What follows belongs to an exercise in optimizing a design on an open flow for small area; a production flow would make more cautious choices.
Where RTL was checked, it was by simulation tests only, not by an equivalence proof against the original.
Some runs may be left out. An edit can pass the tests and still lose a function that they never use.
For runs 8 to 11, only the layout was checked, not whether the RTL still works.
Power figures rest on the tool's default switching activity, not on a simulated workload.

File: flow/config.mk
export PLATFORM = sky130hd
export DESIGN_NAME = ANITA3_simple_trigger
export DESIGN_NICKNAME = ANITA3_simple_trigger
export VERILOG_FILES = /design/flow/design.v
export SDC_FILE = /design/flow/constraint.sdc
export NUM_CORES = 4
export LEC_CHECK = 0
export CAP_MARGIN = 20
export CORE_MARGIN = 2
export CORE_UTILIZATION = 40
export SLEW_MARGIN = 20
File: flow/constraint.sdc
create_clock -name core_clock -period 4.0 [get_ports {clk250_i}]
set_input_delay 0.8000 -clock core_clock [delete_from_list [all_inputs] [get_ports {clk250_i}]]
set_output_delay 0.8000 -clock core_clock [all_outputs]
set_load 0.01 [all_outputs]
File: flow/design.v
`timescale 1ns / 1ps
module srl_oneshot(
		input clk250_i,
		input rst_i,
		input trig_i,
		output scal_o
    );
	parameter ONESHOT_LENGTH = 16;
	reg flag;
	reg [15:0] delay_line;
	always @(posedge clk250_i) begin
		if (rst_i) begin
			flag <= 0;
			delay_line <= {16{1'b0}};
		end else begin
			if (trig_i) flag <= 1;
			else if (delay_line[ONESHOT_LENGTH-1]) flag <= 0;
			delay_line <= {delay_line[14:0],trig_i};
		end
	end
	assign scal_o = flag;
endmodule
`timescale 1ns / 1ps
module srl_oneshot_with_ref(
		input clk250_i,
		input rst_i,
		input pulse_i,
		input trig_i,
		output mon_scal_o,
		output scal_o
    );
	parameter ONESHOT_LENGTH = 16;
	reg [1:0] mon_flag_reg;
	reg mon_flag;
	reg flag;
	reg [15:0] delay_line;
	reg [15:0] mon_delay_line;
	always @(posedge clk250_i) begin
		if (rst_i) begin
			mon_flag_reg <= 2'b00;
			mon_flag <= 0;
			mon_delay_line <= {16{1'b0}};
			flag <= 0;
			delay_line <= {16{1'b0}};
		end else begin
			mon_flag_reg <= {mon_flag_reg[0],flag & pulse_i};
			if (mon_flag_reg[0] && !mon_flag_reg[1]) mon_flag <= 1;
			else if (mon_delay_line[ONESHOT_LENGTH-1]) mon_flag <= 0;
			mon_delay_line <= {mon_delay_line[14:0],mon_flag_reg[0] && !mon_flag_reg[1]};
			if (trig_i) flag <= 1;
			else if (delay_line[ONESHOT_LENGTH-1]) flag <= 0;
			delay_line <= {delay_line[14:0],trig_i};
		end
	end
	assign scal_o = flag;
	assign mon_scal_o = mon_flag;
endmodule
`timescale 1ns / 1ps
module ANITA3_trigger_holdoff(
		input clk250_i,
		input rst_i,
		input trig_i,
		output holdoff_o
    );
	reg holdoff_div_2;
	reg [3:0] holdoff_counter;
	wire [4:0] holdoff_counter_plus_one = holdoff_counter + 1;
	reg trigger_holdoff;
	reg clear_holdoff;
	always @(posedge clk250_i) begin
		if (rst_i) begin
			trigger_holdoff <= 0;
			holdoff_div_2 <= 0;
			holdoff_counter <= {4{1'b0}};
			clear_holdoff <= 0;
		end else begin
			if (clear_holdoff) trigger_holdoff <= 0;
			else if (trig_i) trigger_holdoff <= 1;
			if (!trigger_holdoff) holdoff_div_2 <= 0;
			else holdoff_div_2 <= ~holdoff_div_2;
			if (!trigger_holdoff) holdoff_counter <= {4{1'b0}};
			else if (holdoff_div_2) holdoff_counter <= holdoff_counter_plus_one;
			clear_holdoff <= holdoff_counter_plus_one[4];
		end
	end
	assign holdoff_o = trigger_holdoff;
endmodule
`timescale 1ns / 1ps
module ANITA3_simple_trigger_map(
		clk250_i,
		rst_i,
		L1_i,
		mask_i,
		V_pol_phi_o,
		H_pol_phi_o
    );
	parameter NUM_SURFS = 12;
	parameter NUM_TRIG = 4;
	parameter NUM_PHI = 16;
	input clk250_i;
	input rst_i;
	input [NUM_SURFS*NUM_TRIG-1:0] L1_i;
	input [2*NUM_PHI-1:0] mask_i;
	output [NUM_PHI-1:0] V_pol_phi_o;
	output [NUM_PHI-1:0] H_pol_phi_o;
	wire [NUM_PHI-1:0] V_pol_phi_in;
	wire [NUM_PHI-1:0] H_pol_phi_in;
	wire [NUM_TRIG-1:0] SURF_L1[NUM_SURFS-1:0];
	generate
		genvar s;
		for (s=0;s<NUM_SURFS;s=s+1) begin : SL
			assign SURF_L1[s] = L1_i[4*s +: 4];
		end
	endgenerate
	wire [NUM_PHI-1:0] V_pol_mask = mask_i[0 +: NUM_PHI];
	wire [NUM_PHI-1:0] H_pol_mask = mask_i[NUM_PHI +: NUM_PHI];
	reg [NUM_PHI-1:0] V_pol_phi_reg;
	reg [NUM_PHI-1:0] H_pol_phi_reg;
	reg [NUM_PHI-1:0] V_pol_phi_pipe;
	reg [NUM_PHI-1:0] H_pol_phi_pipe;
	assign V_pol_phi_in[0] = SURF_L1[2][0];
	assign V_pol_phi_in[4] = SURF_L1[2][1];
	assign H_pol_phi_in[0] = SURF_L1[2][2];
	assign H_pol_phi_in[4] = SURF_L1[2][3];
	assign V_pol_phi_in[2] = SURF_L1[3][0];
	assign V_pol_phi_in[6] = SURF_L1[3][1];
	assign H_pol_phi_in[2] = SURF_L1[3][2];
	assign H_pol_phi_in[6] = SURF_L1[3][3];
	assign V_pol_phi_in[1] = SURF_L1[4][0];
	assign V_pol_phi_in[5] = SURF_L1[4][1];
	assign H_pol_phi_in[1] = SURF_L1[4][2];
	assign H_pol_phi_in[5] = SURF_L1[4][3];
	assign V_pol_phi_in[3] = SURF_L1[5][0];
	assign V_pol_phi_in[7] = SURF_L1[5][1];
	assign H_pol_phi_in[3] = SURF_L1[5][2];
	assign H_pol_phi_in[7] = SURF_L1[5][3];
	assign V_pol_phi_in[15] = SURF_L1[6][0];
	assign V_pol_phi_in[11] = SURF_L1[6][1];
	assign H_pol_phi_in[15] = SURF_L1[6][2];
	assign H_pol_phi_in[11] = SURF_L1[6][3];
	assign V_pol_phi_in[13] = SURF_L1[7][0];
	assign V_pol_phi_in[9] = SURF_L1[7][1];
	assign H_pol_phi_in[13] = SURF_L1[7][2];
	assign H_pol_phi_in[9] = SURF_L1[7][3];
	assign V_pol_phi_in[14] = SURF_L1[8][0];
	assign V_pol_phi_in[10] = SURF_L1[8][1];
	assign H_pol_phi_in[14] = SURF_L1[8][2];
	assign H_pol_phi_in[10] = SURF_L1[8][3];
	assign V_pol_phi_in[12] = SURF_L1[9][0];
	assign V_pol_phi_in[8] = SURF_L1[9][1];
	assign H_pol_phi_in[12] = SURF_L1[9][2];
	assign H_pol_phi_in[8] = SURF_L1[9][3];
	generate
		genvar j;
		for (j=0;j<NUM_PHI;j=j+1) begin : PHI
			always @(posedge clk250_i) begin : IFF
				if (rst_i) V_pol_phi_reg[j] <= 0;
				else if (V_pol_mask[j]) V_pol_phi_reg[j] <= 0;
				else V_pol_phi_reg[j] <= V_pol_phi_in[j];
				if (rst_i) H_pol_phi_reg[j] <= 0;
				else if (H_pol_mask[j]) H_pol_phi_reg[j] <= 0;
				else H_pol_phi_reg[j] <= H_pol_phi_in[j];
			end
		end
	endgenerate
	always @(posedge clk250_i) begin
		if (rst_i) begin
			V_pol_phi_pipe <= {NUM_PHI{1'b0}};
			H_pol_phi_pipe <= {NUM_PHI{1'b0}};
		end else begin
			V_pol_phi_pipe <= V_pol_phi_reg;
			H_pol_phi_pipe <= H_pol_phi_reg;
		end
	end
	assign V_pol_phi_o = V_pol_phi_pipe;
	assign H_pol_phi_o = H_pol_phi_pipe;
endmodule
`timescale 1ns / 1ps
module ANITA3_simple_trigger( clk250_i,
										rst_i,
										L1_i,
										trig_o,
										scal_o,
										scal_L1_o,
										disable_i,
										refpulse_i,
										mon_scal_o,
										ant_mask_i,
										phi_mask_i,
										phi_o,
										count_o
										);
   parameter NUM_SURFS = 12;
   parameter NUM_TRIG = 4;
   parameter NUM_HOLD = 4;   
	parameter NUM_PHI = 16;
   input clk250_i;
	input rst_i;
   input [NUM_SURFS*NUM_TRIG-1:0] L1_i;
	input [2*NUM_PHI-1:0] ant_mask_i;
	input [2*NUM_PHI-1:0] phi_mask_i;
   output 			  trig_o;
	output [2*NUM_PHI-1:0] phi_o;
	output [2*NUM_PHI-1:0] scal_o;
	output [2*NUM_PHI-1:0] scal_L1_o;
	input refpulse_i;
	output [2*NUM_PHI-1:0] mon_scal_o;
	output [7:0] count_o;
	input disable_i;
	wire [NUM_PHI-1:0] V_pol_phi;
	wire [NUM_PHI-1:0] H_pol_phi;
	ANITA3_simple_trigger_map u_map(.clk250_i(clk250_i),
											  .rst_i(rst_i),
											  .mask_i(ant_mask_i),
											  .L1_i(L1_i),
											  .V_pol_phi_o(V_pol_phi),
											  .H_pol_phi_o(H_pol_phi));
	reg [NUM_PHI-1:0] V_pol_trig;
	reg [NUM_PHI-1:0] H_pol_trig;
	reg [NUM_PHI-1:0] V_pol_phi_del;
	reg [NUM_PHI-1:0] H_pol_phi_del;
	reg [NUM_PHI-1:0] V_pol_hold;
	reg [NUM_PHI-1:0] H_pol_hold;
	reg [NUM_PHI-1:0] V_pol_pat;
	reg [NUM_PHI-1:0] H_pol_pat;	
	reg H_rf_trigger;
	reg V_rf_trigger;
	reg rf_trigger;
	reg [1:0] raw_rf_trigger;
	wire trigger_holdoff;
	reg [7:0] raw_rf_count;
	reg rf_count_flag;
	reg [7:0] rf_count;	
	reg trig_disable;
	generate
		genvar i;
		for (i=0;i<NUM_PHI;i=i+1) begin : RF_TRIG
			srl_oneshot l1v_scaler(.clk250_i(clk250_i),.rst_i(rst_i),.trig_i(V_pol_phi[i]), 
													.scal_o(scal_L1_o[i]));
			srl_oneshot l1h_scaler(.clk250_i(clk250_i),.rst_i(rst_i),.trig_i(H_pol_phi[i]), 
													.scal_o(scal_L1_o[NUM_PHI+i]));
			srl_oneshot_with_ref v_scaler(.clk250_i(clk250_i),.rst_i(rst_i),.trig_i(V_pol_trig[i]),.pulse_i(refpulse_i), 
													.scal_o(scal_o[i]), .mon_scal_o(mon_scal_o[i]));
			srl_oneshot_with_ref h_scaler(.clk250_i(clk250_i),.rst_i(rst_i),.trig_i(H_pol_trig[i]),.pulse_i(refpulse_i), 
													.scal_o(scal_o[NUM_PHI+i]), .mon_scal_o(mon_scal_o[NUM_PHI+i]));
			always @(posedge clk250_i) begin
				if (rst_i) begin
					V_pol_trig[i] <= 1'b0;
					H_pol_trig[i] <= 1'b0;
				end else begin
				V_pol_trig[i] <= ((V_pol_phi[i]) && (V_pol_phi[(i+1)%NUM_PHI])) && !phi_mask_i[i];  
				H_pol_trig[i] <= ((H_pol_phi[i]) && (H_pol_phi[(i+1)%NUM_PHI])) && !phi_mask_i[NUM_PHI+i];	
				end
				end
		end
	endgenerate
	always @(posedge clk250_i) begin
		if (rst_i) begin
			trig_disable <= 0;
			V_pol_phi_del <= {NUM_PHI{1'b0}};
			H_pol_phi_del <= {NUM_PHI{1'b0}};
			H_pol_hold <= {NUM_PHI{1'b0}};
			V_pol_hold <= {NUM_PHI{1'b0}};
			H_pol_pat <= {NUM_PHI{1'b0}};
			V_pol_pat <= {NUM_PHI{1'b0}};
			H_rf_trigger <= 0;
			V_rf_trigger <= 0;
			rf_trigger <= 0;
			raw_rf_trigger <= {2{1'b0}};
			rf_count_flag <= 0;
			raw_rf_count <= {8{1'b0}};
			rf_count <= {8{1'b0}};
		end else begin
		trig_disable <= disable_i;
		V_pol_phi_del <= V_pol_phi;
		H_pol_phi_del <= H_pol_phi;
		H_pol_hold <= H_pol_phi_del;
		V_pol_hold <= V_pol_phi_del;
		if ((H_rf_trigger || V_rf_trigger) && !trigger_holdoff) H_pol_pat <= H_pol_hold;
		if ((H_rf_trigger || V_rf_trigger) && !trigger_holdoff) V_pol_pat <= V_pol_hold;		
		H_rf_trigger <= |H_pol_trig;
		V_rf_trigger <= |V_pol_trig;
		rf_trigger <= (H_rf_trigger | V_rf_trigger) && !trigger_holdoff && !trig_disable;
		raw_rf_trigger <= {raw_rf_trigger[0],(H_rf_trigger | V_rf_trigger)};
		rf_count_flag <= (raw_rf_trigger[0] && !raw_rf_trigger[1]);
		if (rf_count_flag) raw_rf_count <= raw_rf_count + 1;
		if (rf_count_flag && trigger_holdoff) rf_count <= raw_rf_count;
			end
	end
	ANITA3_trigger_holdoff u_rf_holdoff(.clk250_i(clk250_i),
													.rst_i(rst_i),
													.trig_i(V_rf_trigger | H_rf_trigger),
													.holdoff_o(trigger_holdoff));
	assign trig_o = rf_trigger;
	assign phi_o = {H_pol_pat,V_pol_pat};
	assign count_o = rf_count;
endmodule
File: flow/run.sh
#!/bin/bash
# synth_recipe.tcl (not shown) runs the flow's synth.tcl, then flattens the netlist and writes it again
# the make line also repeats each setting of config.mk as NAME=value (left out here)
make -C /OpenROAD-flow-scripts/flow DESIGN_CONFIG=/design/flow/config.mk WORK_HOME=/design/flow/orfs CLKGATE_MAP_FILE= SYNTH_SCRIPT=/design/flow/synth_recipe.tcl finish
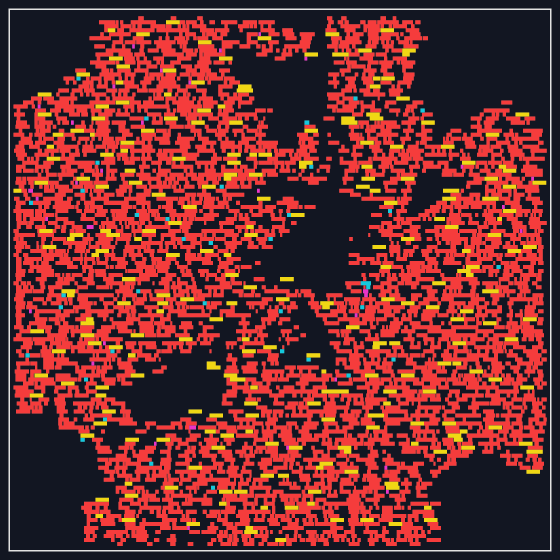
Figure 1: run 1, drive-strength map.
- _0 and _1 cells: red (cells 4302)
- _3 and _4 cells: cyan (cells 37)
- _6 and larger: yellow (cells 255)
- _2 cells: magenta (cells 34)

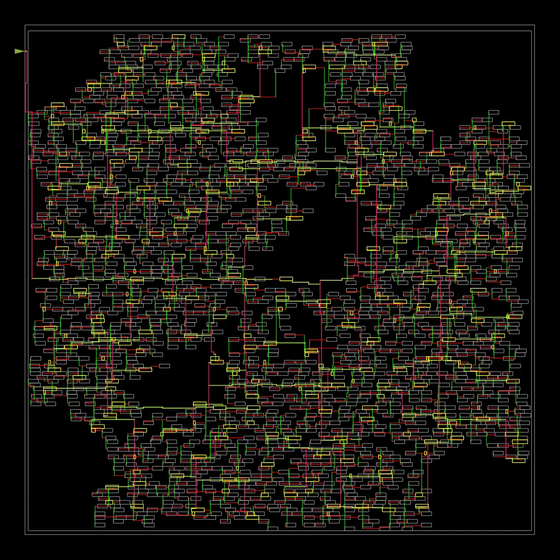
Figure 2: run 1, clock nets.
final setup skew: 0.0195 ns
Clock Buffer Count: 274
Worst-Skew Late Latency: 0.77 ns

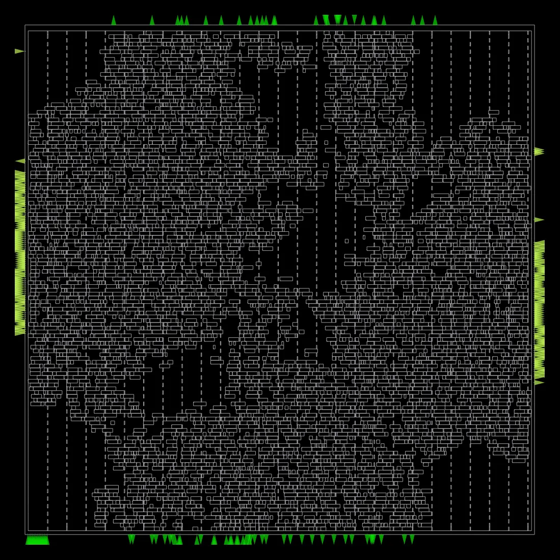
Figure 3: run 1, cell placement.
post-layout util: 47.5%
TAP cells: 1742
number of rows created at floorplan: 132
sequential fraction of total cell area: 60.1%
number of non-filler instances in the completed layout: 6373

==> tab_implementation.tex, run 1 <==
\begin{tabular}{lr}
\hline
Metric & Value \\
\hline
\multicolumn{2}{l}{\textbf{Die}} \\
IO Pins & 253 \\
Placeable core region & 130000 um2 \\
Die Width & 366 um \\
Floorplan die area & 134000 um2 \\
Chip height & 366 um \\
\multicolumn{2}{l}{\textbf{STA}} \\
Final hold violation count & 0 \\
Post-route setup TNS & 0 ns \\
Rel. slew slack & 42.1\% \\
Worst Tran Pin Value & 0.861 ns \\
\multicolumn{2}{l}{\textbf{Route}} \\
Vias & 26026 \\
Number of antenna-violating nets in the routed design & 0 \\
Residual DRC & 0 \\
First DRT Iteration DRCs & 1232 \\
First-pass DRT Iterations & 4 \\
\multicolumn{2}{l}{\textbf{Placed design}} \\
Post-DP HPWL & 49.5 mm \\
Pre-CTS worst setup slack & 1.43 ns \\
Routability congestion estimate from global placement & 0.713 \\
PortBufs & 236 \\
\multicolumn{2}{l}{\textbf{Logic synthesis}} \\
Largest family of logic cells by synthesized area & simple AND/OR/NAND/NOR gates \\
Proportion of register bits with asynchronous set or reset after synthesis & 0\% \\
Netlist area before placement & 52400 um2 \\
Proportion of synthesized area in mux cells & 0.0382\% \\
Adder-cell area share of the yosys netlist & 0.0477\% \\
Most common cell in the synthesized netlist & sky130\_fd\_sc\_hd\_\_dfxtp\_1 \\
Leading post-synthesis cells by instance count & 1854 x sky130\_fd\_sc\_hd\_\_dfxtp\_1, 1100 x sky130\_fd\_sc\_hd\_\_nor2b\_1, 504 x sky130\_fd\_sc\_hd\_\_and2b\_1, 144 x sky130\_fd\_sc\_hd\_\_clkbuf\_1, 140 x sky130\_fd\_sc\_hd\_\_a21oi\_1 \\
Synthesized flop and latch total & 1854 \\
Area share of xor/xnor cells in the synthesized design & 0.117\% \\
Distinct cell type count of the synthesized netlist & 31 \\
Number of warnings printed during yosys synthesis & 5 \\
\multicolumn{2}{l}{\textbf{Setup path}} \\
Largest driver fanout on the critical path & 2 \\
Number of cells traversed by the worst register-to-register path & 4 \\
Last element of the critical path & phi\_o[5] \\
Data required time of the critical path & 3.20 ns \\
Slack of the worst reg-to-reg path & 2.07 ns \\
Critical register-to-register path startpoint & u\_rf\_holdoff.trigger\_holdoff\$\_SDFFE\_PP0P\_ \\
Largest stage delay on the critical path & 0.80 ns \\
Critical-path cell list & clkdlybuf4s50\_1 \\
Critical Path Source Type & register \\
Cell family with most CP delay & buffers and inverters \\
Total buffers and inverters traversed by the critical path & 1 \\
\multicolumn{2}{l}{\textbf{Power}} \\
Worst IR drop on VDD & 0.325 mV \\
Clk network pwr share & 46.4\% \\
Cell internal pwr & 28.4 mW \\
Portion of total power attributed to sequential cells & 52.1\% \\
\multicolumn{2}{l}{\textbf{GRT}} \\
Largest net degree at the start of global routing & 147 \\
Antenna violations before repair & 10 \\
Combined global-route utilization of all metal layers & 12.5\% \\
\multicolumn{2}{l}{\textbf{Clock network}} \\
Cell chosen for the clock root & sky130\_fd\_sc\_hd\_\_clkbuf\_16 \\
Total clock sinks & 1854 \\
TritonCTS clock tree & yes \\
Clock tree buffer depth & 3 \\
Clock transition at the registers of the reported paths & 0.06 ns \\
\multicolumn{2}{l}{\textbf{Layout}} \\
Commonest non-fill, non-tap cell in the layout & sky130\_fd\_sc\_hd\_\_dfxtp\_1 \\
NumNets Final & 4599 \\
\multicolumn{2}{l}{\textbf{Status}} \\
Result of the run & finished clean \\
\multicolumn{2}{l}{\textbf{Min path}} \\
Path class of the lowest-slack min-delay path & reg2reg \\
Beginning of the worst hold path & u\_rf\_holdoff.clear\_holdoff\$\_SDFF\_PP0\_ \\
\hline
\end{tabular}
-- run 1: layer usage --
metal	share of wire, %	wire, um	GRT usage (%)
met3	6.9	5700	3.97
met5	0.031	26	0
met4	2.5	2080	4.76
met1	50	42100	17.8
met2	40	33400	17.7
-- run 1: final cells by class --
type	count	area, um2
sequential	1854	37100
multi-input combinational	2102	13400
clock buffer	274	5310
timing repair buffer	279	2870
inverter	65	244
antenna	3	7.51
clock inverter	54	579
fill	11693	68100
tap	1742	2180
-- run 1: logic make-up (layout without fill, tap and decap cells) --
group,Yosys count,after routing
AND/OR/NAND/NOR,1944,1944
adder cells (fa/ha/maj),2,2
flip-flops,1854,1854
buffers and inverters,366,672
multiplexers,2,2
other,0,3
AO/OA/AOI/OAI,147,147
XOR/XNOR,7,7
-- run 1: power groups by stage --
stage / combinational, mW / clock (mW) / sequential (mW)
floorplan: 0.362 / 0 / 18.9
global placement: 0.560 / 0 / 19.0
detailed placement: 0.563 / 0 / 19.0
CTS: 0.565 / 17.0 / 18.5
global route: 0.608 / 17.8 / 18.5
finish: 0.547 / 16.5 / 18.5
Figure 4. Cell classes on the final placement (run 1).
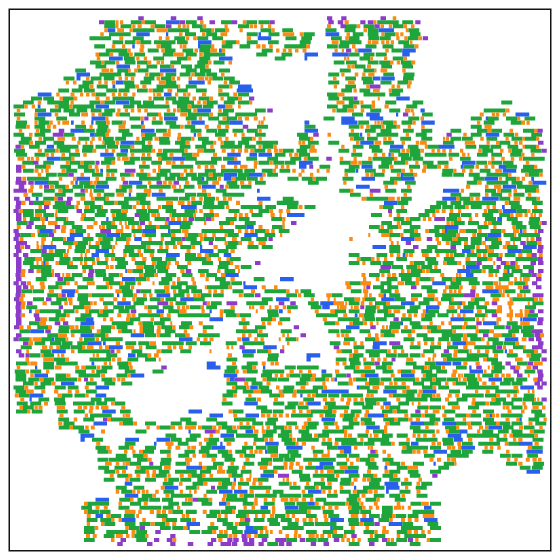

==> run 2: a larger rewrite; changed files in full <==
==> flow/design.v <==
`timescale 1ns / 1ps
module srl_oneshot(
		input clk250_i,
		input rst_i,
		input valid_i,
		input trig_i,
		output hold_o,
		output scal_o
    );
	reg flag;
	reg [15:0] delay_line;
	always @(posedge clk250_i) begin
		if (rst_i) flag <= 1'b0;
		else if (trig_i) flag <= 1'b1;
		else if (delay_line[15] && valid_i) flag <= 1'b0;
		delay_line <= {delay_line[14:0],trig_i};
	end
	assign scal_o = flag;
	assign hold_o = delay_line[1];
endmodule
`timescale 1ns / 1ps
module srl_oneshot_with_ref(
		input clk250_i,
		input rst_i,
		input valid_i,
		input pulse_i,
		input trig_i,
		output mon_scal_o,
		output scal_o
    );
	reg [1:0] mon_flag_reg;
	reg mon_flag;
	reg flag;
	reg [15:0] delay_line;
	reg [15:0] mon_hist;
	wire mon_edge = mon_flag_reg[0] && !mon_flag_reg[1];
	wire mon_old = mon_hist[14] && !mon_hist[15];
	always @(posedge clk250_i) begin
		if (rst_i) begin
			mon_flag_reg <= 2'b00;
			mon_flag <= 1'b0;
			flag <= 1'b0;
		end else begin
			mon_flag_reg <= {mon_flag_reg[0],flag & pulse_i};
			if (mon_edge) mon_flag <= 1'b1;
			else if (mon_old && valid_i) mon_flag <= 1'b0;
			if (trig_i) flag <= 1'b1;
			else if (delay_line[15] && valid_i) flag <= 1'b0;
		end
		mon_hist <= {mon_hist[14:0],mon_flag_reg[1]};
		delay_line <= {delay_line[14:0],trig_i};
	end
	assign scal_o = flag;
	assign mon_scal_o = mon_flag;
endmodule
`timescale 1ns / 1ps
module ANITA3_trigger_holdoff(
		input clk250_i,
		input rst_i,
		input trig_i,
		output holdoff_o
    );
	reg holdoff_div_2;
	reg [3:0] holdoff_counter;
	wire [4:0] holdoff_counter_plus_one = holdoff_counter + 1;
	reg trigger_holdoff;
	reg clear_holdoff;
	always @(posedge clk250_i) begin
		if (rst_i) begin
			trigger_holdoff <= 0;
			holdoff_div_2 <= 0;
			holdoff_counter <= {4{1'b0}};
			clear_holdoff <= 0;
		end else begin
			if (clear_holdoff) trigger_holdoff <= 0;
			else if (trig_i) trigger_holdoff <= 1;
			if (!trigger_holdoff) holdoff_div_2 <= 0;
			else holdoff_div_2 <= ~holdoff_div_2;
			if (!trigger_holdoff) holdoff_counter <= {4{1'b0}};
			else if (holdoff_div_2) holdoff_counter <= holdoff_counter_plus_one;
			clear_holdoff <= holdoff_counter_plus_one[4];
		end
	end
	assign holdoff_o = trigger_holdoff;
endmodule
`timescale 1ns / 1ps
module ANITA3_simple_trigger_map(
		input clk250_i,
		input rst_i,
		input [47:0] L1_i,
		input [31:0] mask_i,
		output [15:0] V_pol_phi_o,
		output [15:0] H_pol_phi_o
    );
	wire [15:0] V_in;
	wire [15:0] H_in;
	assign V_in[0]  = L1_i[4*2+0];  assign V_in[4]  = L1_i[4*2+1];
	assign H_in[0]  = L1_i[4*2+2];  assign H_in[4]  = L1_i[4*2+3];
	assign V_in[2]  = L1_i[4*3+0];  assign V_in[6]  = L1_i[4*3+1];
	assign H_in[2]  = L1_i[4*3+2];  assign H_in[6]  = L1_i[4*3+3];
	assign V_in[1]  = L1_i[4*4+0];  assign V_in[5]  = L1_i[4*4+1];
	assign H_in[1]  = L1_i[4*4+2];  assign H_in[5]  = L1_i[4*4+3];
	assign V_in[3]  = L1_i[4*5+0];  assign V_in[7]  = L1_i[4*5+1];
	assign H_in[3]  = L1_i[4*5+2];  assign H_in[7]  = L1_i[4*5+3];
	assign V_in[15] = L1_i[4*6+0];  assign V_in[11] = L1_i[4*6+1];
	assign H_in[15] = L1_i[4*6+2];  assign H_in[11] = L1_i[4*6+3];
	assign V_in[13] = L1_i[4*7+0];  assign V_in[9]  = L1_i[4*7+1];
	assign H_in[13] = L1_i[4*7+2];  assign H_in[9]  = L1_i[4*7+3];
	assign V_in[14] = L1_i[4*8+0];  assign V_in[10] = L1_i[4*8+1];
	assign H_in[14] = L1_i[4*8+2];  assign H_in[10] = L1_i[4*8+3];
	assign V_in[12] = L1_i[4*9+0];  assign V_in[8]  = L1_i[4*9+1];
	assign H_in[12] = L1_i[4*9+2];  assign H_in[8]  = L1_i[4*9+3];
	reg [15:0] V_pol_phi_reg;
	reg [15:0] H_pol_phi_reg;
	reg [15:0] V_pol_phi_pipe;
	reg [15:0] H_pol_phi_pipe;
	always @(posedge clk250_i) begin
		if (rst_i) begin
			V_pol_phi_reg <= 16'd0;
			H_pol_phi_reg <= 16'd0;
			V_pol_phi_pipe <= 16'd0;
			H_pol_phi_pipe <= 16'd0;
		end else begin
			V_pol_phi_reg <= V_in & ~mask_i[15:0];
			H_pol_phi_reg <= H_in & ~mask_i[31:16];
			V_pol_phi_pipe <= V_pol_phi_reg;
			H_pol_phi_pipe <= H_pol_phi_reg;
		end
	end
	assign V_pol_phi_o = V_pol_phi_pipe;
	assign H_pol_phi_o = H_pol_phi_pipe;
endmodule
`timescale 1ns / 1ps
module ANITA3_simple_trigger( clk250_i,
										rst_i,
										L1_i,
										trig_o,
										scal_o,
										scal_L1_o,
										disable_i,
										refpulse_i,
										mon_scal_o,
										ant_mask_i,
										phi_mask_i,
										phi_o,
										count_o
										);
	input clk250_i;
	input rst_i;
	input [47:0] L1_i;
	input [31:0] ant_mask_i;
	input [31:0] phi_mask_i;
	output trig_o;
	output [31:0] phi_o;
	output [31:0] scal_o;
	output [31:0] scal_L1_o;
	input refpulse_i;
	output [31:0] mon_scal_o;
	output [7:0] count_o;
	input disable_i;
	wire [15:0] V_pol_phi;
	wire [15:0] H_pol_phi;
	wire [15:0] V_pol_hold;
	wire [15:0] H_pol_hold;
	ANITA3_simple_trigger_map u_map(.clk250_i(clk250_i),
											  .rst_i(rst_i),
											  .mask_i(ant_mask_i),
											  .L1_i(L1_i),
											  .V_pol_phi_o(V_pol_phi),
											  .H_pol_phi_o(H_pol_phi));
	reg [4:0] rst_age;
	wire valid = rst_age[4];
	always @(posedge clk250_i) begin
		if (rst_i) rst_age <= 5'd0;
		else if (!rst_age[4]) rst_age <= rst_age + 5'd1;
	end
	reg [15:0] V_pol_trig;
	reg [15:0] H_pol_trig;
	reg [15:0] V_pol_pat;
	reg [15:0] H_pol_pat;
	reg rf_trigger;
	reg any_rf_trigger;
	reg [1:0] raw_rf_trigger;
	wire trigger_holdoff;
	reg [7:0] raw_rf_count;
	reg rf_count_flag;
	reg [7:0] rf_count;
	reg trig_disable;
	generate
		genvar i;
		for (i=0;i<16;i=i+1) begin : RF_TRIG
			srl_oneshot l1v_scaler(.clk250_i(clk250_i),.rst_i(rst_i),.valid_i(valid),.trig_i(V_pol_phi[i]),
													.hold_o(V_pol_hold[i]),.scal_o(scal_L1_o[i]));
			srl_oneshot l1h_scaler(.clk250_i(clk250_i),.rst_i(rst_i),.valid_i(valid),.trig_i(H_pol_phi[i]),
													.hold_o(H_pol_hold[i]),.scal_o(scal_L1_o[16+i]));
			srl_oneshot_with_ref v_scaler(.clk250_i(clk250_i),.rst_i(rst_i),.valid_i(valid),.trig_i(V_pol_trig[i]),.pulse_i(refpulse_i),
													.scal_o(scal_o[i]), .mon_scal_o(mon_scal_o[i]));
			srl_oneshot_with_ref h_scaler(.clk250_i(clk250_i),.rst_i(rst_i),.valid_i(valid),.trig_i(H_pol_trig[i]),.pulse_i(refpulse_i),
													.scal_o(scal_o[16+i]), .mon_scal_o(mon_scal_o[16+i]));
			always @(posedge clk250_i) begin
				if (rst_i) begin
					V_pol_trig[i] <= 1'b0;
					H_pol_trig[i] <= 1'b0;
				end else begin
					V_pol_trig[i] <= V_pol_phi[i] && V_pol_phi[(i+1)%16] && !phi_mask_i[i];
					H_pol_trig[i] <= H_pol_phi[i] && H_pol_phi[(i+1)%16] && !phi_mask_i[16+i];
				end
			end
		end
	endgenerate
	wire latch_pat = any_rf_trigger && !trigger_holdoff;
	always @(posedge clk250_i) begin
		if (rst_i) begin
			trig_disable <= 1'b0;
			H_pol_pat <= 16'd0;
			V_pol_pat <= 16'd0;
			any_rf_trigger <= 1'b0;
			rf_trigger <= 1'b0;
			raw_rf_trigger <= 2'b00;
			rf_count_flag <= 1'b0;
			raw_rf_count <= 8'd0;
			rf_count <= 8'd0;
		end else begin
			trig_disable <= disable_i;
			if (latch_pat) H_pol_pat <= H_pol_hold;
			if (latch_pat) V_pol_pat <= V_pol_hold;
			any_rf_trigger <= (|H_pol_trig) | (|V_pol_trig);
			rf_trigger <= latch_pat && !trig_disable;
			raw_rf_trigger <= {raw_rf_trigger[0],any_rf_trigger};
			rf_count_flag <= raw_rf_trigger[0] && !raw_rf_trigger[1];
			if (rf_count_flag) raw_rf_count <= raw_rf_count + 8'd1;
			if (rf_count_flag && trigger_holdoff) rf_count <= raw_rf_count;
		end
	end
	ANITA3_trigger_holdoff u_rf_holdoff(.clk250_i(clk250_i),
													.rst_i(rst_i),
													.trig_i(any_rf_trigger),
													.holdoff_o(trigger_holdoff));
	assign trig_o = rf_trigger;
	assign phi_o = {H_pol_pat,V_pol_pat};
	assign count_o = rf_count;
endmodule
==> flow/config.mk <==
export PLATFORM = sky130hd
export DESIGN_NAME = ANITA3_simple_trigger
export DESIGN_NICKNAME = ANITA3_simple_trigger
export VERILOG_FILES = /design/flow/design.v
export SDC_FILE = /design/flow/constraint.sdc
export NUM_CORES = 4
export LEC_CHECK = 0
export CAP_MARGIN = 20
export CORE_MARGIN = 2
export CORE_UTILIZATION = 40
export CTS_BUF_LIST = sky130_fd_sc_hd__clkbuf_4 sky130_fd_sc_hd__clkbuf_8
export SLEW_MARGIN = 20
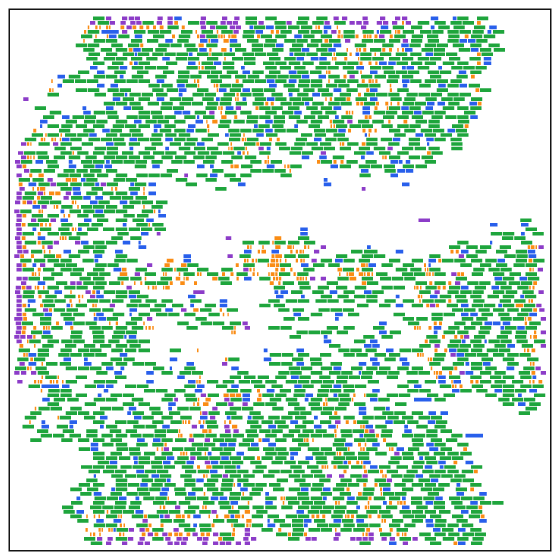
Figure 5: run 2, cell classes on the final placement.
- clock drivers and dummy loads: blue (cells 493; share of their area 12%)
- combinational and other logic: orange (cells 680; share of their area 7.5%)
- other buffers and delay cells: purple (cells 242; share of their area 4.9%)
- flops: green (cells 1858; share of their area 75%)

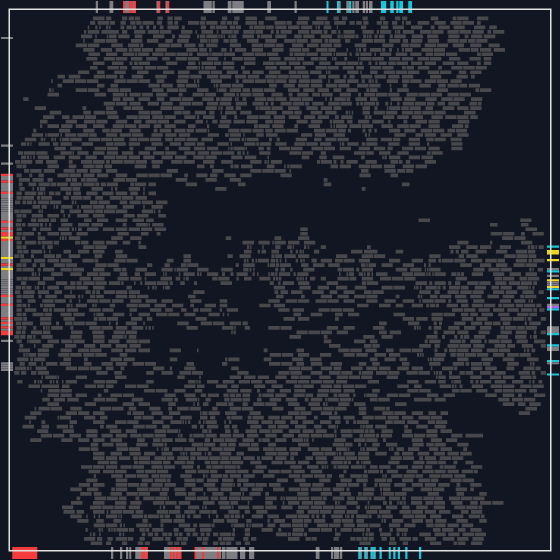
Figure 6: run 2, ports around the boundary.
Pins as bars across the die edge, other pins in gray.
- refpulse_i: purple (pins 1; direction input; edge right)
- mon_scal_o: cyan (pins 32; direction output; edge 13 top, 10 bottom, 9 right)
- count_o: yellow (pins 8; direction output; edge 5 right, 3 left)
- L1_i: red (pins 48; direction input; edge 26 bottom, 16 left, 6 top)

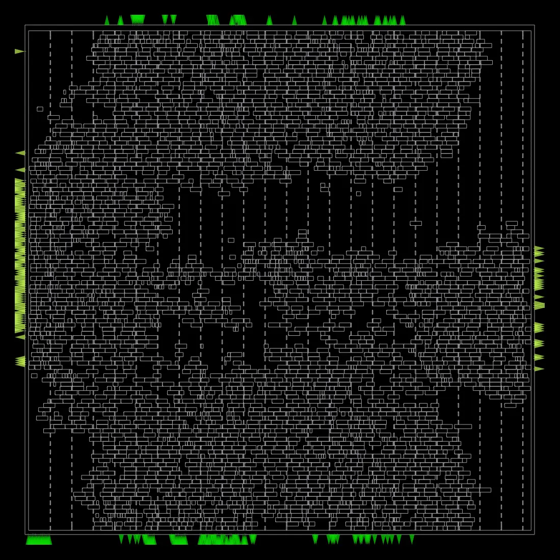
Figure 7: run 2, cell placement.
post-layout util: 49.3%
number of fillers in the final layout: 8963
number of non-filler instances in the completed layout: 4658
sequential fraction of total cell area: 72.8%

==> run 2 against run 1 <==
Net effect:
- still clean
- worst setup slack lost 0.039 ns
- sequential cell count increased by 4
- non-clock buffer count shrank 37
- clock-buffer cell count rose by 180
- hold slack worse by 0.11 ns
- clock power is 4% lower
- wire length down 24%
- critical path depth unchanged
- final area is 17% lower
- maximum frequency fell by 1.4%
- via count shrank 29%
- critical endpoint is now scal_o[23]
- highest routed layer is now met4
==> tab_implementation.tex, run 2 <==
\begin{tabular}{lr}
\hline
Metric & Value \\
\hline
\multicolumn{2}{l}{\textbf{STA}} \\
Worst Tran Pin Value & 0.989 ns \\
Final setup skew & 0.0621 ns \\
Rel. slew slack & 34.0\% \\
\multicolumn{2}{l}{\textbf{Status}} \\
Result of the run & finished clean \\
\multicolumn{2}{l}{\textbf{Route}} \\
Metal-1 WL & 30.1 mm \\
Amount of wire on met3 after detailed routing & 4.47 mm \\
Highest metal layer with signal wires & met4 \\
Met2 WL & 26.8 mm \\
\multicolumn{2}{l}{\textbf{Placed design}} \\
Post-DP HPWL & 38.4 mm \\
PortBufs & 236 \\
Pre-CTS worst setup slack & 1.53 ns \\
\multicolumn{2}{l}{\textbf{Power}} \\
Worst IR drop on VDD & 0.317 mV \\
Clk network pwr share & 45.4\% \\
\multicolumn{2}{l}{\textbf{Setup path}} \\
Critical Path Source Type & register \\
Largest driver fanout on the critical path & 3 \\
Critical register-to-register path startpoint & u\_rf\_holdoff.trigger\_holdoff\$\_SDFFE\_PP0P\_ \\
Number of cells traversed by the worst register-to-register path & 3 \\
Critical-path cell list & clkdlybuf4s50\_1 \\
\multicolumn{2}{l}{\textbf{Clock network}} \\
TritonCTS clock tree & yes \\
Cell chosen for the clock root & sky130\_fd\_sc\_hd\_\_clkbuf\_8 \\
\multicolumn{2}{l}{\textbf{GRT}} \\
Antenna violations before repair & 10 \\
\multicolumn{2}{l}{\textbf{Logic synthesis}} \\
Netlist area before placement & 41800 um2 \\
Number of warnings printed during yosys synthesis & 5 \\
Proportion of register bits with asynchronous set or reset after synthesis & 0\% \\
\multicolumn{2}{l}{\textbf{Die}} \\
Number of rows created at floorplan & 118 \\
\hline
\end{tabular}
-- run 2: cell type report --
type | count | area share (%)
repair buffers | 242 | 4.77
well taps | 1380 | 3.38
diodes | 5 | 0.0245
clock inverters | 39 | 0.681
clock buffers | 454 | 11.1
inverters | 2 | 0.0147
flip-flops and latches | 1858 | 72.8
multi-input cells | 678 | 7.22
-- run 2: power groups by stage --
| stage | Clock, mW | Combinational [mW] | Sequential, mW |
|---|---|---|---|
| 2_1_floorplan | 0 | 0.111 | 19.1 |
| 3_3_place_gp | 0 | 0.250 | 19.2 |
| 3_5_place_dp | 0 | 0.252 | 19.2 |
| 4_1_cts | 16.4 | 0.253 | 18.8 |
| 5_1_grt | 17.2 | 0.270 | 18.8 |
| 6_report | 15.8 | 0.247 | 18.8 |
-- run 2: worst register-to-register path, stage by stage (launching register included) --
cell                       delay (ns)
sky130_fd_sc_hd__dfxtp_1         0.69
sky130_fd_sc_hd__nand2b_2        0.80
sky130_fd_sc_hd__nand2_1         0.14
sky130_fd_sc_hd__a21oi_1         0.19
Figure 8. Drive-strength map (run 2).
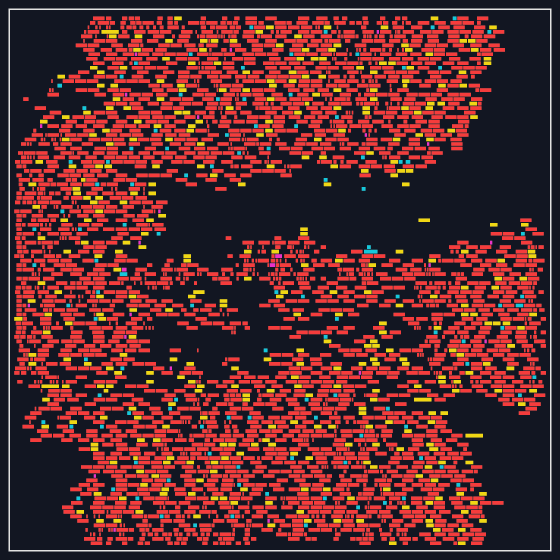

## Run 3: what changed since run 2
--- a/flow/config.mk
+++ b/flow/config.mk
@@ -8,5 +8,4 @@
 export CAP_MARGIN = 20
 export CORE_MARGIN = 2
 export CORE_UTILIZATION = 40
-export CTS_BUF_LIST = sky130_fd_sc_hd__clkbuf_4 sky130_fd_sc_hd__clkbuf_8
 export SLEW_MARGIN = 20
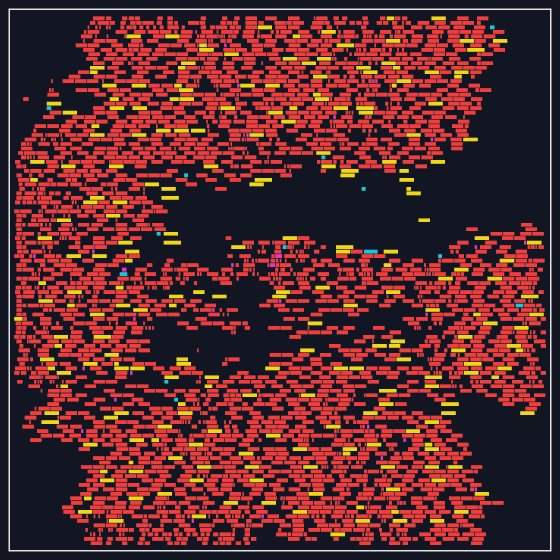
Figure 9: run 3, drive-strength map.
- _6 and larger: yellow (cells 234)
- _3 and _4 cells: cyan (cells 13)
- _0 and _1 cells: red (cells 2804)
- _2 cells: magenta (cells 28)

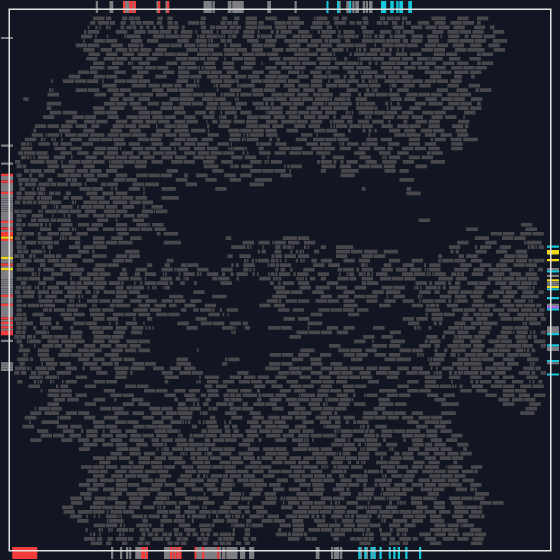
Figure 10: run 3, ports around the boundary.
Pins as bars across the die edge, other pins in gray.
- mon_scal_o: cyan (pins 32; direction output; edge 13 top, 10 bottom, 9 right)
- L1_i: red (pins 48; direction input; edge 26 bottom, 16 left, 6 top)
- refpulse_i: purple (pins 1; direction input; edge right)
- count_o: yellow (pins 8; direction output; edge 5 right, 3 left)

==> run 3 against run 2 <==
Net effect:
- die area unchanged
- synthesized cell count did not move
- via count shrank 3.6%
- largest power group unchanged
- still clean
- global-route usage fell by 0.25 points
- highest routed layer unchanged
- critical path type unchanged
- first-iteration DRC count grew 10%
==> tab_implementation.tex, run 3 <==
\begin{tabular}{lr}
\hline
Metric & Value \\
\hline
\multicolumn{2}{l}{\textbf{Status}} \\
Result of the run & finished clean \\
\multicolumn{2}{l}{\textbf{Clock network}} \\
Total clock sinks & 1858 \\
Clock transition at the registers of the reported paths & 0.06 ns \\
TritonCTS clock tree & yes \\
\multicolumn{2}{l}{\textbf{Power}} \\
Worst IR drop on VDD & 0.411 mV \\
Group with the largest share of power & sequential cells \\
Power attributed to sequential cells & 18.7 mW \\
Clk network pwr share & 45.7\% \\
Clk power & 16.0 mW \\
\multicolumn{2}{l}{\textbf{Placed design}} \\
Post-DP HPWL & 38.4 mm \\
Routability congestion estimate from global placement & 0.709 \\
Pre-CTS worst setup slack & 1.53 ns \\
\multicolumn{2}{l}{\textbf{Route}} \\
Vias & 17720 \\
\multicolumn{2}{l}{\textbf{Layout}} \\
Buffers, non-clock & 242 \\
Clk cell area share & 11.2\% \\
Post-layout util & 49.0\% \\
Largest area class, layout & flip-flops and latches \\
NumNets Final & 3071 \\
Sequential fraction of total cell area & 73.3\% \\
\multicolumn{2}{l}{\textbf{STA}} \\
Rel. slew slack & 32.5\% \\
\multicolumn{2}{l}{\textbf{Logic synthesis}} \\
Number of warnings printed during yosys synthesis & 5 \\
Synthesized flop and latch total & 1858 \\
Proportion of register bits with asynchronous set or reset after synthesis & 0\% \\
\multicolumn{2}{l}{\textbf{Die}} \\
Floorplan die area & 107000 um2 \\
Chip height & 327 um \\
\multicolumn{2}{l}{\textbf{Setup path}} \\
Number of cells traversed by the worst register-to-register path & 3 \\
Slack of the worst reg-to-reg path & 2.11 ns \\
Critical-path cell list & clkdlybuf4s50\_1 \\
\multicolumn{2}{l}{\textbf{GRT}} \\
Antenna violations before repair & 12 \\
\hline
\end{tabular}
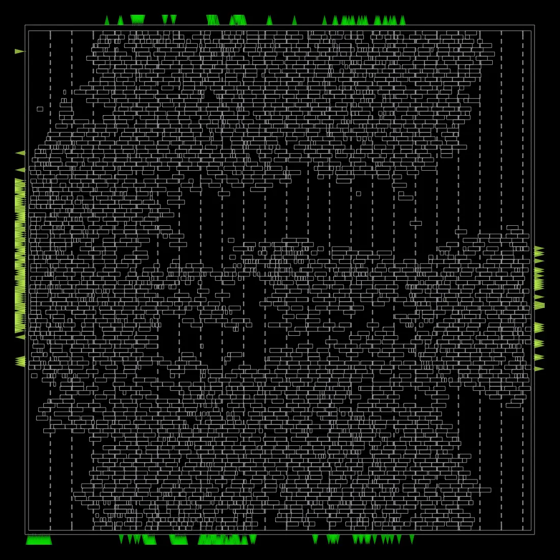
Figure 11: run 3, cell placement.
placeable core region: 104000 um2
number of flip-flops and latches: 1858
number of fillers in the final layout: 8919
TAP cells: 1380

## run 3: cell counts after synthesis
No cell type changed its count.
## run 3: worst max-delay path by stage
stage	endpoint	from	cells after the start	slack (ns)
after floorplan	H_pol_trig[15]$_SDFF_PP0_	rst_i	3	2.46
after global placement	RF_TRIG[9].v_scaler.mon_flag_reg[0]$_SDFF_PP0_	refpulse_i	3	1.53
after detailed placement	RF_TRIG[14].h_scaler.mon_flag_reg[0]$_SDFF_PP0_	refpulse_i	3	1.53
after CTS	scal_L1_o[31]	RF_TRIG[15].l1h_scaler.flag$_SDFFE_PP0P_	1	1.30
after global routing	scal_L1_o[31]	RF_TRIG[15].l1h_scaler.flag$_SDFFE_PP0P_	1	1.28
final	scal_o[23]	RF_TRIG[7].h_scaler.flag$_SDFFE_PP0P_	1	1.41
## run 3: cells by family after synthesis
group	after synthesis	synth area share, %
fa+ha+maj	3	0.0897
flops	1858	88.9
buf+inv	152	2.32
xor+xnor	10	0.209
mux	3	0.0718
compound gates	145	1.74
simple gates	517	6.66
## run 3: metal layers
layer	vias to the layer above	part of all wire [%]	GRT usage (%)
met2	348	42	16.7
met4	0	3.0	5.84
met5	-	0	0
met1	8261	48	15.4
met3	126	6.5	4.29
li1	8985	-	-
Figure 12. Cell classes on the final placement (run 3).
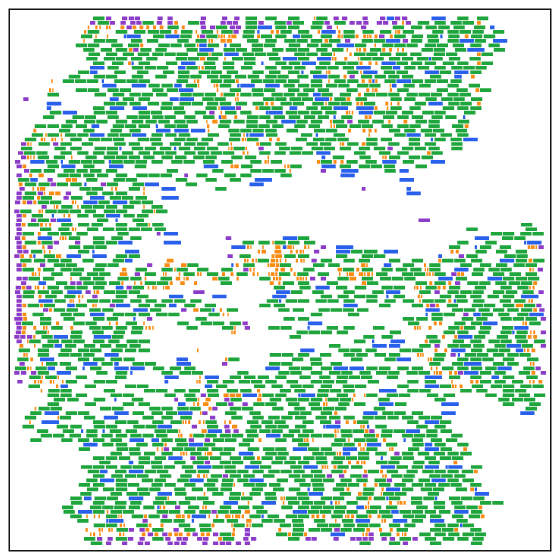

## Run 4: what changed since run 3
--- a/flow/config.mk
+++ b/flow/config.mk
@@ -8,4 +8,7 @@
 export CAP_MARGIN = 20
 export CORE_MARGIN = 2
 export CORE_UTILIZATION = 40
+export CTS_BUF_LIST = sky130_fd_sc_hd__clkbuf_8
+export CTS_CLUSTER_DIAMETER = 60
+export CTS_CLUSTER_SIZE = 20
 export SLEW_MARGIN = 20
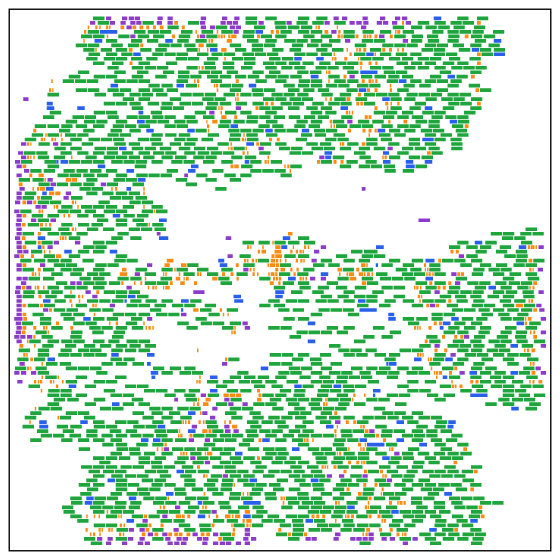
Figure 13: run 4, cell classes on the final placement.
- combinational and other logic: orange (cells 680; share of their area 8.1%)
- flops: green (cells 1858; share of their area 82%)
- other buffers and delay cells: purple (cells 242; share of their area 5.4%)
- clock drivers and dummy loads: blue (cells 161; share of their area 4.9%)

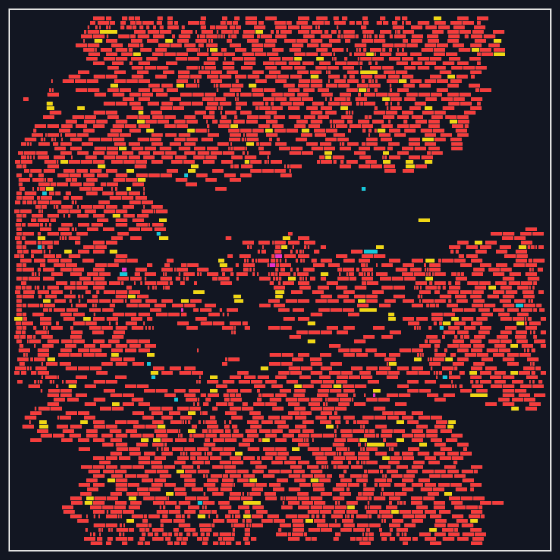
Figure 14: run 4, drive-strength map.
- _3 and _4 cells: cyan (cells 14)
- _0 and _1 cells: red (cells 2771)
- _6 and larger: yellow (cells 151)
- _2 cells: magenta (cells 5)

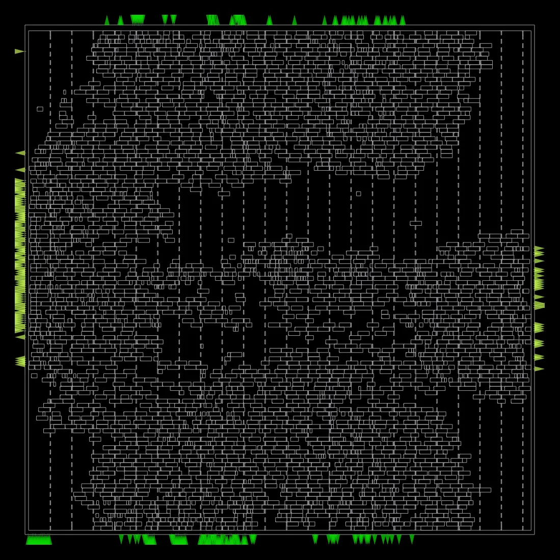
Figure 15: run 4, cell placement.
number of fillers in the final layout: 9258
number of non-filler instances in the completed layout: 4325
sequential fraction of total cell area: 78.7%
number of rows created at floorplan: 118

==> run 4 against run 3 <==
Net effect:
- sequential cell count stayed put
- area after synthesis stayed put
- total power is 21% lower
- largest power group unchanged
==> tab_implementation.tex, run 4 <==
\begin{tabular}{lr}
\hline
Metric & Value \\
\hline
\multicolumn{2}{l}{\textbf{Status}} \\
Result of the run & finished clean \\
\multicolumn{2}{l}{\textbf{Setup path}} \\
Last element of the critical path & scal\_o[22] \\
Critical register-to-register path startpoint & u\_rf\_holdoff.trigger\_holdoff\$\_SDFFE\_PP0P\_ \\
Slack of the worst reg-to-reg path & 2.08 ns \\
Total buffers and inverters traversed by the critical path & 1 \\
Data required time of the critical path & 3.20 ns \\
Largest driver fanout on the critical path & 3 \\
Critical Path Source & RF\_TRIG[6].h\_scaler.flag\$\_SDFFE\_PP0P\_ \\
Number of cells traversed by the worst register-to-register path & 3 \\
\multicolumn{2}{l}{\textbf{GRT}} \\
M3 GR Usage & 3.56\% \\
Met2 Use GR & 16.2\% \\
\multicolumn{2}{l}{\textbf{Route}} \\
Highest metal layer with signal wires & met4 \\
First-pass DRT Iterations & 4 \\
Amount of wire on met3 after detailed routing & 3.81 mm \\
Number of antenna-violating nets in the routed design & 0 \\
First DRT Iteration DRCs & 575 \\
Vias & 17239 \\
Metal-1 WL & 29.5 mm \\
\multicolumn{2}{l}{\textbf{Min path}} \\
Beginning of the worst hold path & RF\_TRIG[12].h\_scaler.mon\_hist[0]\$\_DFF\_P\_ \\
Path class of the lowest-slack min-delay path & reg2reg \\
\multicolumn{2}{l}{\textbf{Layout}} \\
NumNets Final & 3016 \\
Commonest non-fill, non-tap cell in the layout & sky130\_fd\_sc\_hd\_\_dfxtp\_1 \\
\multicolumn{2}{l}{\textbf{Die}} \\
Die Width & 327 um \\
Placeable core region & 104000 um2 \\
\multicolumn{2}{l}{\textbf{Power}} \\
Group with the largest share of power & sequential cells \\
Clk power & 8.81 mW \\
Portion of total power attributed to sequential cells & 67.4\% \\
Cell internal pwr & 22.2 mW \\
Clk network pwr share & 31.7\% \\
\multicolumn{2}{l}{\textbf{Logic synthesis}} \\
Number of warnings printed during yosys synthesis & 5 \\
Distinct cell type count of the synthesized netlist & 33 \\
Netlist area before placement & 41800 um2 \\
\multicolumn{2}{l}{\textbf{Clock network}} \\
Total clock sinks & 1858 \\
Clock transition at the registers of the reported paths & 0.11 ns \\
TritonCTS clock tree & yes \\
Clock tree buffer depth & 3 \\
\multicolumn{2}{l}{\textbf{STA}} \\
Worst Tran Pin Value & 0.961 ns \\
Rel. slew slack & 35.8\% \\
\multicolumn{2}{l}{\textbf{Placed design}} \\
Post-DP HPWL & 38.4 mm \\
\hline
\end{tabular}
run 4: cell counts after synthesis:
No cell type changed its count.
run 4: logic make-up (layout without fill, tap and decap cells):
family          after synthesis  count (layout)  synth area share (%)
compound gates              145             145                  1.74
other cells                   0               4                     0
fa+ha+maj                     3               3                0.0897
simple gates                517             517                  6.66
mux                           3               3                0.0718
flops                      1858            1858                  88.9
buf+inv                     152             405                  2.32
xor+xnor                     10              10                 0.209
run 4: stage by stage:
step                instances  util, %
floorplan                2688        -
global placement         4160     43.5
detailed placement       4160     43.5
CTS                      4321     45.6
global route             4324     45.6
finish                   4325     45.6
run 4: layout make-up:
class / count / area (um2) / area share, %
clock inverter: 37 / 504 / 1.07
tap: 1380 / 1730 / 3.65
timing repair buffer: 242 / 2440 / 5.16
inverter: 2 / 7.51 / 0.0159
sequential: 1858 / 37200 / 78.7
clock buffer: 124 / 1710 / 3.61
multi-input combinational: 678 / 3690 / 7.80
antenna: 4 / 10.0 / 0.0212
Figure 16. Ports around the boundary (run 4).
Pins as bars across the die edge, other pins in gray.
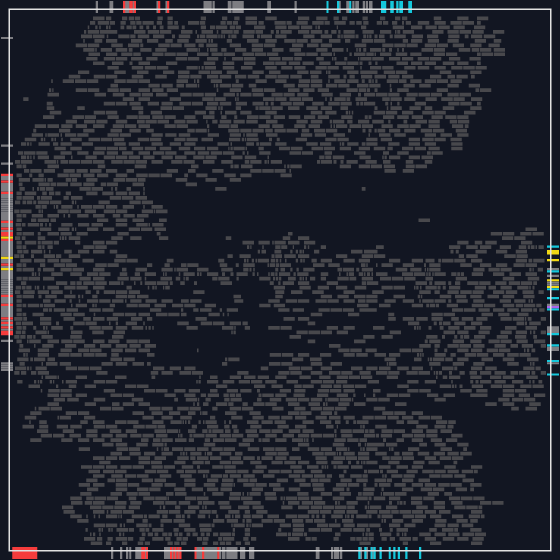

## Run 5: what changed since run 4
--- a/flow/config.mk
+++ b/flow/config.mk
@@ -7,8 +7,8 @@
 export LEC_CHECK = 0
 export CAP_MARGIN = 20
 export CORE_MARGIN = 2
-export CORE_UTILIZATION = 40
-export CTS_BUF_LIST = sky130_fd_sc_hd__clkbuf_8
+export CORE_UTILIZATION = 60
+export CTS_BUF_LIST = sky130_fd_sc_hd__clkbuf_16
 export CTS_CLUSTER_DIAMETER = 60
-export CTS_CLUSTER_SIZE = 20
+export CTS_CLUSTER_SIZE = 36
 export SLEW_MARGIN = 20
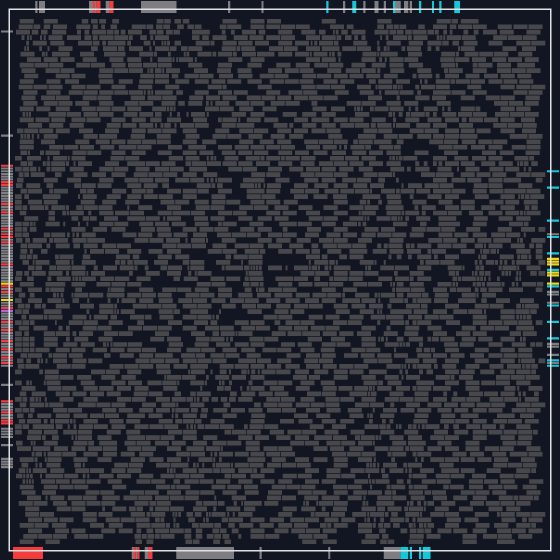
Figure 17: run 5, ports around the boundary.
Pins as bars across the die edge, other pins in gray.
- count_o: yellow (pins 8; direction output; edge 6 right, 2 left)
- L1_i: red (pins 48; direction input; edge 23 left, 20 bottom, 5 top)
- mon_scal_o: cyan (pins 32; direction output; edge 12 right, 10 top, 10 bottom)
- refpulse_i: purple (pins 1; direction input; edge left)

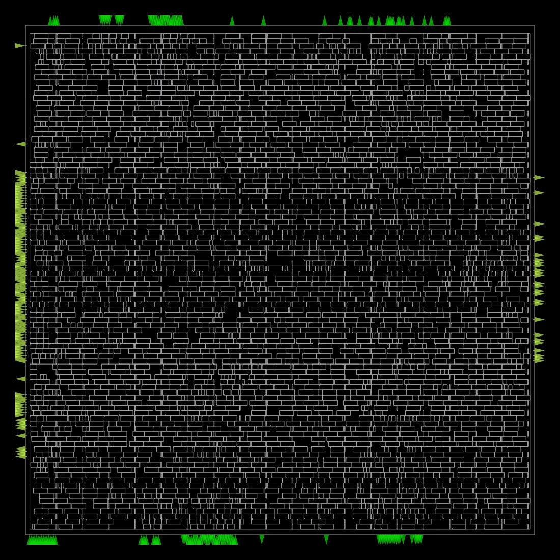
Figure 18: run 5, cell placement.
post-layout util: 68.3%
number of fillers in the final layout: 4832
sequential fraction of total cell area: 79.1%
placeable core region: 68800 um2
number of non-filler instances in the completed layout: 3841

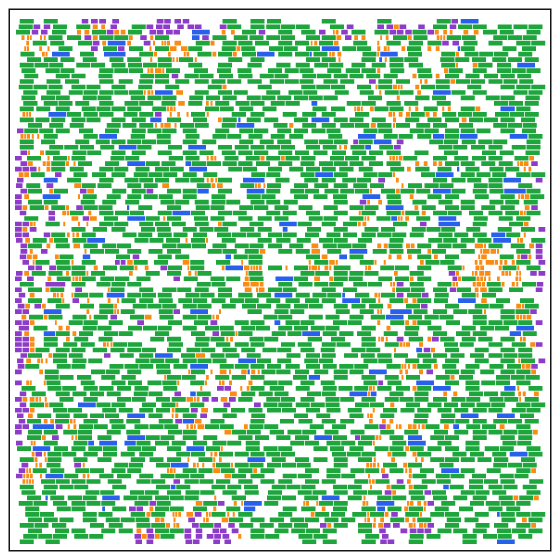
Figure 19: run 5, cell classes on the final placement.
- combinational and other logic: orange (cells 680; share of their area 8.0%)
- other buffers and delay cells: purple (cells 243; share of their area 5.3%)
- clock drivers and dummy loads: blue (cells 124; share of their area 5.5%)
- flops: green (cells 1858; share of their area 81%)

==> run 5 against run 4 <==
Net effect:
- clock-buffer cell count shrank 49
- hold slack lost 0.016 ns
- still clean
- sequential power is essentially flat
- utilization grew 23 points
- final area shrank 0.56%
- via count shrank 0.61%
- maximum frequency grew 2.7%
- sequential share of layout area grew 0.44 points
- total power grew 2.6%
==> tab_implementation.tex, run 5 <==
\begin{tabular}{lr}
\hline
Metric & Value \\
\hline
\multicolumn{2}{l}{\textbf{Status}} \\
Result of the run & finished clean \\
\multicolumn{2}{l}{\textbf{Layout}} \\
Commonest non-fill, non-tap cell in the layout & sky130\_fd\_sc\_hd\_\_dfxtp\_1 \\
Multi-input gate area & 3680 um2 \\
\multicolumn{2}{l}{\textbf{Setup path}} \\
Data required time of the critical path & 3.20 ns \\
Total buffers and inverters traversed by the critical path & 1 \\
Largest stage delay on the critical path & 0.78 ns \\
Last element of the critical path & count\_o[6] \\
Critical Path Source & rf\_count[6]\$\_SDFFE\_PP0P\_ \\
Critical Path Source Type & register \\
Number of cells traversed by the worst register-to-register path & 4 \\
\multicolumn{2}{l}{\textbf{Clock network}} \\
Total clock sinks & 1858 \\
Worst-Skew Late Latency & 0.65 ns \\
Clock transition at the registers of the reported paths & 0.12 ns \\
\multicolumn{2}{l}{\textbf{Die}} \\
Chip height & 268 um \\
Floorplan die area & 71900 um2 \\
Number of rows created at floorplan & 96 \\
\multicolumn{2}{l}{\textbf{Placed design}} \\
Post-DP HPWL & 36.2 mm \\
Pre-CTS worst setup slack & 1.35 ns \\
PortBufs & 236 \\
\multicolumn{2}{l}{\textbf{Route}} \\
Number of antenna-violating nets in the routed design & 0 \\
Vias & 17134 \\
First DRT Iteration DRCs & 786 \\
\multicolumn{2}{l}{\textbf{Logic synthesis}} \\
Adder-cell area share of the yosys netlist & 0.0897\% \\
Netlist area before placement & 41800 um2 \\
Simple logic cell fraction of the synthesized area & 6.66\% \\
Area share of xor/xnor cells in the synthesized design & 0.209\% \\
Compound-gate portion of the synthesized area & 1.74\% \\
Distinct cell type count of the synthesized netlist & 33 \\
Proportion of register bits with asynchronous set or reset after synthesis & 0\% \\
\multicolumn{2}{l}{\textbf{Min path}} \\
Path class of the lowest-slack min-delay path & reg2reg \\
\multicolumn{2}{l}{\textbf{Power}} \\
Worst IR drop on VDD & 0.422 mV \\
\multicolumn{2}{l}{\textbf{GRT}} \\
Largest net degree at the start of global routing & 165 \\
Antenna violations before repair & 8 \\
\multicolumn{2}{l}{\textbf{STA}} \\
Post-route setup TNS & 0 ns \\
Final hold violation count & 0 \\
\hline
\end{tabular}
-- run 5: layout make-up --
class | count | share of cell area (%)
timing repair buffer | 243 | 5.19
multi-input combinational | 678 | 7.83
inverter | 2 | 0.0160
clock buffer | 75 | 3.99
tap | 931 | 2.48
antenna | 5 | 0.0266
clock inverter | 49 | 1.35
sequential | 1858 | 79.1
-- run 5: power breakdown --
group | switching, mW | leakage [nW] | internal, mW
logic | 0.106 | 1.90 | 0.140
clock network | 5.56 | 1.22 | 3.97
registers | 0.0639 | 15.0 | 18.7
-- run 5: metal layers --
| metal | global-route usage, % | up-vias | wire (um) |
|---|---|---|---|
| met5 | 0 | - | 51 |
| li1 | - | 8708 | - |
| met2 | 24.2 | 249 | 24500 |
| met1 | 22.0 | 8070 | 27500 |
| met4 | 4.79 | 8 | 1360 |
| met3 | 4.63 | 99 | 3240 |
-- run 5: cells by family after synthesis --
group	after synthesis
buf+inv	152
flops	1858
mux	3
fa+ha+maj	3
simple gates	517
compound gates	145
xor+xnor	10
Figure 20. Drive-strength map (run 5).
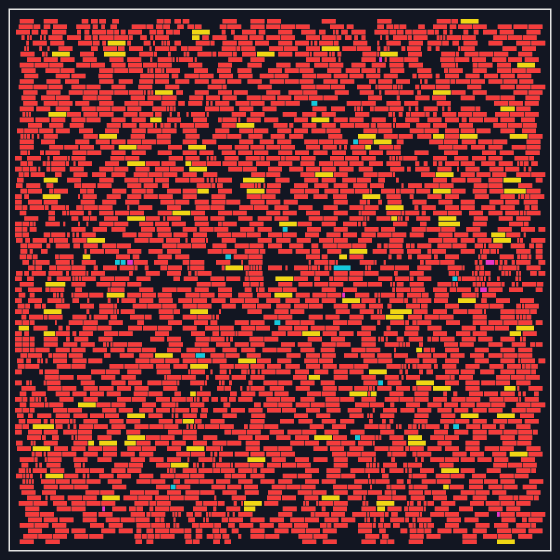

## Run 6: what changed since run 5
--- a/flow/design.v
+++ b/flow/design.v
@@ -32,22 +32,22 @@
 	reg mon_flag;
 	reg flag;
 	reg [15:0] delay_line;
-	reg [15:0] mon_hist;
+	reg [15:0] mon_delay_line;
 	wire mon_edge = mon_flag_reg[0] && !mon_flag_reg[1];
-	wire mon_old = mon_hist[14] && !mon_hist[15];
-	always @(posedge clk250_i) begin
-		if (rst_i) begin
-			mon_flag_reg <= 2'b00;
+	always @(posedge clk250_i) begin
+		if (rst_i) begin
+			mon_flag_reg[1] <= 1'b1;
 			mon_flag <= 1'b0;
 			flag <= 1'b0;
 		end else begin
-			mon_flag_reg <= {mon_flag_reg[0],flag & pulse_i};
+			mon_flag_reg[1] <= mon_flag_reg[0];
 			if (mon_edge) mon_flag <= 1'b1;
-			else if (mon_old && valid_i) mon_flag <= 1'b0;
+			else if (mon_delay_line[15] && valid_i) mon_flag <= 1'b0;
 			if (trig_i) flag <= 1'b1;
 			else if (delay_line[15] && valid_i) flag <= 1'b0;
 		end
-		mon_hist <= {mon_hist[14:0],mon_flag_reg[1]};
+		mon_flag_reg[0] <= flag & pulse_i;
+		mon_delay_line <= {mon_delay_line[14:0],mon_edge};
 		delay_line <= {delay_line[14:0],trig_i};
 	end
 	assign scal_o = flag;
@@ -209,11 +209,15 @@
 		end
 	endgenerate
 	wire latch_pat = any_rf_trigger && !trigger_holdoff;
+	wire pat_load = latch_pat & ~rst_i;
+	wire pat_keep = ~latch_pat & ~rst_i;
+	always @(posedge clk250_i) begin
+		V_pol_pat <= (V_pol_hold & {16{pat_load}}) | (V_pol_pat & {16{pat_keep}});
+		H_pol_pat <= (H_pol_hold & {16{pat_load}}) | (H_pol_pat & {16{pat_keep}});
+	end
 	always @(posedge clk250_i) begin
 		if (rst_i) begin
 			trig_disable <= 1'b0;
-			H_pol_pat <= 16'd0;
-			V_pol_pat <= 16'd0;
 			any_rf_trigger <= 1'b0;
 			rf_trigger <= 1'b0;
 			raw_rf_trigger <= 2'b00;
@@ -222,8 +226,6 @@
 			rf_count <= 8'd0;
 		end else begin
 			trig_disable <= disable_i;
-			if (latch_pat) H_pol_pat <= H_pol_hold;
-			if (latch_pat) V_pol_pat <= V_pol_hold;
 			any_rf_trigger <= (|H_pol_trig) | (|V_pol_trig);
 			rf_trigger <= latch_pat && !trig_disable;
 			raw_rf_trigger <= {raw_rf_trigger[0],any_rf_trigger};
==> flow/config.mk (replaced) <==
export PLATFORM = sky130hd
export DESIGN_NAME = ANITA3_simple_trigger
export DESIGN_NICKNAME = ANITA3_simple_trigger
export VERILOG_FILES = /design/flow/design.v
export SDC_FILE = /design/flow/constraint.sdc
export NUM_CORES = 4
export LEC_CHECK = 0
export ABC_AREA = 1
export CAP_MARGIN = 20
export CORE_MARGIN = 2
export CORE_UTILIZATION = 40
export CTS_BUF_LIST = sky130_fd_sc_hd__clkbuf_8
export CTS_CLUSTER_DIAMETER = 60
export CTS_CLUSTER_SIZE = 20
export SLEW_MARGIN = 20
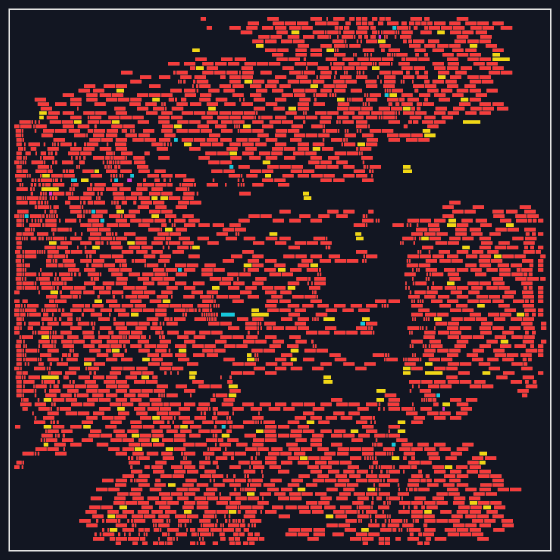
Figure 21: run 6, drive-strength map.
- _6 and larger: yellow (cells 142)
- _2 cells: magenta (cells 4)
- _0 and _1 cells: red (cells 2942)
- _3 and _4 cells: cyan (cells 16)

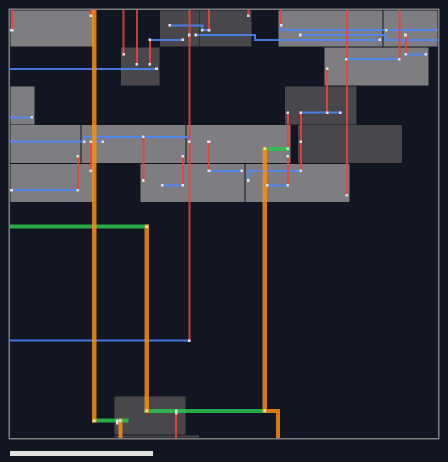
Figure 22: run 6, zoomed window.
Scale bar: 10 um. Region (231, 231) to (261, 261) um. Cells in gray, sequential cells in the stronger gray; small squares are vias.
- metal 4: orange
- metal 3: green
- metal 2: red
- metal 1: blue
- sequential cells in the window: 10
- netlist names of flops here include: RF_TRIG.h_scaler.mon_delay_line (9), RF_TRIG.v_scaler.mon_flag_reg (1)
- cells with their middle in the window: 16
- most frequent: dfxtp_1 (10), clkbuf_8 (2)

==> run 6 against run 5 <==
Net effect:
- still clean on timing, DRC and antenna
- clock power decreased by about 10%
- final area increased by 0.40%
- clock-buffer cell count increased by 43
- sequential power about the same
- total power decreased by 3.3%
- maximum frequency decreased by 6.8%
- non-clock buffer count increased by 1
- sequential cell count unchanged
- area after synthesis increased by 0.19%
- largest cell class unchanged
- highest routed layer unchanged
==> tab_implementation.tex, run 6 <==
\begin{tabular}{lr}
\hline
Metric & Value \\
\hline
\multicolumn{2}{l}{\textbf{Setup path}} \\
Slack of the worst reg-to-reg path & 2.37 ns \\
Largest stage delay on the critical path & 0.83 ns \\
Total buffers and inverters traversed by the critical path & 1 \\
Data required time of the critical path & 3.20 ns \\
Critical register-to-register path startpoint & rst\_age[4]\$\_SDFF\_PP0\_ \\
Critical Path Source Type & register \\
Critical Path Source & RF\_TRIG[12].l1h\_scaler.flag\$\_SDFFE\_PP0P\_ \\
Last element of the critical path & scal\_L1\_o[28] \\
Cell family with most CP delay & buffers and inverters \\
Critical-path cell list & clkdlybuf4s50\_1 \\
\multicolumn{2}{l}{\textbf{Logic synthesis}} \\
Number of warnings printed during yosys synthesis & 5 \\
Fraction of synthesized cell area taken by the top area cell type & 88.7\% \\
Most common cell in the synthesized netlist & sky130\_fd\_sc\_hd\_\_dfxtp\_1 \\
Leading post-synthesis cells by instance count & 1858 x sky130\_fd\_sc\_hd\_\_dfxtp\_1, 230 x sky130\_fd\_sc\_hd\_\_nand2\_1, 180 x sky130\_fd\_sc\_hd\_\_nor2\_1, 165 x sky130\_fd\_sc\_hd\_\_inv\_1, 99 x sky130\_fd\_sc\_hd\_\_buf\_4 \\
Netlist area before placement & 41900 um2 \\
Proportion of register bits with asynchronous set or reset after synthesis & 0\% \\
Distinct cell type count of the synthesized netlist & 25 \\
\multicolumn{2}{l}{\textbf{STA}} \\
Final hold violation count & 0 \\
Worst Tran Pin Value & 1.03 ns \\
Post-route setup TNS & 0 ns \\
Rel. slew slack & 31.2\% \\
\multicolumn{2}{l}{\textbf{Die}} \\
Number of rows created at floorplan & 118 \\
IO Pins & 253 \\
Die Width & 328 um \\
Placeable core region & 104000 um2 \\
Chip height & 328 um \\
\multicolumn{2}{l}{\textbf{Clock network}} \\
Clock tree buffer depth & 3 \\
Total clock sinks & 1858 \\
Clock transition at the registers of the reported paths & 0.11 ns \\
TritonCTS clock tree & yes \\
\multicolumn{2}{l}{\textbf{Status}} \\
Result of the run & finished clean \\
\multicolumn{2}{l}{\textbf{Layout}} \\
Post-layout util & 45.5\% \\
Number of non-filler instances in the completed layout & 4489 \\
NumNets Final & 3185 \\
\multicolumn{2}{l}{\textbf{GRT}} \\
Combined global-route utilization of all metal layers & 11.3\% \\
Antenna violations before repair & 10 \\
\multicolumn{2}{l}{\textbf{Min path}} \\
Path class of the lowest-slack min-delay path & reg2reg \\
\multicolumn{2}{l}{\textbf{Route}} \\
Residual DRC & 0 \\
Vias & 17668 \\
Number of antenna-violating nets in the routed design & 0 \\
First-pass DRT Iterations & 4 \\
First DRT Iteration DRCs & 706 \\
\multicolumn{2}{l}{\textbf{Placed design}} \\
Routability congestion estimate from global placement & 0.757 \\
PortBufs & 236 \\
Post-DP HPWL & 39.1 mm \\
Placed insts & 4331 \\
Pre-CTS worst setup slack & 1.34 ns \\
\multicolumn{2}{l}{\textbf{Power}} \\
Worst IR drop on VDD & 0.249 mV \\
\hline
\end{tabular}
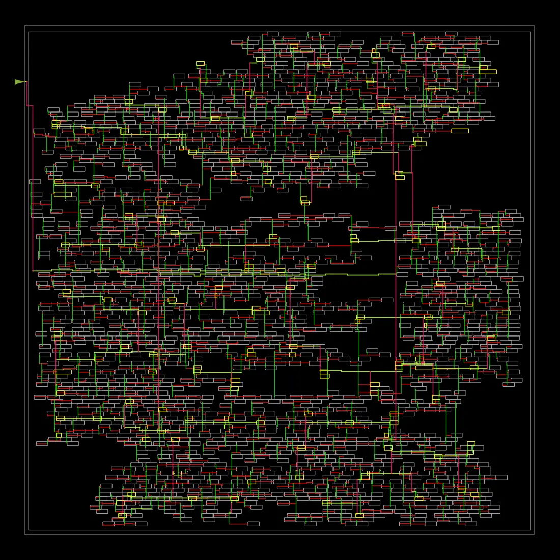
Figure 23: run 6, clock nets.
Worst-Skew Late Latency: 0.79 ns
final setup skew: 0.0380 ns

## run 6: cell types whose count changed after synthesis, sizes merged, moves of 31 or more
cell	before	now
inv	2	166
nor2b	102	0
nand2	144	230
a21oi	141	66
nor2	111	182
o21ai	2	48
nand3	10	47
a21boi	0	32
and2	32	0
nor3b	32	0
o21a	0	32
nand3b	32	1
## run 6: logic make-up after synthesis
family          synth area share [%]
buf+inv                         3.84
fa+ha+maj                     0.0896
xor+xnor                      0.0209
compound gates                  2.52
flops                           88.7
simple gates                    4.80
## run 6: report_power, final
part	internal, mW	switching, mW	total, mW
logic	0.135	0.139	0.274
clock network	3.19	5.36	8.55
registers	18.7	0.0541	18.7
total	22.0	5.56	27.6
## run 6: per-layer routing
metal | track usage, % | vias up | part of all wire (%)
met5 | 0 | - | 0.15
met4 | 4.01 | 12 | 2.7
met3 | 3.99 | 128 | 7.4
met2 | 16.8 | 329 | 41
met1 | 15.1 | 8140 | 48
li1 | - | 9059 | -
## run 6: layout make-up
cell class,instances,area (um2)
tap,1380,1730
clock inverter,34,458
timing repair buffer,244,2430
inverter,167,632
fill,9171,56600
antenna,5,12.5
clock buffer,118,1620
multi-input combinational,683,3120
sequential,1858,37200
Figure 24. Cell placement (run 6).
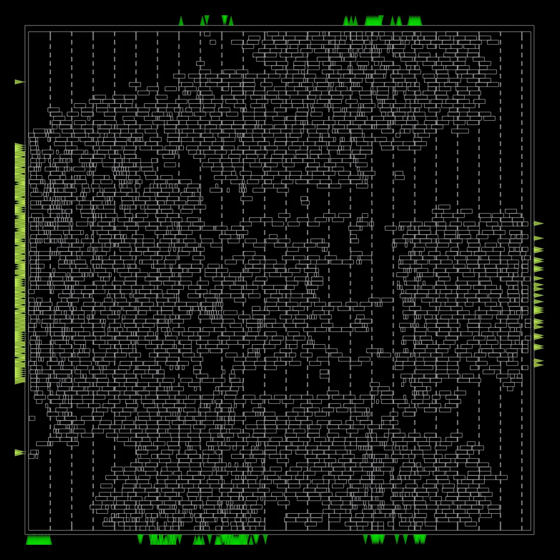

## Run 7: what changed since run 6
==> flow/flow/run.sh (new file) <==
#!/bin/bash
# Standard ORFS layout with three changes: port buffers are buf_1, CTS uses
# clkbuf_8 sink clusters of up to 20 flops, and CTS adds no dummy loads.
set -euo pipefail
export BUFFER_PORTS_ARGS="-buffer_cell sky130_fd_sc_hd__buf_1"
export CTS_ARGS="-sink_clustering_enable -repair_clock_nets -buf_list sky130_fd_sc_hd__clkbuf_8 -sink_clustering_size 20 -sink_clustering_max_diameter 60 -dont_use_dummy_load"
bash standard.sh finish > standard_make.log 2>&1
==> flow/standard.sh (new file) <==
#!/bin/bash
# synth_recipe.tcl (not shown) runs the flow's synth.tcl, then flattens the netlist and writes it again
# the make line also repeats each setting of config.mk as NAME=value (left out here)
make -C /OpenROAD-flow-scripts/flow DESIGN_CONFIG=/design/flow/config.mk WORK_HOME=/design/flow/orfs CLKGATE_MAP_FILE= SYNTH_SCRIPT=/design/flow/synth_recipe.tcl "${@:-finish}"
==> flow/config.mk (replaced) <==
export PLATFORM = sky130hd
export DESIGN_NAME = ANITA3_simple_trigger
export DESIGN_NICKNAME = ANITA3_simple_trigger
export VERILOG_FILES = /design/flow/design.v
export SDC_FILE = /design/flow/constraint.sdc
export NUM_CORES = 4
export LEC_CHECK = 0
export CAP_MARGIN = 20
export CORE_MARGIN = 2
export CORE_UTILIZATION = 40
export SLEW_MARGIN = 20
removed: flow/run.sh
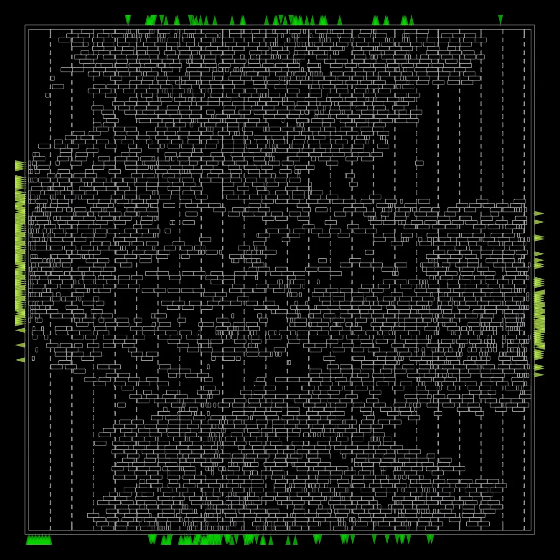
Figure 25: run 7, cell placement.
sequential fraction of total cell area: 82.7%
number of fillers in the final layout: 9274
number of non-filler instances in the completed layout: 4224
post-layout util: 43.5%
placeable core region: 103000 um2

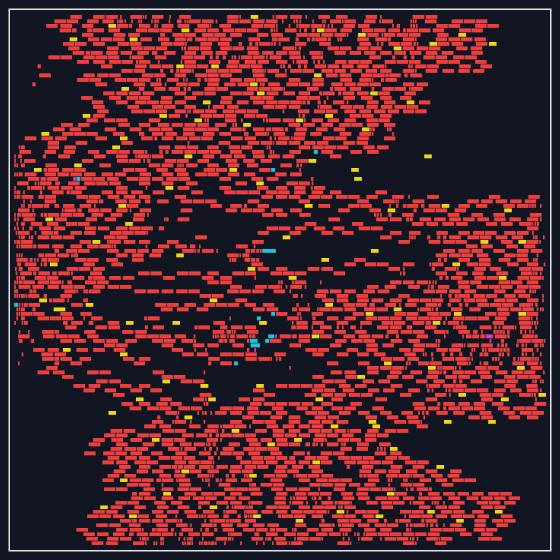
Figure 26: run 7, drive-strength map.
- _2 cells: magenta (cells 4)
- _0 and _1 cells: red (cells 2701)
- _6 and larger: yellow (cells 117)
- _3 and _4 cells: cyan (cells 12)

==> run 7 against run 6 <==
Net effect:
- wire length is 1.8% higher
- sequential share of layout area is 3.9 points higher
- hold slack worse by 0.14 ns
- area after synthesis is 0.75% lower
- die area is 0.74% lower
- highest routed layer unchanged
==> tab_implementation.tex, run 7 <==
\begin{tabular}{lr}
\hline
Metric & Value \\
\hline
\multicolumn{2}{l}{\textbf{Setup path}} \\
Critical Path Source Type & register \\
Cell family with most CP delay & buffers and inverters \\
Path length in cells of the critical path & 1 \\
Largest stage delay on the critical path & 0.42 ns \\
Number of cells traversed by the worst register-to-register path & 4 \\
Data required time of the critical path & 3.20 ns \\
Critical-path cell list & buf\_1 \\
Total buffers and inverters traversed by the critical path & 1 \\
Largest driver fanout on the critical path & 2 \\
Slack of the worst reg-to-reg path & 1.97 ns \\
\multicolumn{2}{l}{\textbf{Layout}} \\
Area share of buffers outside the clock network & 2.14\% \\
Number of flip-flops and latches & 1858 \\
Multi-input logic cell count & 614 \\
Multi-input gate area & 3440 um2 \\
Inverters, non-clock & 2 \\
Clk cell area share & 3.55\% \\
Proportion of cell area occupied by multi-input gates & 7.66\% \\
\# diodes & 10 \\
Register Area & 37200 um2 \\
\multicolumn{2}{l}{\textbf{Logic synthesis}} \\
Most common cell in the synthesized netlist & sky130\_fd\_sc\_hd\_\_dfxtp\_1 \\
Synthesized flop and latch total & 1858 \\
Proportion of register bits with asynchronous set or reset after synthesis & 0\% \\
Number of warnings printed during yosys synthesis & 5 \\
Leading post-synthesis cells by instance count & 1858 x sky130\_fd\_sc\_hd\_\_dfxtp\_1, 112 x sky130\_fd\_sc\_hd\_\_nand2\_1, 111 x sky130\_fd\_sc\_hd\_\_nor2\_1, 110 x sky130\_fd\_sc\_hd\_\_a21oi\_1, 104 x sky130\_fd\_sc\_hd\_\_buf\_4 \\
Netlist area before placement & 41600 um2 \\
Fraction of synthesized cell area taken by the top area cell type & 89.4\% \\
\multicolumn{2}{l}{\textbf{Die}} \\
Floorplan die area & 107000 um2 \\
Number of rows created at floorplan & 118 \\
Chip height & 327 um \\
IO Pins & 253 \\
Die Width & 327 um \\
\multicolumn{2}{l}{\textbf{Route}} \\
Vias & 16827 \\
First DRT Iteration DRCs & 707 \\
First-pass DRT Iterations & 5 \\
\multicolumn{2}{l}{\textbf{STA}} \\
Rel. slew slack & 44.7\% \\
Final hold violation count & 0 \\
Post-route setup TNS & 0 ns \\
\multicolumn{2}{l}{\textbf{Placed design}} \\
PortBufs & 236 \\
Routability congestion estimate from global placement & 0.695 \\
Placed insts & 4098 \\
\multicolumn{2}{l}{\textbf{Clock network}} \\
Cell chosen for the clock root & sky130\_fd\_sc\_hd\_\_clkbuf\_8 \\
Clock transition at the registers of the reported paths & 0.12 ns \\
Total clock sinks & 1858 \\
Worst-Skew Late Latency & 0.78 ns \\
Clock tree buffer depth & 3 \\
TritonCTS clock tree & yes \\
\multicolumn{2}{l}{\textbf{Min path}} \\
Beginning of the worst hold path & ant\_mask\_i[28] \\
\multicolumn{2}{l}{\textbf{GRT}} \\
Combined global-route utilization of all metal layers & 11.4\% \\
\multicolumn{2}{l}{\textbf{Status}} \\
Result of the run & finished clean \\
\hline
\end{tabular}
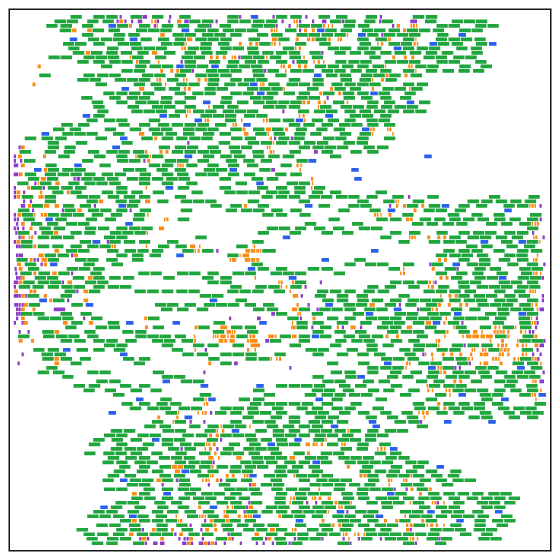
Figure 27: run 7, cell classes on the final placement.
- flops: green (cells 1858; share of their area 86%)
- combinational and other logic: orange (cells 616; share of their area 8.0%)
- other buffers and delay cells: purple (cells 244; share of their area 2.2%)
- clock drivers: blue (cells 116; share of their area 3.7%)

## run 7: stage by stage
stage | instance area [um2] | setup slack, ns | util [%] | power (mW)
2_1_floorplan | 41600 | 2.35 | - | 19.3
3_3_place_gp | 43300 | 1.70 | 41.9 | 19.4
4_1_cts | 44900 | 1.51 | 43.5 | 27.0
3_5_place_dp | 43300 | 1.70 | 41.9 | 19.4
5_1_grt | 44900 | 1.51 | 43.5 | 27.7
6_report | 45000 | 1.67 | 43.5 | 26.6
## run 7: kinds of logic after synthesis
family | Yosys count | share of synthesized area [%]
DFF | 1858 | 89.4
AOI/OAI and AO/OA | 146 | 2.05
adders and majority gates | 3 | 0.0902
and+or+nand+nor | 452 | 5.82
buffers and inverters | 148 | 2.36
muxes | 3 | 0.0722
xor gates and xnor gates | 10 | 0.211
## run 7: per-layer routing
layer / GRT usage (%) / wire [um] / vias up
met1: 16.3 / 30900 / 7860
met5: 0 / 27 / -
li1: - / - / 8535
met4: 4.20 / 1970 / 4
met2: 16.4 / 24700 / 301
met3: 3.29 / 3650 / 127
## run 7: power breakdown
group / internal [mW] / switching, mW / total [mW]
combinational: 0.0698 / 0.117 / 0.187
clock: 2.59 / 5.03 / 7.63
sequential: 18.7 / 0.0712 / 18.8
Figure 28. Ports around the boundary (run 7).
Pins as bars across the die edge, other pins in gray.
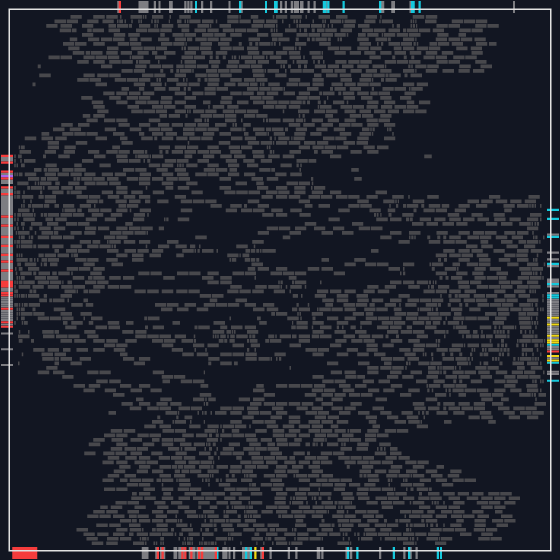

## Run 8: what changed since run 7
--- a/flow/design.v
+++ b/flow/design.v
@@ -86,7 +86,6 @@
 `timescale 1ns / 1ps
 module ANITA3_simple_trigger_map(
 		input clk250_i,
-		input rst_i,
 		input [47:0] L1_i,
 		input [31:0] mask_i,
 		output [15:0] V_pol_phi_o,
@@ -115,17 +114,10 @@
 	reg [15:0] V_pol_phi_pipe;
 	reg [15:0] H_pol_phi_pipe;
 	always @(posedge clk250_i) begin
-		if (rst_i) begin
-			V_pol_phi_reg <= 16'd0;
-			H_pol_phi_reg <= 16'd0;
-			V_pol_phi_pipe <= 16'd0;
-			H_pol_phi_pipe <= 16'd0;
-		end else begin
-			V_pol_phi_reg <= V_in & ~mask_i[15:0];
-			H_pol_phi_reg <= H_in & ~mask_i[31:16];
-			V_pol_phi_pipe <= V_pol_phi_reg;
-			H_pol_phi_pipe <= H_pol_phi_reg;
-		end
+		V_pol_phi_reg <= V_in & ~mask_i[15:0];
+		H_pol_phi_reg <= H_in & ~mask_i[31:16];
+		V_pol_phi_pipe <= V_pol_phi_reg;
+		H_pol_phi_pipe <= H_pol_phi_reg;
 	end
 	assign V_pol_phi_o = V_pol_phi_pipe;
 	assign H_pol_phi_o = H_pol_phi_pipe;
@@ -163,16 +155,18 @@
 	wire [15:0] V_pol_hold;
 	wire [15:0] H_pol_hold;
 	ANITA3_simple_trigger_map u_map(.clk250_i(clk250_i),
-											  .rst_i(rst_i),
 											  .mask_i(ant_mask_i),
 											  .L1_i(L1_i),
 											  .V_pol_phi_o(V_pol_phi),
 											  .H_pol_phi_o(H_pol_phi));
+	reg [1:0] rst_d;
+	always @(posedge clk250_i) rst_d <= {rst_d[0], rst_i};
+	wire rst_hold = rst_i | rst_d[0] | rst_d[1];
 	reg [4:0] rst_age;
-	wire valid = rst_age[4];
+	wire valid = rst_age[4] & rst_age[1];
 	always @(posedge clk250_i) begin
 		if (rst_i) rst_age <= 5'd0;
-		else if (!rst_age[4]) rst_age <= rst_age + 5'd1;
+		else if (!valid) rst_age <= rst_age + 5'd1;
 	end
 	reg [15:0] V_pol_trig;
 	reg [15:0] H_pol_trig;
@@ -189,16 +183,16 @@
 	generate
 		genvar i;
 		for (i=0;i<16;i=i+1) begin : RF_TRIG
-			srl_oneshot l1v_scaler(.clk250_i(clk250_i),.rst_i(rst_i),.valid_i(valid),.trig_i(V_pol_phi[i]),
+			srl_oneshot l1v_scaler(.clk250_i(clk250_i),.rst_i(rst_hold),.valid_i(valid),.trig_i(V_pol_phi[i]),
 													.hold_o(V_pol_hold[i]),.scal_o(scal_L1_o[i]));
-			srl_oneshot l1h_scaler(.clk250_i(clk250_i),.rst_i(rst_i),.valid_i(valid),.trig_i(H_pol_phi[i]),
+			srl_oneshot l1h_scaler(.clk250_i(clk250_i),.rst_i(rst_hold),.valid_i(valid),.trig_i(H_pol_phi[i]),
 													.hold_o(H_pol_hold[i]),.scal_o(scal_L1_o[16+i]));
 			srl_oneshot_with_ref v_scaler(.clk250_i(clk250_i),.rst_i(rst_i),.valid_i(valid),.trig_i(V_pol_trig[i]),.pulse_i(refpulse_i),
 													.scal_o(scal_o[i]), .mon_scal_o(mon_scal_o[i]));
 			srl_oneshot_with_ref h_scaler(.clk250_i(clk250_i),.rst_i(rst_i),.valid_i(valid),.trig_i(H_pol_trig[i]),.pulse_i(refpulse_i),
 													.scal_o(scal_o[16+i]), .mon_scal_o(mon_scal_o[16+i]));
 			always @(posedge clk250_i) begin
-				if (rst_i) begin
+				if (rst_hold) begin
 					V_pol_trig[i] <= 1'b0;
 					H_pol_trig[i] <= 1'b0;
 				end else begin
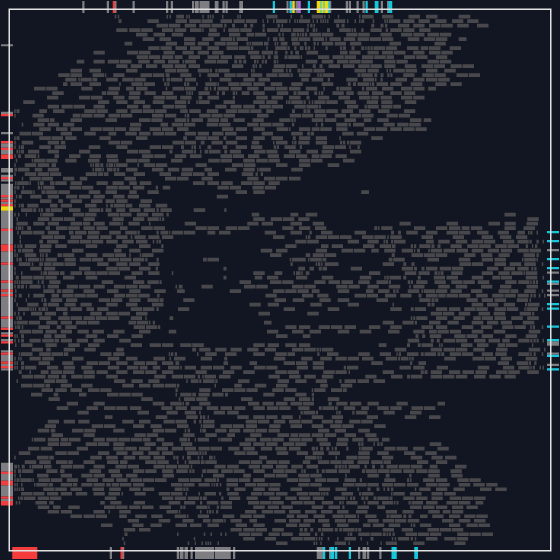
Figure 29: run 8, ports around the boundary.
Pins as bars across the die edge, other pins in gray.
- refpulse_i: purple (pins 1; direction input; edge top)
- L1_i: red (pins 48; direction input; edge 30 left, 17 bottom, 1 top)
- mon_scal_o: cyan (pins 32; direction output; edge 11 top, 11 right, 10 bottom)
- count_o: yellow (pins 8; direction output; edge 6 top, 2 left)

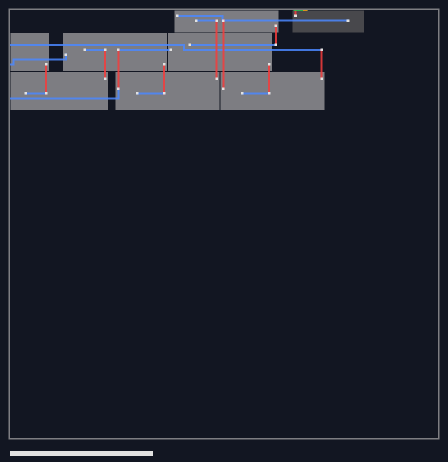
Figure 30: run 8, zoomed window.
Scale bar: 10 um. Region (230, 230) to (260, 260) um. Cells in gray, sequential cells in the stronger gray; small squares are vias.
- metal 2: red
- metal 3: green
- metal 4: orange
- metal 1: blue
- netlist names of flops here include: RF_TRIG.v_scaler.mon_delay_line (6)
- sequential cells in the window: 6
- most frequent: dfxtp_1 (6), clkbuf_8 (1)
- cells with their middle in the window: 7

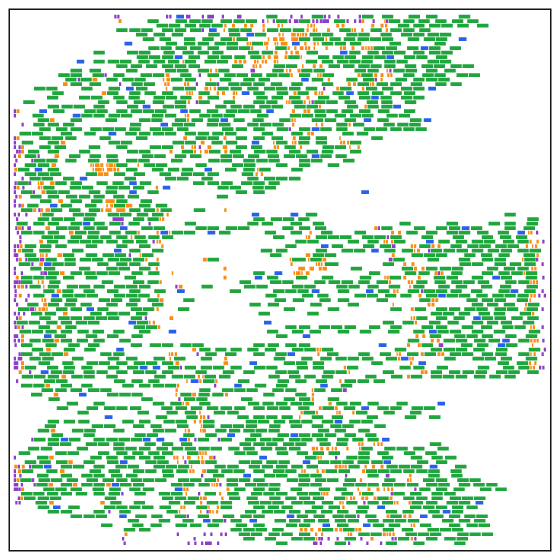
Figure 31: run 8, cell classes on the final placement.
- other buffers and delay cells: purple (cells 242; share of their area 2.2%)
- combinational and other logic: orange (cells 603; share of their area 7.8%)
- clock drivers: blue (cells 115; share of their area 3.7%)
- flops: green (cells 1860; share of their area 86%)

==> run 8 against run 7 <==
Net effect:
- still clean on timing, DRC and antenna
- maximum frequency increased by 2.5%
- via count up 0.75%
- utilization is essentially flat
- sequential power about the same
- area after synthesis is 0.14% lower
- critical path depth stayed put
- hold slack better by 0.0078 ns
- highest routed layer is now met4
==> tab_implementation.tex, run 8 <==
\begin{tabular}{lr}
\hline
Metric & Value \\
\hline
\multicolumn{2}{l}{\textbf{GRT}} \\
Largest net degree at the start of global routing & 124 \\
Antenna violations before repair & 9 \\
Most used routing layer in global routing & met2 \\
Met2 Use GR & 17.2\% \\
M1 GR Usage & 15.4\% \\
\multicolumn{2}{l}{\textbf{Power}} \\
Worst IR drop on VDD & 0.338 mV \\
Part of the power in combinational logic & 0.8\% \\
NetSw & 5.25 mW \\
\multicolumn{2}{l}{\textbf{Setup path}} \\
Critical Path Source & rf\_count[5]\$\_SDFFE\_PP0P\_ \\
Last element of the critical path & count\_o[5] \\
Total buffers and inverters traversed by the critical path & 1 \\
Path length in cells of the critical path & 1 \\
Data required time of the critical path & 3.20 ns \\
Cell family with most CP delay & buffers and inverters \\
Critical-path cell list & buf\_1 \\
Largest driver fanout on the critical path & 2 \\
Number of cells traversed by the worst register-to-register path & 3 \\
\multicolumn{2}{l}{\textbf{Route}} \\
Vias & 16953 \\
Number of antenna-violating nets in the routed design & 0 \\
First-pass DRT Iterations & 4 \\
First DRT Iteration DRCs & 707 \\
\multicolumn{2}{l}{\textbf{Status}} \\
Result of the run & finished clean \\
\multicolumn{2}{l}{\textbf{Logic synthesis}} \\
Fraction of synthesized cell area taken by the top area cell type & 89.6\% \\
Simple logic cell fraction of the synthesized area & 5.54\% \\
Proportion of synthesized area in mux cells & 0.0482\% \\
Number of warnings printed during yosys synthesis & 5 \\
Distinct cell type count of the synthesized netlist & 38 \\
Area share of xor/xnor cells in the synthesized design & 0.211\% \\
Largest family of logic cells by synthesized area & simple AND/OR/NAND/NOR gates \\
\multicolumn{2}{l}{\textbf{Layout}} \\
Number of non-filler instances in the completed layout & 4207 \\
Commonest non-fill, non-tap cell in the layout & sky130\_fd\_sc\_hd\_\_dfxtp\_1 \\
Post-route cell area & 44900 um2 \\
Number of fillers in the final layout & 9289 \\
Post-layout util & 43.5\% \\
\multicolumn{2}{l}{\textbf{Die}} \\
Chip height & 326 um \\
Placeable core region & 103000 um2 \\
Die Width & 326 um \\
Number of rows created at floorplan & 118 \\
IO Pins & 253 \\
Floorplan die area & 106000 um2 \\
\multicolumn{2}{l}{\textbf{Placed design}} \\
Post-placement cell area & 43300 um2 \\
PortBufs & 236 \\
Post-DP HPWL & 38.6 mm \\
Placed insts & 4085 \\
\multicolumn{2}{l}{\textbf{Min path}} \\
Beginning of the worst hold path & ant\_mask\_i[28] \\
\multicolumn{2}{l}{\textbf{Clock network}} \\
Total clock sinks & 1860 \\
\multicolumn{2}{l}{\textbf{STA}} \\
Worst Tran Pin Value & 1.01 ns \\
Post-route setup TNS & 0 ns \\
Final hold violation count & 0 \\
Rel. slew slack & 32.8\% \\
\hline
\end{tabular}
run 8: cell count changes in the layout (fill, tap and decap cells not counted), sizes merged, moves of 2 or more:
| cell | change |
|---|---|
| nand2 | -81 |
| nor4bb | -28 |
| nor3b | -4 |
| dfxtp | +2 |
| buf | -2 |
| nand3 | +97 |
| diode | -3 |
run 8: power by group through the flow:
| stage | clock, mW | combinational, mW | sequential, mW |
|---|---|---|---|
| final | 7.54 | 0.207 | 19.0 |
| after global routing | 8.65 | 0.230 | 19.1 |
| after CTS | 7.98 | 0.215 | 19.0 |
| after detailed placement | 0 | 0.214 | 19.5 |
| after global placement | 0 | 0.211 | 19.5 |
| after floorplan | 0 | 0.143 | 19.4 |
run 8: metal layers:
layer / up-vias / part of all wire (%)
li1: 8522 / -
met1: 7981 / 48
met2: 337 / 43
met3: 113 / 5.7
met4: 0 / 2.9
met5: - / 0
run 8: layout make-up:
class | instances | area, um2 | area share [%]
timing repair buffer | 242 | 948 | 2.11
sequential | 1860 | 37200 | 83.0
antenna | 7 | 17.5 | 0.0390
multi-input combinational | 600 | 3340 | 7.44
inverter | 3 | 11.3 | 0.0251
tap | 1380 | 1730 | 3.85
clock buffer | 115 | 1580 | 3.53
Figure 32. Clock nets (run 8).
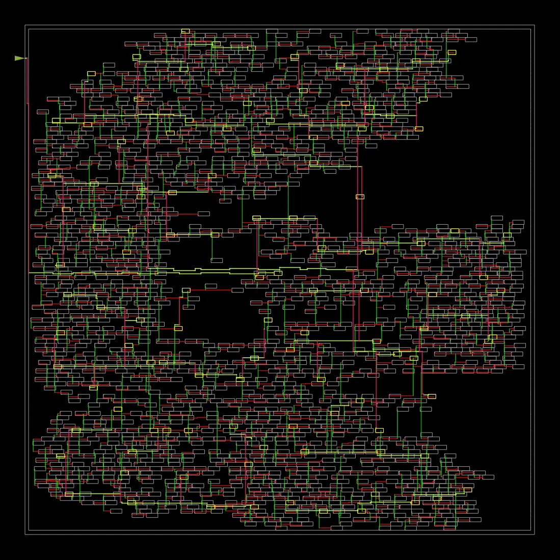

## Run 9: what changed since run 8
--- a/flow/design.v
+++ b/flow/design.v
@@ -28,25 +28,26 @@
 		output mon_scal_o,
 		output scal_o
     );
-	reg [1:0] mon_flag_reg;
+	reg mon_x;
+	reg mon_edge;
 	reg mon_flag;
 	reg flag;
 	reg [15:0] delay_line;
 	reg [15:0] mon_delay_line;
-	wire mon_edge = mon_flag_reg[0] && !mon_flag_reg[1];
+	wire x = flag & pulse_i;
 	always @(posedge clk250_i) begin
 		if (rst_i) begin
-			mon_flag_reg[1] <= 1'b1;
+			mon_edge <= 1'b0;
 			mon_flag <= 1'b0;
 			flag <= 1'b0;
 		end else begin
-			mon_flag_reg[1] <= mon_flag_reg[0];
+			mon_edge <= x && !mon_x;
 			if (mon_edge) mon_flag <= 1'b1;
 			else if (mon_delay_line[15] && valid_i) mon_flag <= 1'b0;
 			if (trig_i) flag <= 1'b1;
 			else if (delay_line[15] && valid_i) flag <= 1'b0;
 		end
-		mon_flag_reg[0] <= flag & pulse_i;
+		mon_x <= x;
 		mon_delay_line <= {mon_delay_line[14:0],mon_edge};
 		delay_line <= {delay_line[14:0],trig_i};
 	end
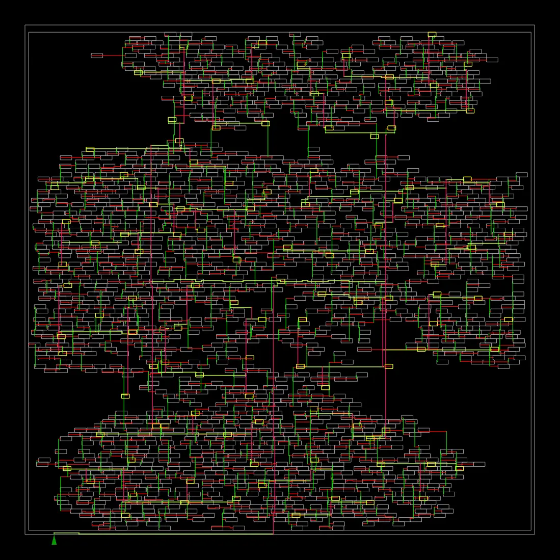
Figure 33: run 9, clock nets.
total clock sinks: 1860
number of flip-flops and latches: 1860
Worst-Skew Late Latency: 0.77 ns
Clock Buffer Count: 114
Num CTS Buffers: 114

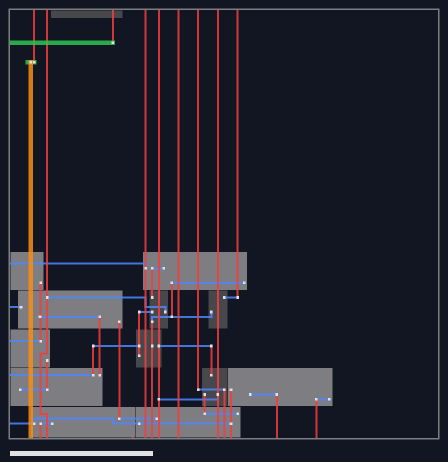
Figure 34: run 9, zoomed window.
Scale bar: 10 um. Region (229, 229) to (259, 259) um. Cells in gray, sequential cells in the stronger gray; small squares are vias.
- metal 2: red
- metal 1: blue
- metal 4: orange
- metal 3: green
- most frequent: dfxtp_1 (6)
- netlist names of flops here include: RF_TRIG.v_scaler.delay_line (3)
- sequential cells in the window: 6
- cells with their middle in the window: 10

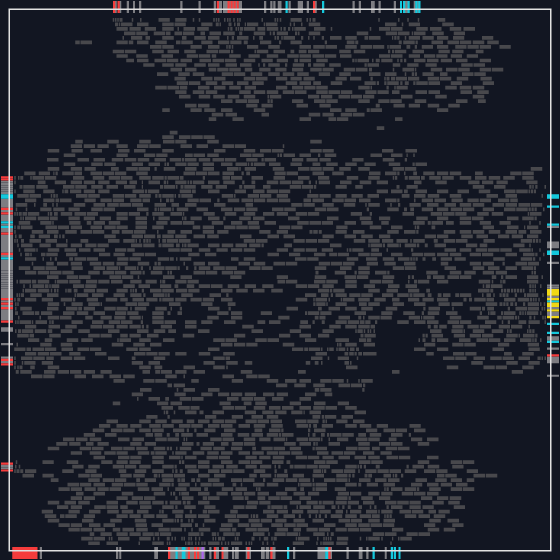
Figure 35: run 9, ports around the boundary.
Pins as bars across the die edge, other pins in gray.
- mon_scal_o: cyan (pins 32; direction output; edge 10 bottom, 10 right, 7 top, 5 left)
- L1_i: red (pins 48; direction input; edge 25 bottom, 14 left, 8 top, 1 right)
- count_o: yellow (pins 8; direction output; edge right)
- refpulse_i: purple (pins 1; direction input; edge bottom)
- all pins by edge: 86 bottom, 76 left, 54 top, 37 right

==> run 9 against run 8 <==
Net effect:
- maximum frequency down 0.44%
- critical path depth is the same
- still clean
- highest routed layer is now met5
- largest cell class unchanged
- sequential cell count unchanged
- synthesized cell count fell by 1.2%
- sequential share of layout area is 0.33 points higher
- via count increased by 0.32%
- area after synthesis is 0.44% lower
==> tab_implementation.tex, run 9 <==
\begin{tabular}{lr}
\hline
Metric & Value \\
\hline
\multicolumn{2}{l}{\textbf{Clock network}} \\
Clock transition at the registers of the reported paths & 0.12 ns \\
Clock tree buffer depth & 3 \\
\multicolumn{2}{l}{\textbf{Route}} \\
Metal-1 WL & 31.3 mm \\
Amount of wire on met3 after detailed routing & 4.08 mm \\
\multicolumn{2}{l}{\textbf{Setup path}} \\
Largest stage delay on the critical path & 0.42 ns \\
Largest driver fanout on the critical path & 4 \\
Critical Path Source & RF\_TRIG[0].h\_scaler.flag\$\_SDFFE\_PP0P\_ \\
Slack of the worst reg-to-reg path & 2.04 ns \\
\multicolumn{2}{l}{\textbf{Layout}} \\
Buffers, non-clock & 247 \\
Number of fillers in the final layout & 9327 \\
Register Area & 37200 um2 \\
Number of non-filler instances in the completed layout & 4164 \\
\multicolumn{2}{l}{\textbf{Power}} \\
Worst IR drop on VDD & 0.273 mV \\
Clk network pwr share & 28.3\% \\
Switch share & 19.9\% \\
Cell internal pwr & 21.5 mW \\
\multicolumn{2}{l}{\textbf{Die}} \\
TAP cells & 1368 \\
Chip height & 326 um \\
\multicolumn{2}{l}{\textbf{Min path}} \\
Beginning of the worst hold path & ant\_mask\_i[14] \\
\multicolumn{2}{l}{\textbf{Logic synthesis}} \\
Fraction of synthesized cell area taken by the top area cell type & 90.0\% \\
Netlist area before placement & 41400 um2 \\
Most common cell in the synthesized netlist & sky130\_fd\_sc\_hd\_\_dfxtp\_1 \\
\multicolumn{2}{l}{\textbf{Placed design}} \\
Post-DP HPWL & 39.5 mm \\
PortBufs & 236 \\
\multicolumn{2}{l}{\textbf{Status}} \\
Result of the run & finished clean \\
\multicolumn{2}{l}{\textbf{STA}} \\
Final setup skew & 0.0894 ns \\
\multicolumn{2}{l}{\textbf{GRT}} \\
M3 GR Usage & 3.68\% \\
\hline
\end{tabular}
run 9: cell count changes in the layout (fill, tap and decap cells not counted), moves of 2 or more:
cell,change
sky130_fd_sc_hd__nand4_1,+2
sky130_fd_sc_hd__or2_2,-32
sky130_fd_sc_hd__nor2b_1,-32
sky130_fd_sc_hd__buf_4,+6
sky130_fd_sc_hd__diode_2,-4
sky130_fd_sc_hd__nor3b_1,+32
run 9: stage by stage:
stage / setup slack (ns) / hold slack [ns] / util [%] / power, mW / area [um2]
after floorplan: 2.40 / 0.310 / - / 19.5 / 41400
after global placement: 1.32 / 0.310 / 42.2 / 19.7 / 43100
after detailed placement: 1.25 / 0.312 / 42.2 / 19.7 / 43100
after CTS: 1.60 / 0.0452 / 43.7 / 27.2 / 44700
after global routing: 1.56 / 0.0838 / 43.7 / 28.0 / 44700
final: 1.72 / 0.157 / 43.7 / 26.8 / 44700
run 9: cell families after synthesis:
group	synth area share, %
DFF	90.0
and+or+nand+nor	5.15
adders and majority gates	0.0908
buffers and inverters	2.37
xor gates and xnor gates	0.212
muxes	0.0484
AOI/OAI and AO/OA	2.11
Figure 36. Drive-strength map (run 9).
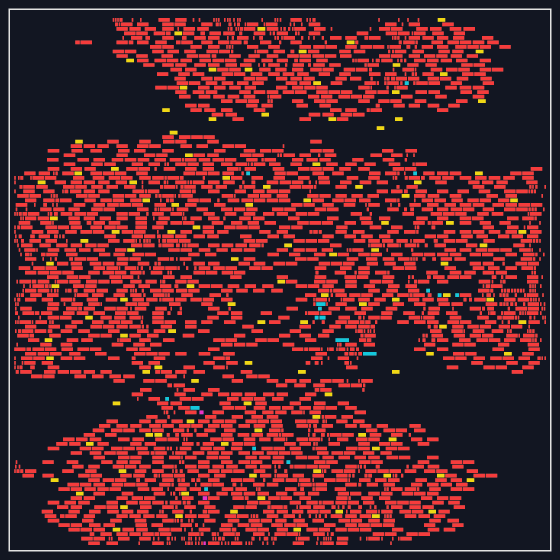

## Run 10: what changed since run 9
==> flow/flow/run.sh (replaced) <==
#!/bin/bash
set -euo pipefail
export BUFFER_PORTS_ARGS="-buffer_cell sky130_fd_sc_hd__buf_1"
export CTS_ARGS="-sink_clustering_enable -repair_clock_nets -dont_use_dummy_load -buf_list sky130_fd_sc_hd__clkbuf_4 -sink_clustering_size 10 -sink_clustering_max_diameter 50"

bash standard.sh finish > standard_make.log 2>&1
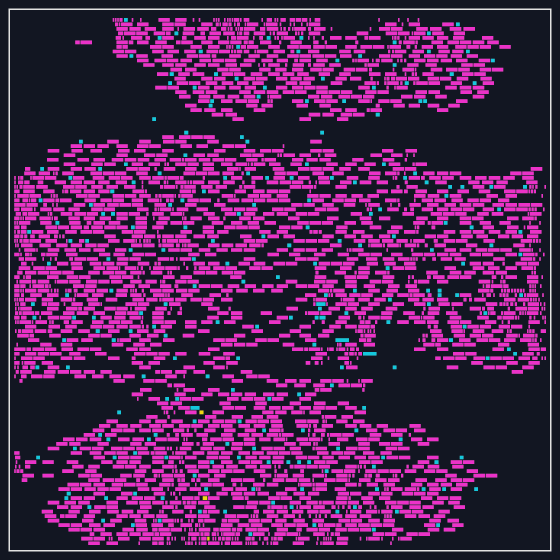
Figure 37: run 10, drive-strength map.
- _2 cells: yellow (cells 3)
- _3 and _4 cells: cyan (cells 226)
- _0 and _1 cells: magenta (cells 2757)

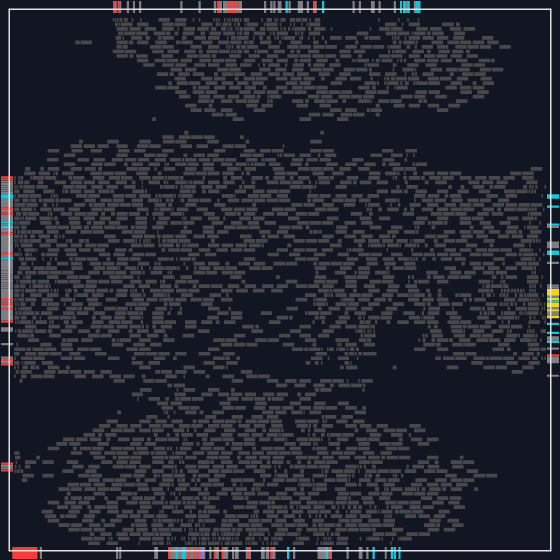
Figure 38: run 10, ports around the boundary.
Pins as bars across the die edge, other pins in gray.
- L1_i: red (pins 48; direction input; edge 25 bottom, 14 left, 8 top, 1 right)
- refpulse_i: purple (pins 1; direction input; edge bottom)
- count_o: yellow (pins 8; direction output; edge right)
- mon_scal_o: cyan (pins 32; direction output; edge 10 bottom, 10 right, 7 top, 5 left)

==> run 10 against run 9 <==
Net effect:
- register-to-register slack got worse by 0.03 ns
- clock skew rose by 0.034 ns
- maximum frequency decreased by 10%
- critical endpoint is now scal_o[11]
- worst setup slack lost 0.25 ns
- die area is the same
- synthesized cell count unchanged
- sequential cell count did not move
- global-route usage increased by 0.53 points
- non-clock buffer count is 98 higher
- area after synthesis is the same
- utilization up 0.96 points
- total power is 0.13% higher
==> tab_implementation.tex, run 10 <==
\begin{tabular}{lr}
\hline
Metric & Value \\
\hline
\multicolumn{2}{l}{\textbf{Status}} \\
Result of the run & finished clean \\
\multicolumn{2}{l}{\textbf{STA}} \\
Final setup skew & 0.123 ns \\
Final hold violation count & 0 \\
Worst Slack Setup Final & 1.46 ns \\
Post-route setup TNS & 0 ns \\
Worst Tran Pin Value & 1.07 ns \\
Rel. slew slack & 28.6\% \\
\multicolumn{2}{l}{\textbf{GRT}} \\
Combined global-route utilization of all metal layers & 12.5\% \\
Antenna violations before repair & 10 \\
Most used routing layer in global routing & met2 \\
\multicolumn{2}{l}{\textbf{Placed design}} \\
Post-DP HPWL & 39.5 mm \\
PortBufs & 236 \\
Pre-CTS worst setup slack & 1.25 ns \\
\multicolumn{2}{l}{\textbf{Logic synthesis}} \\
Most common cell in the synthesized netlist & sky130\_fd\_sc\_hd\_\_dfxtp\_1 \\
Netlist area before placement & 41400 um2 \\
Fraction of synthesized cell area taken by the top area cell type & 90.0\% \\
Synthesized flop and latch total & 1860 \\
Leading post-synthesis cells by instance count & 1860 x sky130\_fd\_sc\_hd\_\_dfxtp\_1, 112 x sky130\_fd\_sc\_hd\_\_nor2\_1, 111 x sky130\_fd\_sc\_hd\_\_a21oi\_1, 107 x sky130\_fd\_sc\_hd\_\_nand3\_1, 97 x sky130\_fd\_sc\_hd\_\_buf\_4 \\
\multicolumn{2}{l}{\textbf{Setup path}} \\
Critical Path Source & RF\_TRIG[11].v\_scaler.flag\$\_SDFFE\_PP0P\_ \\
Critical register-to-register path startpoint & rst\_age[4]\$\_SDFFE\_PP0N\_ \\
Critical-path cell list & buf\_1 \\
Total buffers and inverters traversed by the critical path & 1 \\
Largest driver fanout on the critical path & 4 \\
\multicolumn{2}{l}{\textbf{Power}} \\
Switch share & 20.4\% \\
Clk network pwr share & 28.1\% \\
Cell internal pwr & 21.4 mW \\
Portion of total power attributed to sequential cells & 70.8\% \\
\multicolumn{2}{l}{\textbf{Die}} \\
Chip height & 326 um \\
Die Width & 326 um \\
\multicolumn{2}{l}{\textbf{Route}} \\
Number of antenna-violating nets in the routed design & 0 \\
First-pass DRT Iterations & 6 \\
\multicolumn{2}{l}{\textbf{Clock network}} \\
Clock tree buffer depth & 3 \\
\multicolumn{2}{l}{\textbf{Min path}} \\
Beginning of the worst hold path & RF\_TRIG[10].l1h\_scaler.delay\_line[10]\$\_DFF\_P\_ \\
\hline
\end{tabular}
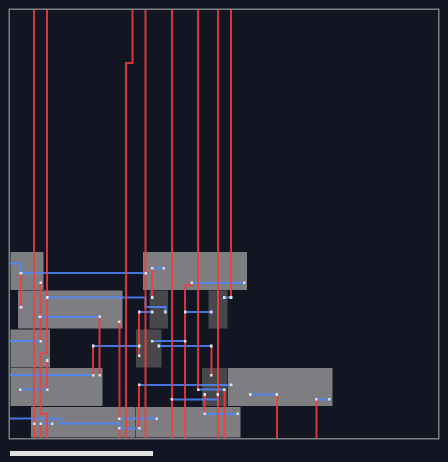
Figure 39: run 10, zoomed window.
Scale bar: 10 um. Region (229, 229) to (259, 259) um. Cells in gray, sequential cells in the stronger gray; small squares are vias.
- metal 1: blue
- metal 2: red
- sequential cells in the window: 6
- netlist names of flops here include: RF_TRIG.v_scaler.delay_line (3)
- most frequent: dfxtp_1 (6)
- cells with their middle in the window: 10

[run 10: area by class of cell]
type	count	area [um2]
multi-input cells	570	3180
diodes	5	12.5
clock buffers	209	1570
fillers	9272	56500
well taps	1368	1710
repair buffers	345	1950
flip-flops and latches	1860	37200
inverters	2	7.51
[run 10: layer usage]
metal | share of wire [%] | wire (um)
met4 | 3.0 | 1960
met5 | 0.037 | 24
met2 | 42 | 27500
met3 | 6.5 | 4250
met1 | 48 | 31300
[run 10: per-stage QoR]
stage / std cells / util, % / power, mW / hold slack (ns)
3_3_place_gp: 4047 / 42.2 / 19.7 / 0.310
4_1_cts: 4354 / 44.7 / 27.3 / 0.179
2_1_floorplan: 2579 / - / 19.5 / 0.310
5_1_grt: 4357 / 44.7 / 28.1 / 0.217
3_5_place_dp: 4047 / 42.2 / 19.7 / 0.312
6_report: 4359 / 44.7 / 26.9 / 0.205
[run 10: kinds of logic after synthesis]
family	after synthesis	share of synthesized area, %
adder cells (fa/ha/maj)	3	0.0908
flip-flops	1860	90.0
multiplexers	2	0.0484
AND/OR/NAND/NOR	406	5.15
AO/OA/AOI/OAI	149	2.11
XOR/XNOR	10	0.212
buffers and inverters	149	2.37
Figure 40. Clock nets (run 10).
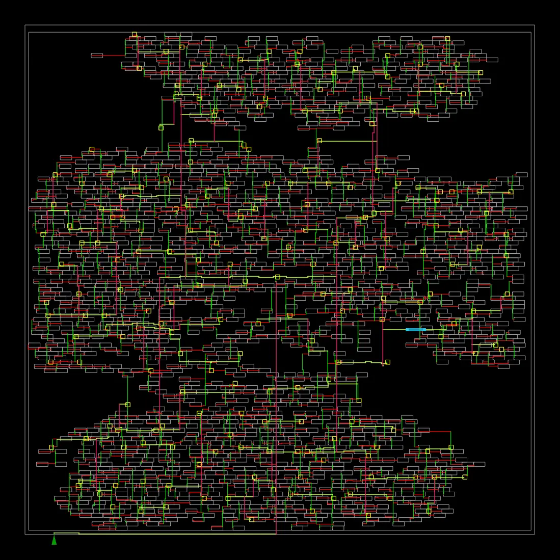

## Run 11: what changed since run 10
--- a/flow/design.v
+++ b/flow/design.v
@@ -28,26 +28,25 @@
 		output mon_scal_o,
 		output scal_o
     );
-	reg mon_x;
-	reg mon_edge;
+	reg [1:0] mon_flag_reg;
 	reg mon_flag;
 	reg flag;
 	reg [15:0] delay_line;
 	reg [15:0] mon_delay_line;
-	wire x = flag & pulse_i;
+	wire mon_edge = mon_flag_reg[0] && !mon_flag_reg[1];
 	always @(posedge clk250_i) begin
 		if (rst_i) begin
-			mon_edge <= 1'b0;
+			mon_flag_reg[1] <= 1'b1;
 			mon_flag <= 1'b0;
 			flag <= 1'b0;
 		end else begin
-			mon_edge <= x && !mon_x;
+			mon_flag_reg[1] <= mon_flag_reg[0];
 			if (mon_edge) mon_flag <= 1'b1;
 			else if (mon_delay_line[15] && valid_i) mon_flag <= 1'b0;
 			if (trig_i) flag <= 1'b1;
 			else if (delay_line[15] && valid_i) flag <= 1'b0;
 		end
-		mon_x <= x;
+		mon_flag_reg[0] <= flag & pulse_i;
 		mon_delay_line <= {mon_delay_line[14:0],mon_edge};
 		delay_line <= {delay_line[14:0],trig_i};
 	end
==> flow/flow/run.sh (replaced) <==
#!/bin/bash
set -euo pipefail
export BUFFER_PORTS_ARGS="-buffer_cell sky130_fd_sc_hd__buf_1"
export CTS_ARGS="-sink_clustering_enable -repair_clock_nets -dont_use_dummy_load -buf_list sky130_fd_sc_hd__clkbuf_16 -sink_clustering_size 40 -sink_clustering_max_diameter 60"

bash standard.sh finish > standard_make.log 2>&1
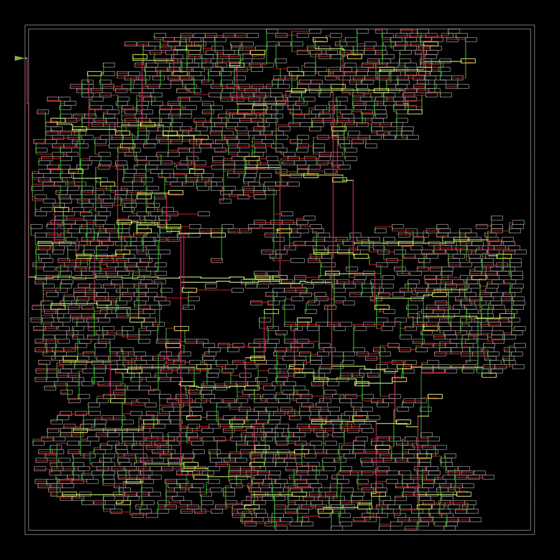
Figure 41: run 11, clock nets.
Worst-Skew Late Latency: 0.71 ns
Num CTS Buffers: 103

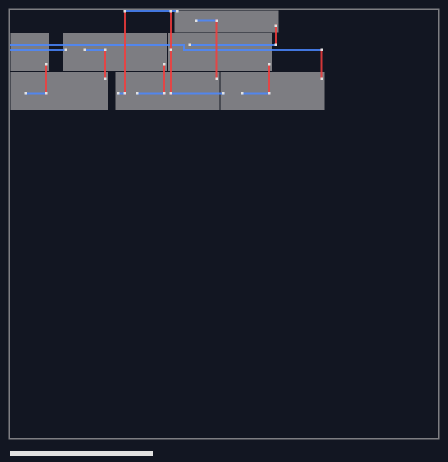
Figure 42: run 11, zoomed window.
Scale bar: 10 um. Region (230, 230) to (260, 260) um. Cells in gray, sequential cells in the stronger gray; small squares are vias.
- metal 2: red
- metal 1: blue
- netlist names of flops here include: RF_TRIG.v_scaler.mon_delay_line (6)
- cells with their middle in the window: 6
- most frequent: dfxtp_1 (6)
- sequential cells in the window: 6

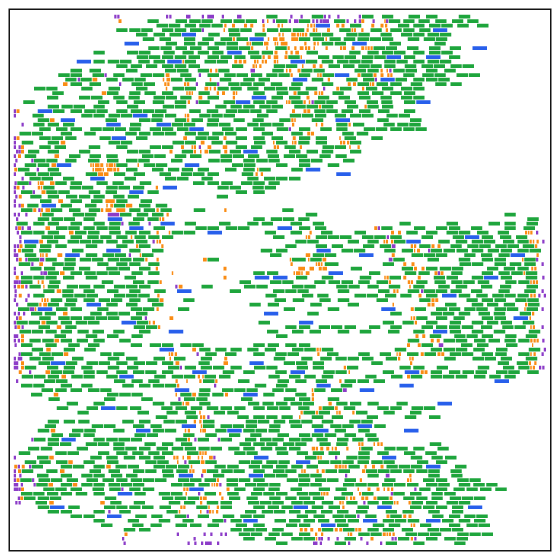
Figure 43: run 11, cell classes on the final placement.
- other buffers and delay cells: purple (cells 242; share of their area 2.1%)
- clock drivers: blue (cells 103; share of their area 5.8%)
- flops: green (cells 1860; share of their area 84%)
- combinational and other logic: orange (cells 603; share of their area 7.6%)

==> run 11 against run 10 <==
Net effect:
- final area grew 0.40%
- area after synthesis increased by 0.44%
- via count down 5.5%
- hold slack better by 0.025 ns
- non-clock buffer count fell by 103
- die area grew 0.44%
- register-to-register slack got worse by 0.18 ns
- utilization decreased by 0.27 points
- sequential power barely moved
- critical path depth stayed put
- clock-buffer cell count fell by 106
- critical endpoint is now count_o[5]
==> tab_implementation.tex, run 11 <==
\begin{tabular}{lr}
\hline
Metric & Value \\
\hline
\multicolumn{2}{l}{\textbf{Route}} \\
First-pass DRT Iterations & 4 \\
Vias & 16953 \\
Residual DRC & 0 \\
\multicolumn{2}{l}{\textbf{Power}} \\
Power consumption & 29.0 mW \\
Part of the power in combinational logic & 0.7\% \\
Clk network pwr share & 33.8\% \\
NetSw & 5.53 mW \\
Power attributed to sequential cells & 19.0 mW \\
Cell internal pwr & 23.5 mW \\
Switch share & 19.1\% \\
\multicolumn{2}{l}{\textbf{Logic synthesis}} \\
Simple logic cell fraction of the synthesized area & 5.54\% \\
Number of warnings printed during yosys synthesis & 5 \\
Area share of xor/xnor cells in the synthesized design & 0.211\% \\
Adder-cell area share of the yosys netlist & 0.0903\% \\
Most common cell in the synthesized netlist & sky130\_fd\_sc\_hd\_\_dfxtp\_1 \\
Leading post-synthesis cells by instance count & 1860 x sky130\_fd\_sc\_hd\_\_dfxtp\_1, 111 x sky130\_fd\_sc\_hd\_\_a21oi\_1, 111 x sky130\_fd\_sc\_hd\_\_nor2\_1, 107 x sky130\_fd\_sc\_hd\_\_nand3\_1, 97 x sky130\_fd\_sc\_hd\_\_buf\_4 \\
Distinct cell type count of the synthesized netlist & 38 \\
Proportion of synthesized area in mux cells & 0.0482\% \\
Fraction of synthesized cell area taken by the top area cell type & 89.6\% \\
Proportion of register bits with asynchronous set or reset after synthesis & 0\% \\
Netlist area before placement & 41500 um2 \\
\multicolumn{2}{l}{\textbf{STA}} \\
Final setup skew & 0.0710 ns \\
Post-route setup TNS & 0 ns \\
Worst Tran Pin Value & 1.02 ns \\
Worst hold margin & 0.230 ns \\
Worst Slack Setup Final & 1.76 ns \\
Final hold violation count & 0 \\
\multicolumn{2}{l}{\textbf{GRT}} \\
Largest net degree at the start of global routing & 124 \\
Antenna violations before repair & 9 \\
Combined global-route utilization of all metal layers & 11.4\% \\
\multicolumn{2}{l}{\textbf{Min path}} \\
Path class of the lowest-slack min-delay path & in2reg \\
Beginning of the worst hold path & ant\_mask\_i[28] \\
\multicolumn{2}{l}{\textbf{Layout}} \\
Post-layout util & 44.4\% \\
Post-route cell area & 45900 um2 \\
Commonest non-fill, non-tap cell in the layout & sky130\_fd\_sc\_hd\_\_dfxtp\_1 \\
\multicolumn{2}{l}{\textbf{Placed design}} \\
Post-placement cell area & 43300 um2 \\
Post-DP HPWL & 38.6 mm \\
Placed insts & 4085 \\
\multicolumn{2}{l}{\textbf{Clock network}} \\
Cell chosen for the clock root & sky130\_fd\_sc\_hd\_\_clkbuf\_16 \\
Total clock sinks & 1860 \\
Clock tree buffer depth & 3 \\
Clock transition at the registers of the reported paths & 0.11 ns \\
TritonCTS clock tree & yes \\
\multicolumn{2}{l}{\textbf{Die}} \\
Placeable core region & 103000 um2 \\
Chip height & 326 um \\
IO Pins & 253 \\
Die Width & 326 um \\
\multicolumn{2}{l}{\textbf{Setup path}} \\
Critical Path Source Type & register \\
Largest driver fanout on the critical path & 2 \\
Largest stage delay on the critical path & 0.42 ns \\
Number of cells traversed by the worst register-to-register path & 3 \\
Critical Path Source & rf\_count[5]\$\_SDFFE\_PP0P\_ \\
Critical-path cell list & buf\_1 \\
Cell family with most CP delay & buffers and inverters \\
Last element of the critical path & count\_o[5] \\
Slack of the worst reg-to-reg path & 1.83 ns \\
Total buffers and inverters traversed by the critical path & 1 \\
\multicolumn{2}{l}{\textbf{Status}} \\
Result of the run & finished clean \\
\hline
\end{tabular}
[run 11: changes by cell type in the layout (fill, tap and decap cells not counted), sizes merged]
cell and change:
nand4 -1, o21ai -1, buf -5, or3 -1
or4 +1, nand2b -1, or2 +32, o31ai +1
inv +1, nor2b +32, clkbuf -106, dlygate4sd3 -98
diode +1, nor3b -32
[run 11: layout make-up]
cell class | count | area (um2) | area share [%]
flip-flops and latches | 1860 | 37200 | 81.2
repair buffers | 242 | 948 | 2.07
inverters | 3 | 11.3 | 0.0246
clock buffers | 103 | 2580 | 5.62
multi-input cells | 600 | 3340 | 7.28
diodes | 6 | 15.0 | 0.0327
well taps | 1380 | 1730 | 3.77
[run 11: cell families after synthesis]
| kind of cell | after synthesis |
|---|---|
| compound gates | 149 |
| xor+xnor | 10 |
| fa+ha+maj | 3 |
| buf+inv | 151 |
| flops | 1860 |
| mux | 2 |
| simple gates | 436 |
[run 11: routing by layer]
| metal | track usage, % | wire [um] | vias up |
|---|---|---|---|
| met5 | 0 | 13 | - |
| met4 | 4.83 | 1830 | 2 |
| met3 | 2.96 | 3360 | 110 |
| met2 | 17.4 | 26000 | 317 |
| met1 | 15.4 | 29300 | 8007 |
| li1 | - | - | 8517 |

==> layout pictures side by side <==
Cell classes on the final placement.
shot_01.png
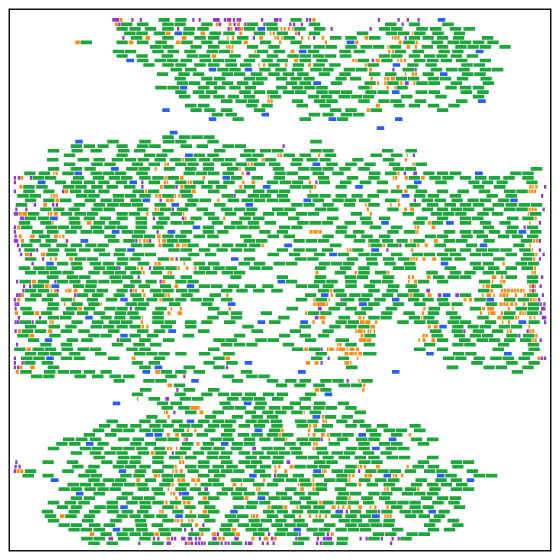
shot_02.png
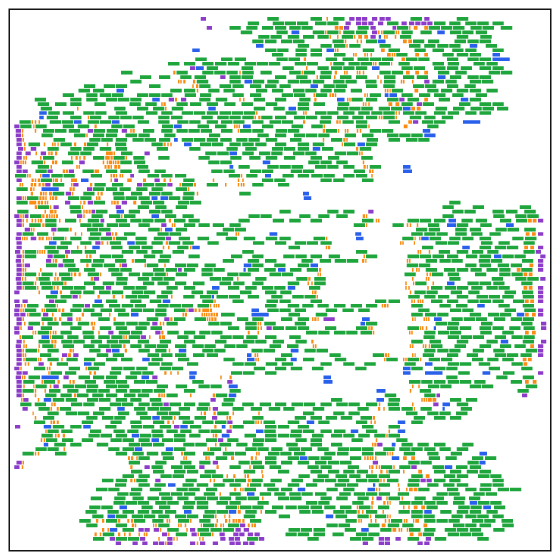
shot_02.png: run 6
shot_01.png: run 9

Key to shot_02.png:
- clock drivers and dummy loads: blue (cells 152; share of their area 4.6%)
- other buffers and delay cells: purple (cells 244; share of their area 5.3%)
- flops: green (cells 1858; share of their area 82%)
- combinational and other logic: orange (cells 850; share of their area 8.3%)

## what the ideal ports hide
The flow's constraints put no driver on any port. The routed layouts listed below were extracted and timed again, unchanged, in two steps. Step 1 (the two cells are an assumption about what drives the block):
set clk [get_ports {clk250_i}]
set_driving_cell -lib_cell sky130_fd_sc_hd__clkbuf_16 $clk
set_driving_cell -lib_cell sky130_fd_sc_hd__buf_2 [delete_from_list [all_inputs] $clk]
Step 2, shift: input delay + t, output delay - t, t = (earliest + latest rising clock arrival at the registers) / 2. This alone moves slack from input paths to output paths. a / b / c = ideal ports / drivers / drivers and shift; a / b = the first two.
run	t (ns)	slack for setup (ns)	hold WS [ns]	clock arrival spread, ns	worst register clock-pin slew, ns
run 1	0.835	1.311 / 1.235 / 1.445	0.390 / 0.390 / 0.390	0.031 / 0.031	0.06 / 0.06
run 2	0.930	1.272 / 1.207 / 1.583	0.285 / 0.285 / 0.285	0.068 / 0.067	0.06 / 0.06
run 3	0.800	1.413 / 1.343 / 1.568	0.304 / 0.304 / 0.304	0.039 / 0.038	0.06 / 0.06
run 4	0.835	1.349 / 1.278 / 1.639	0.307 / 0.307 / 0.307	0.048 / 0.048	0.12 / 0.12
run 5	0.696	1.418 / 1.353 / 1.542	0.291 / 0.291 / 0.291	0.040 / 0.040	0.12 / 0.12
run 6	0.824	1.229 / 1.164 / 1.439	0.301 / 0.301 / 0.301	0.055 / 0.055	0.12 / 0.12
run 7	0.777	1.672 / 1.612 / 1.795	0.162 / 0.127 / 0.253	0.125 / 0.125	0.12 / 0.12
run 8	0.775	1.728 / 1.663 / 1.575	0.170 / 0.127 / 0.257	0.102 / 0.102	0.11 / 0.11
run 9	0.775	1.718 / 1.660 / 1.265	0.157 / 0.120 / 0.231	0.113 / 0.113	0.12 / 0.12
run 10	1.033	1.465 / 1.406 / 0.661	0.205 / 0.205 / 0.205	0.190 / 0.189	0.11 / 0.11
run 11	0.731	1.757 / 1.689 / 1.542	0.230 / 0.186 / 0.253	0.091 / 0.091	0.12 / 0.12
After both steps every run listed still meets setup and hold. The setup slack of run 10, which loses most, moves by -0.059 ns with the drivers and by -0.804 ns with both steps.
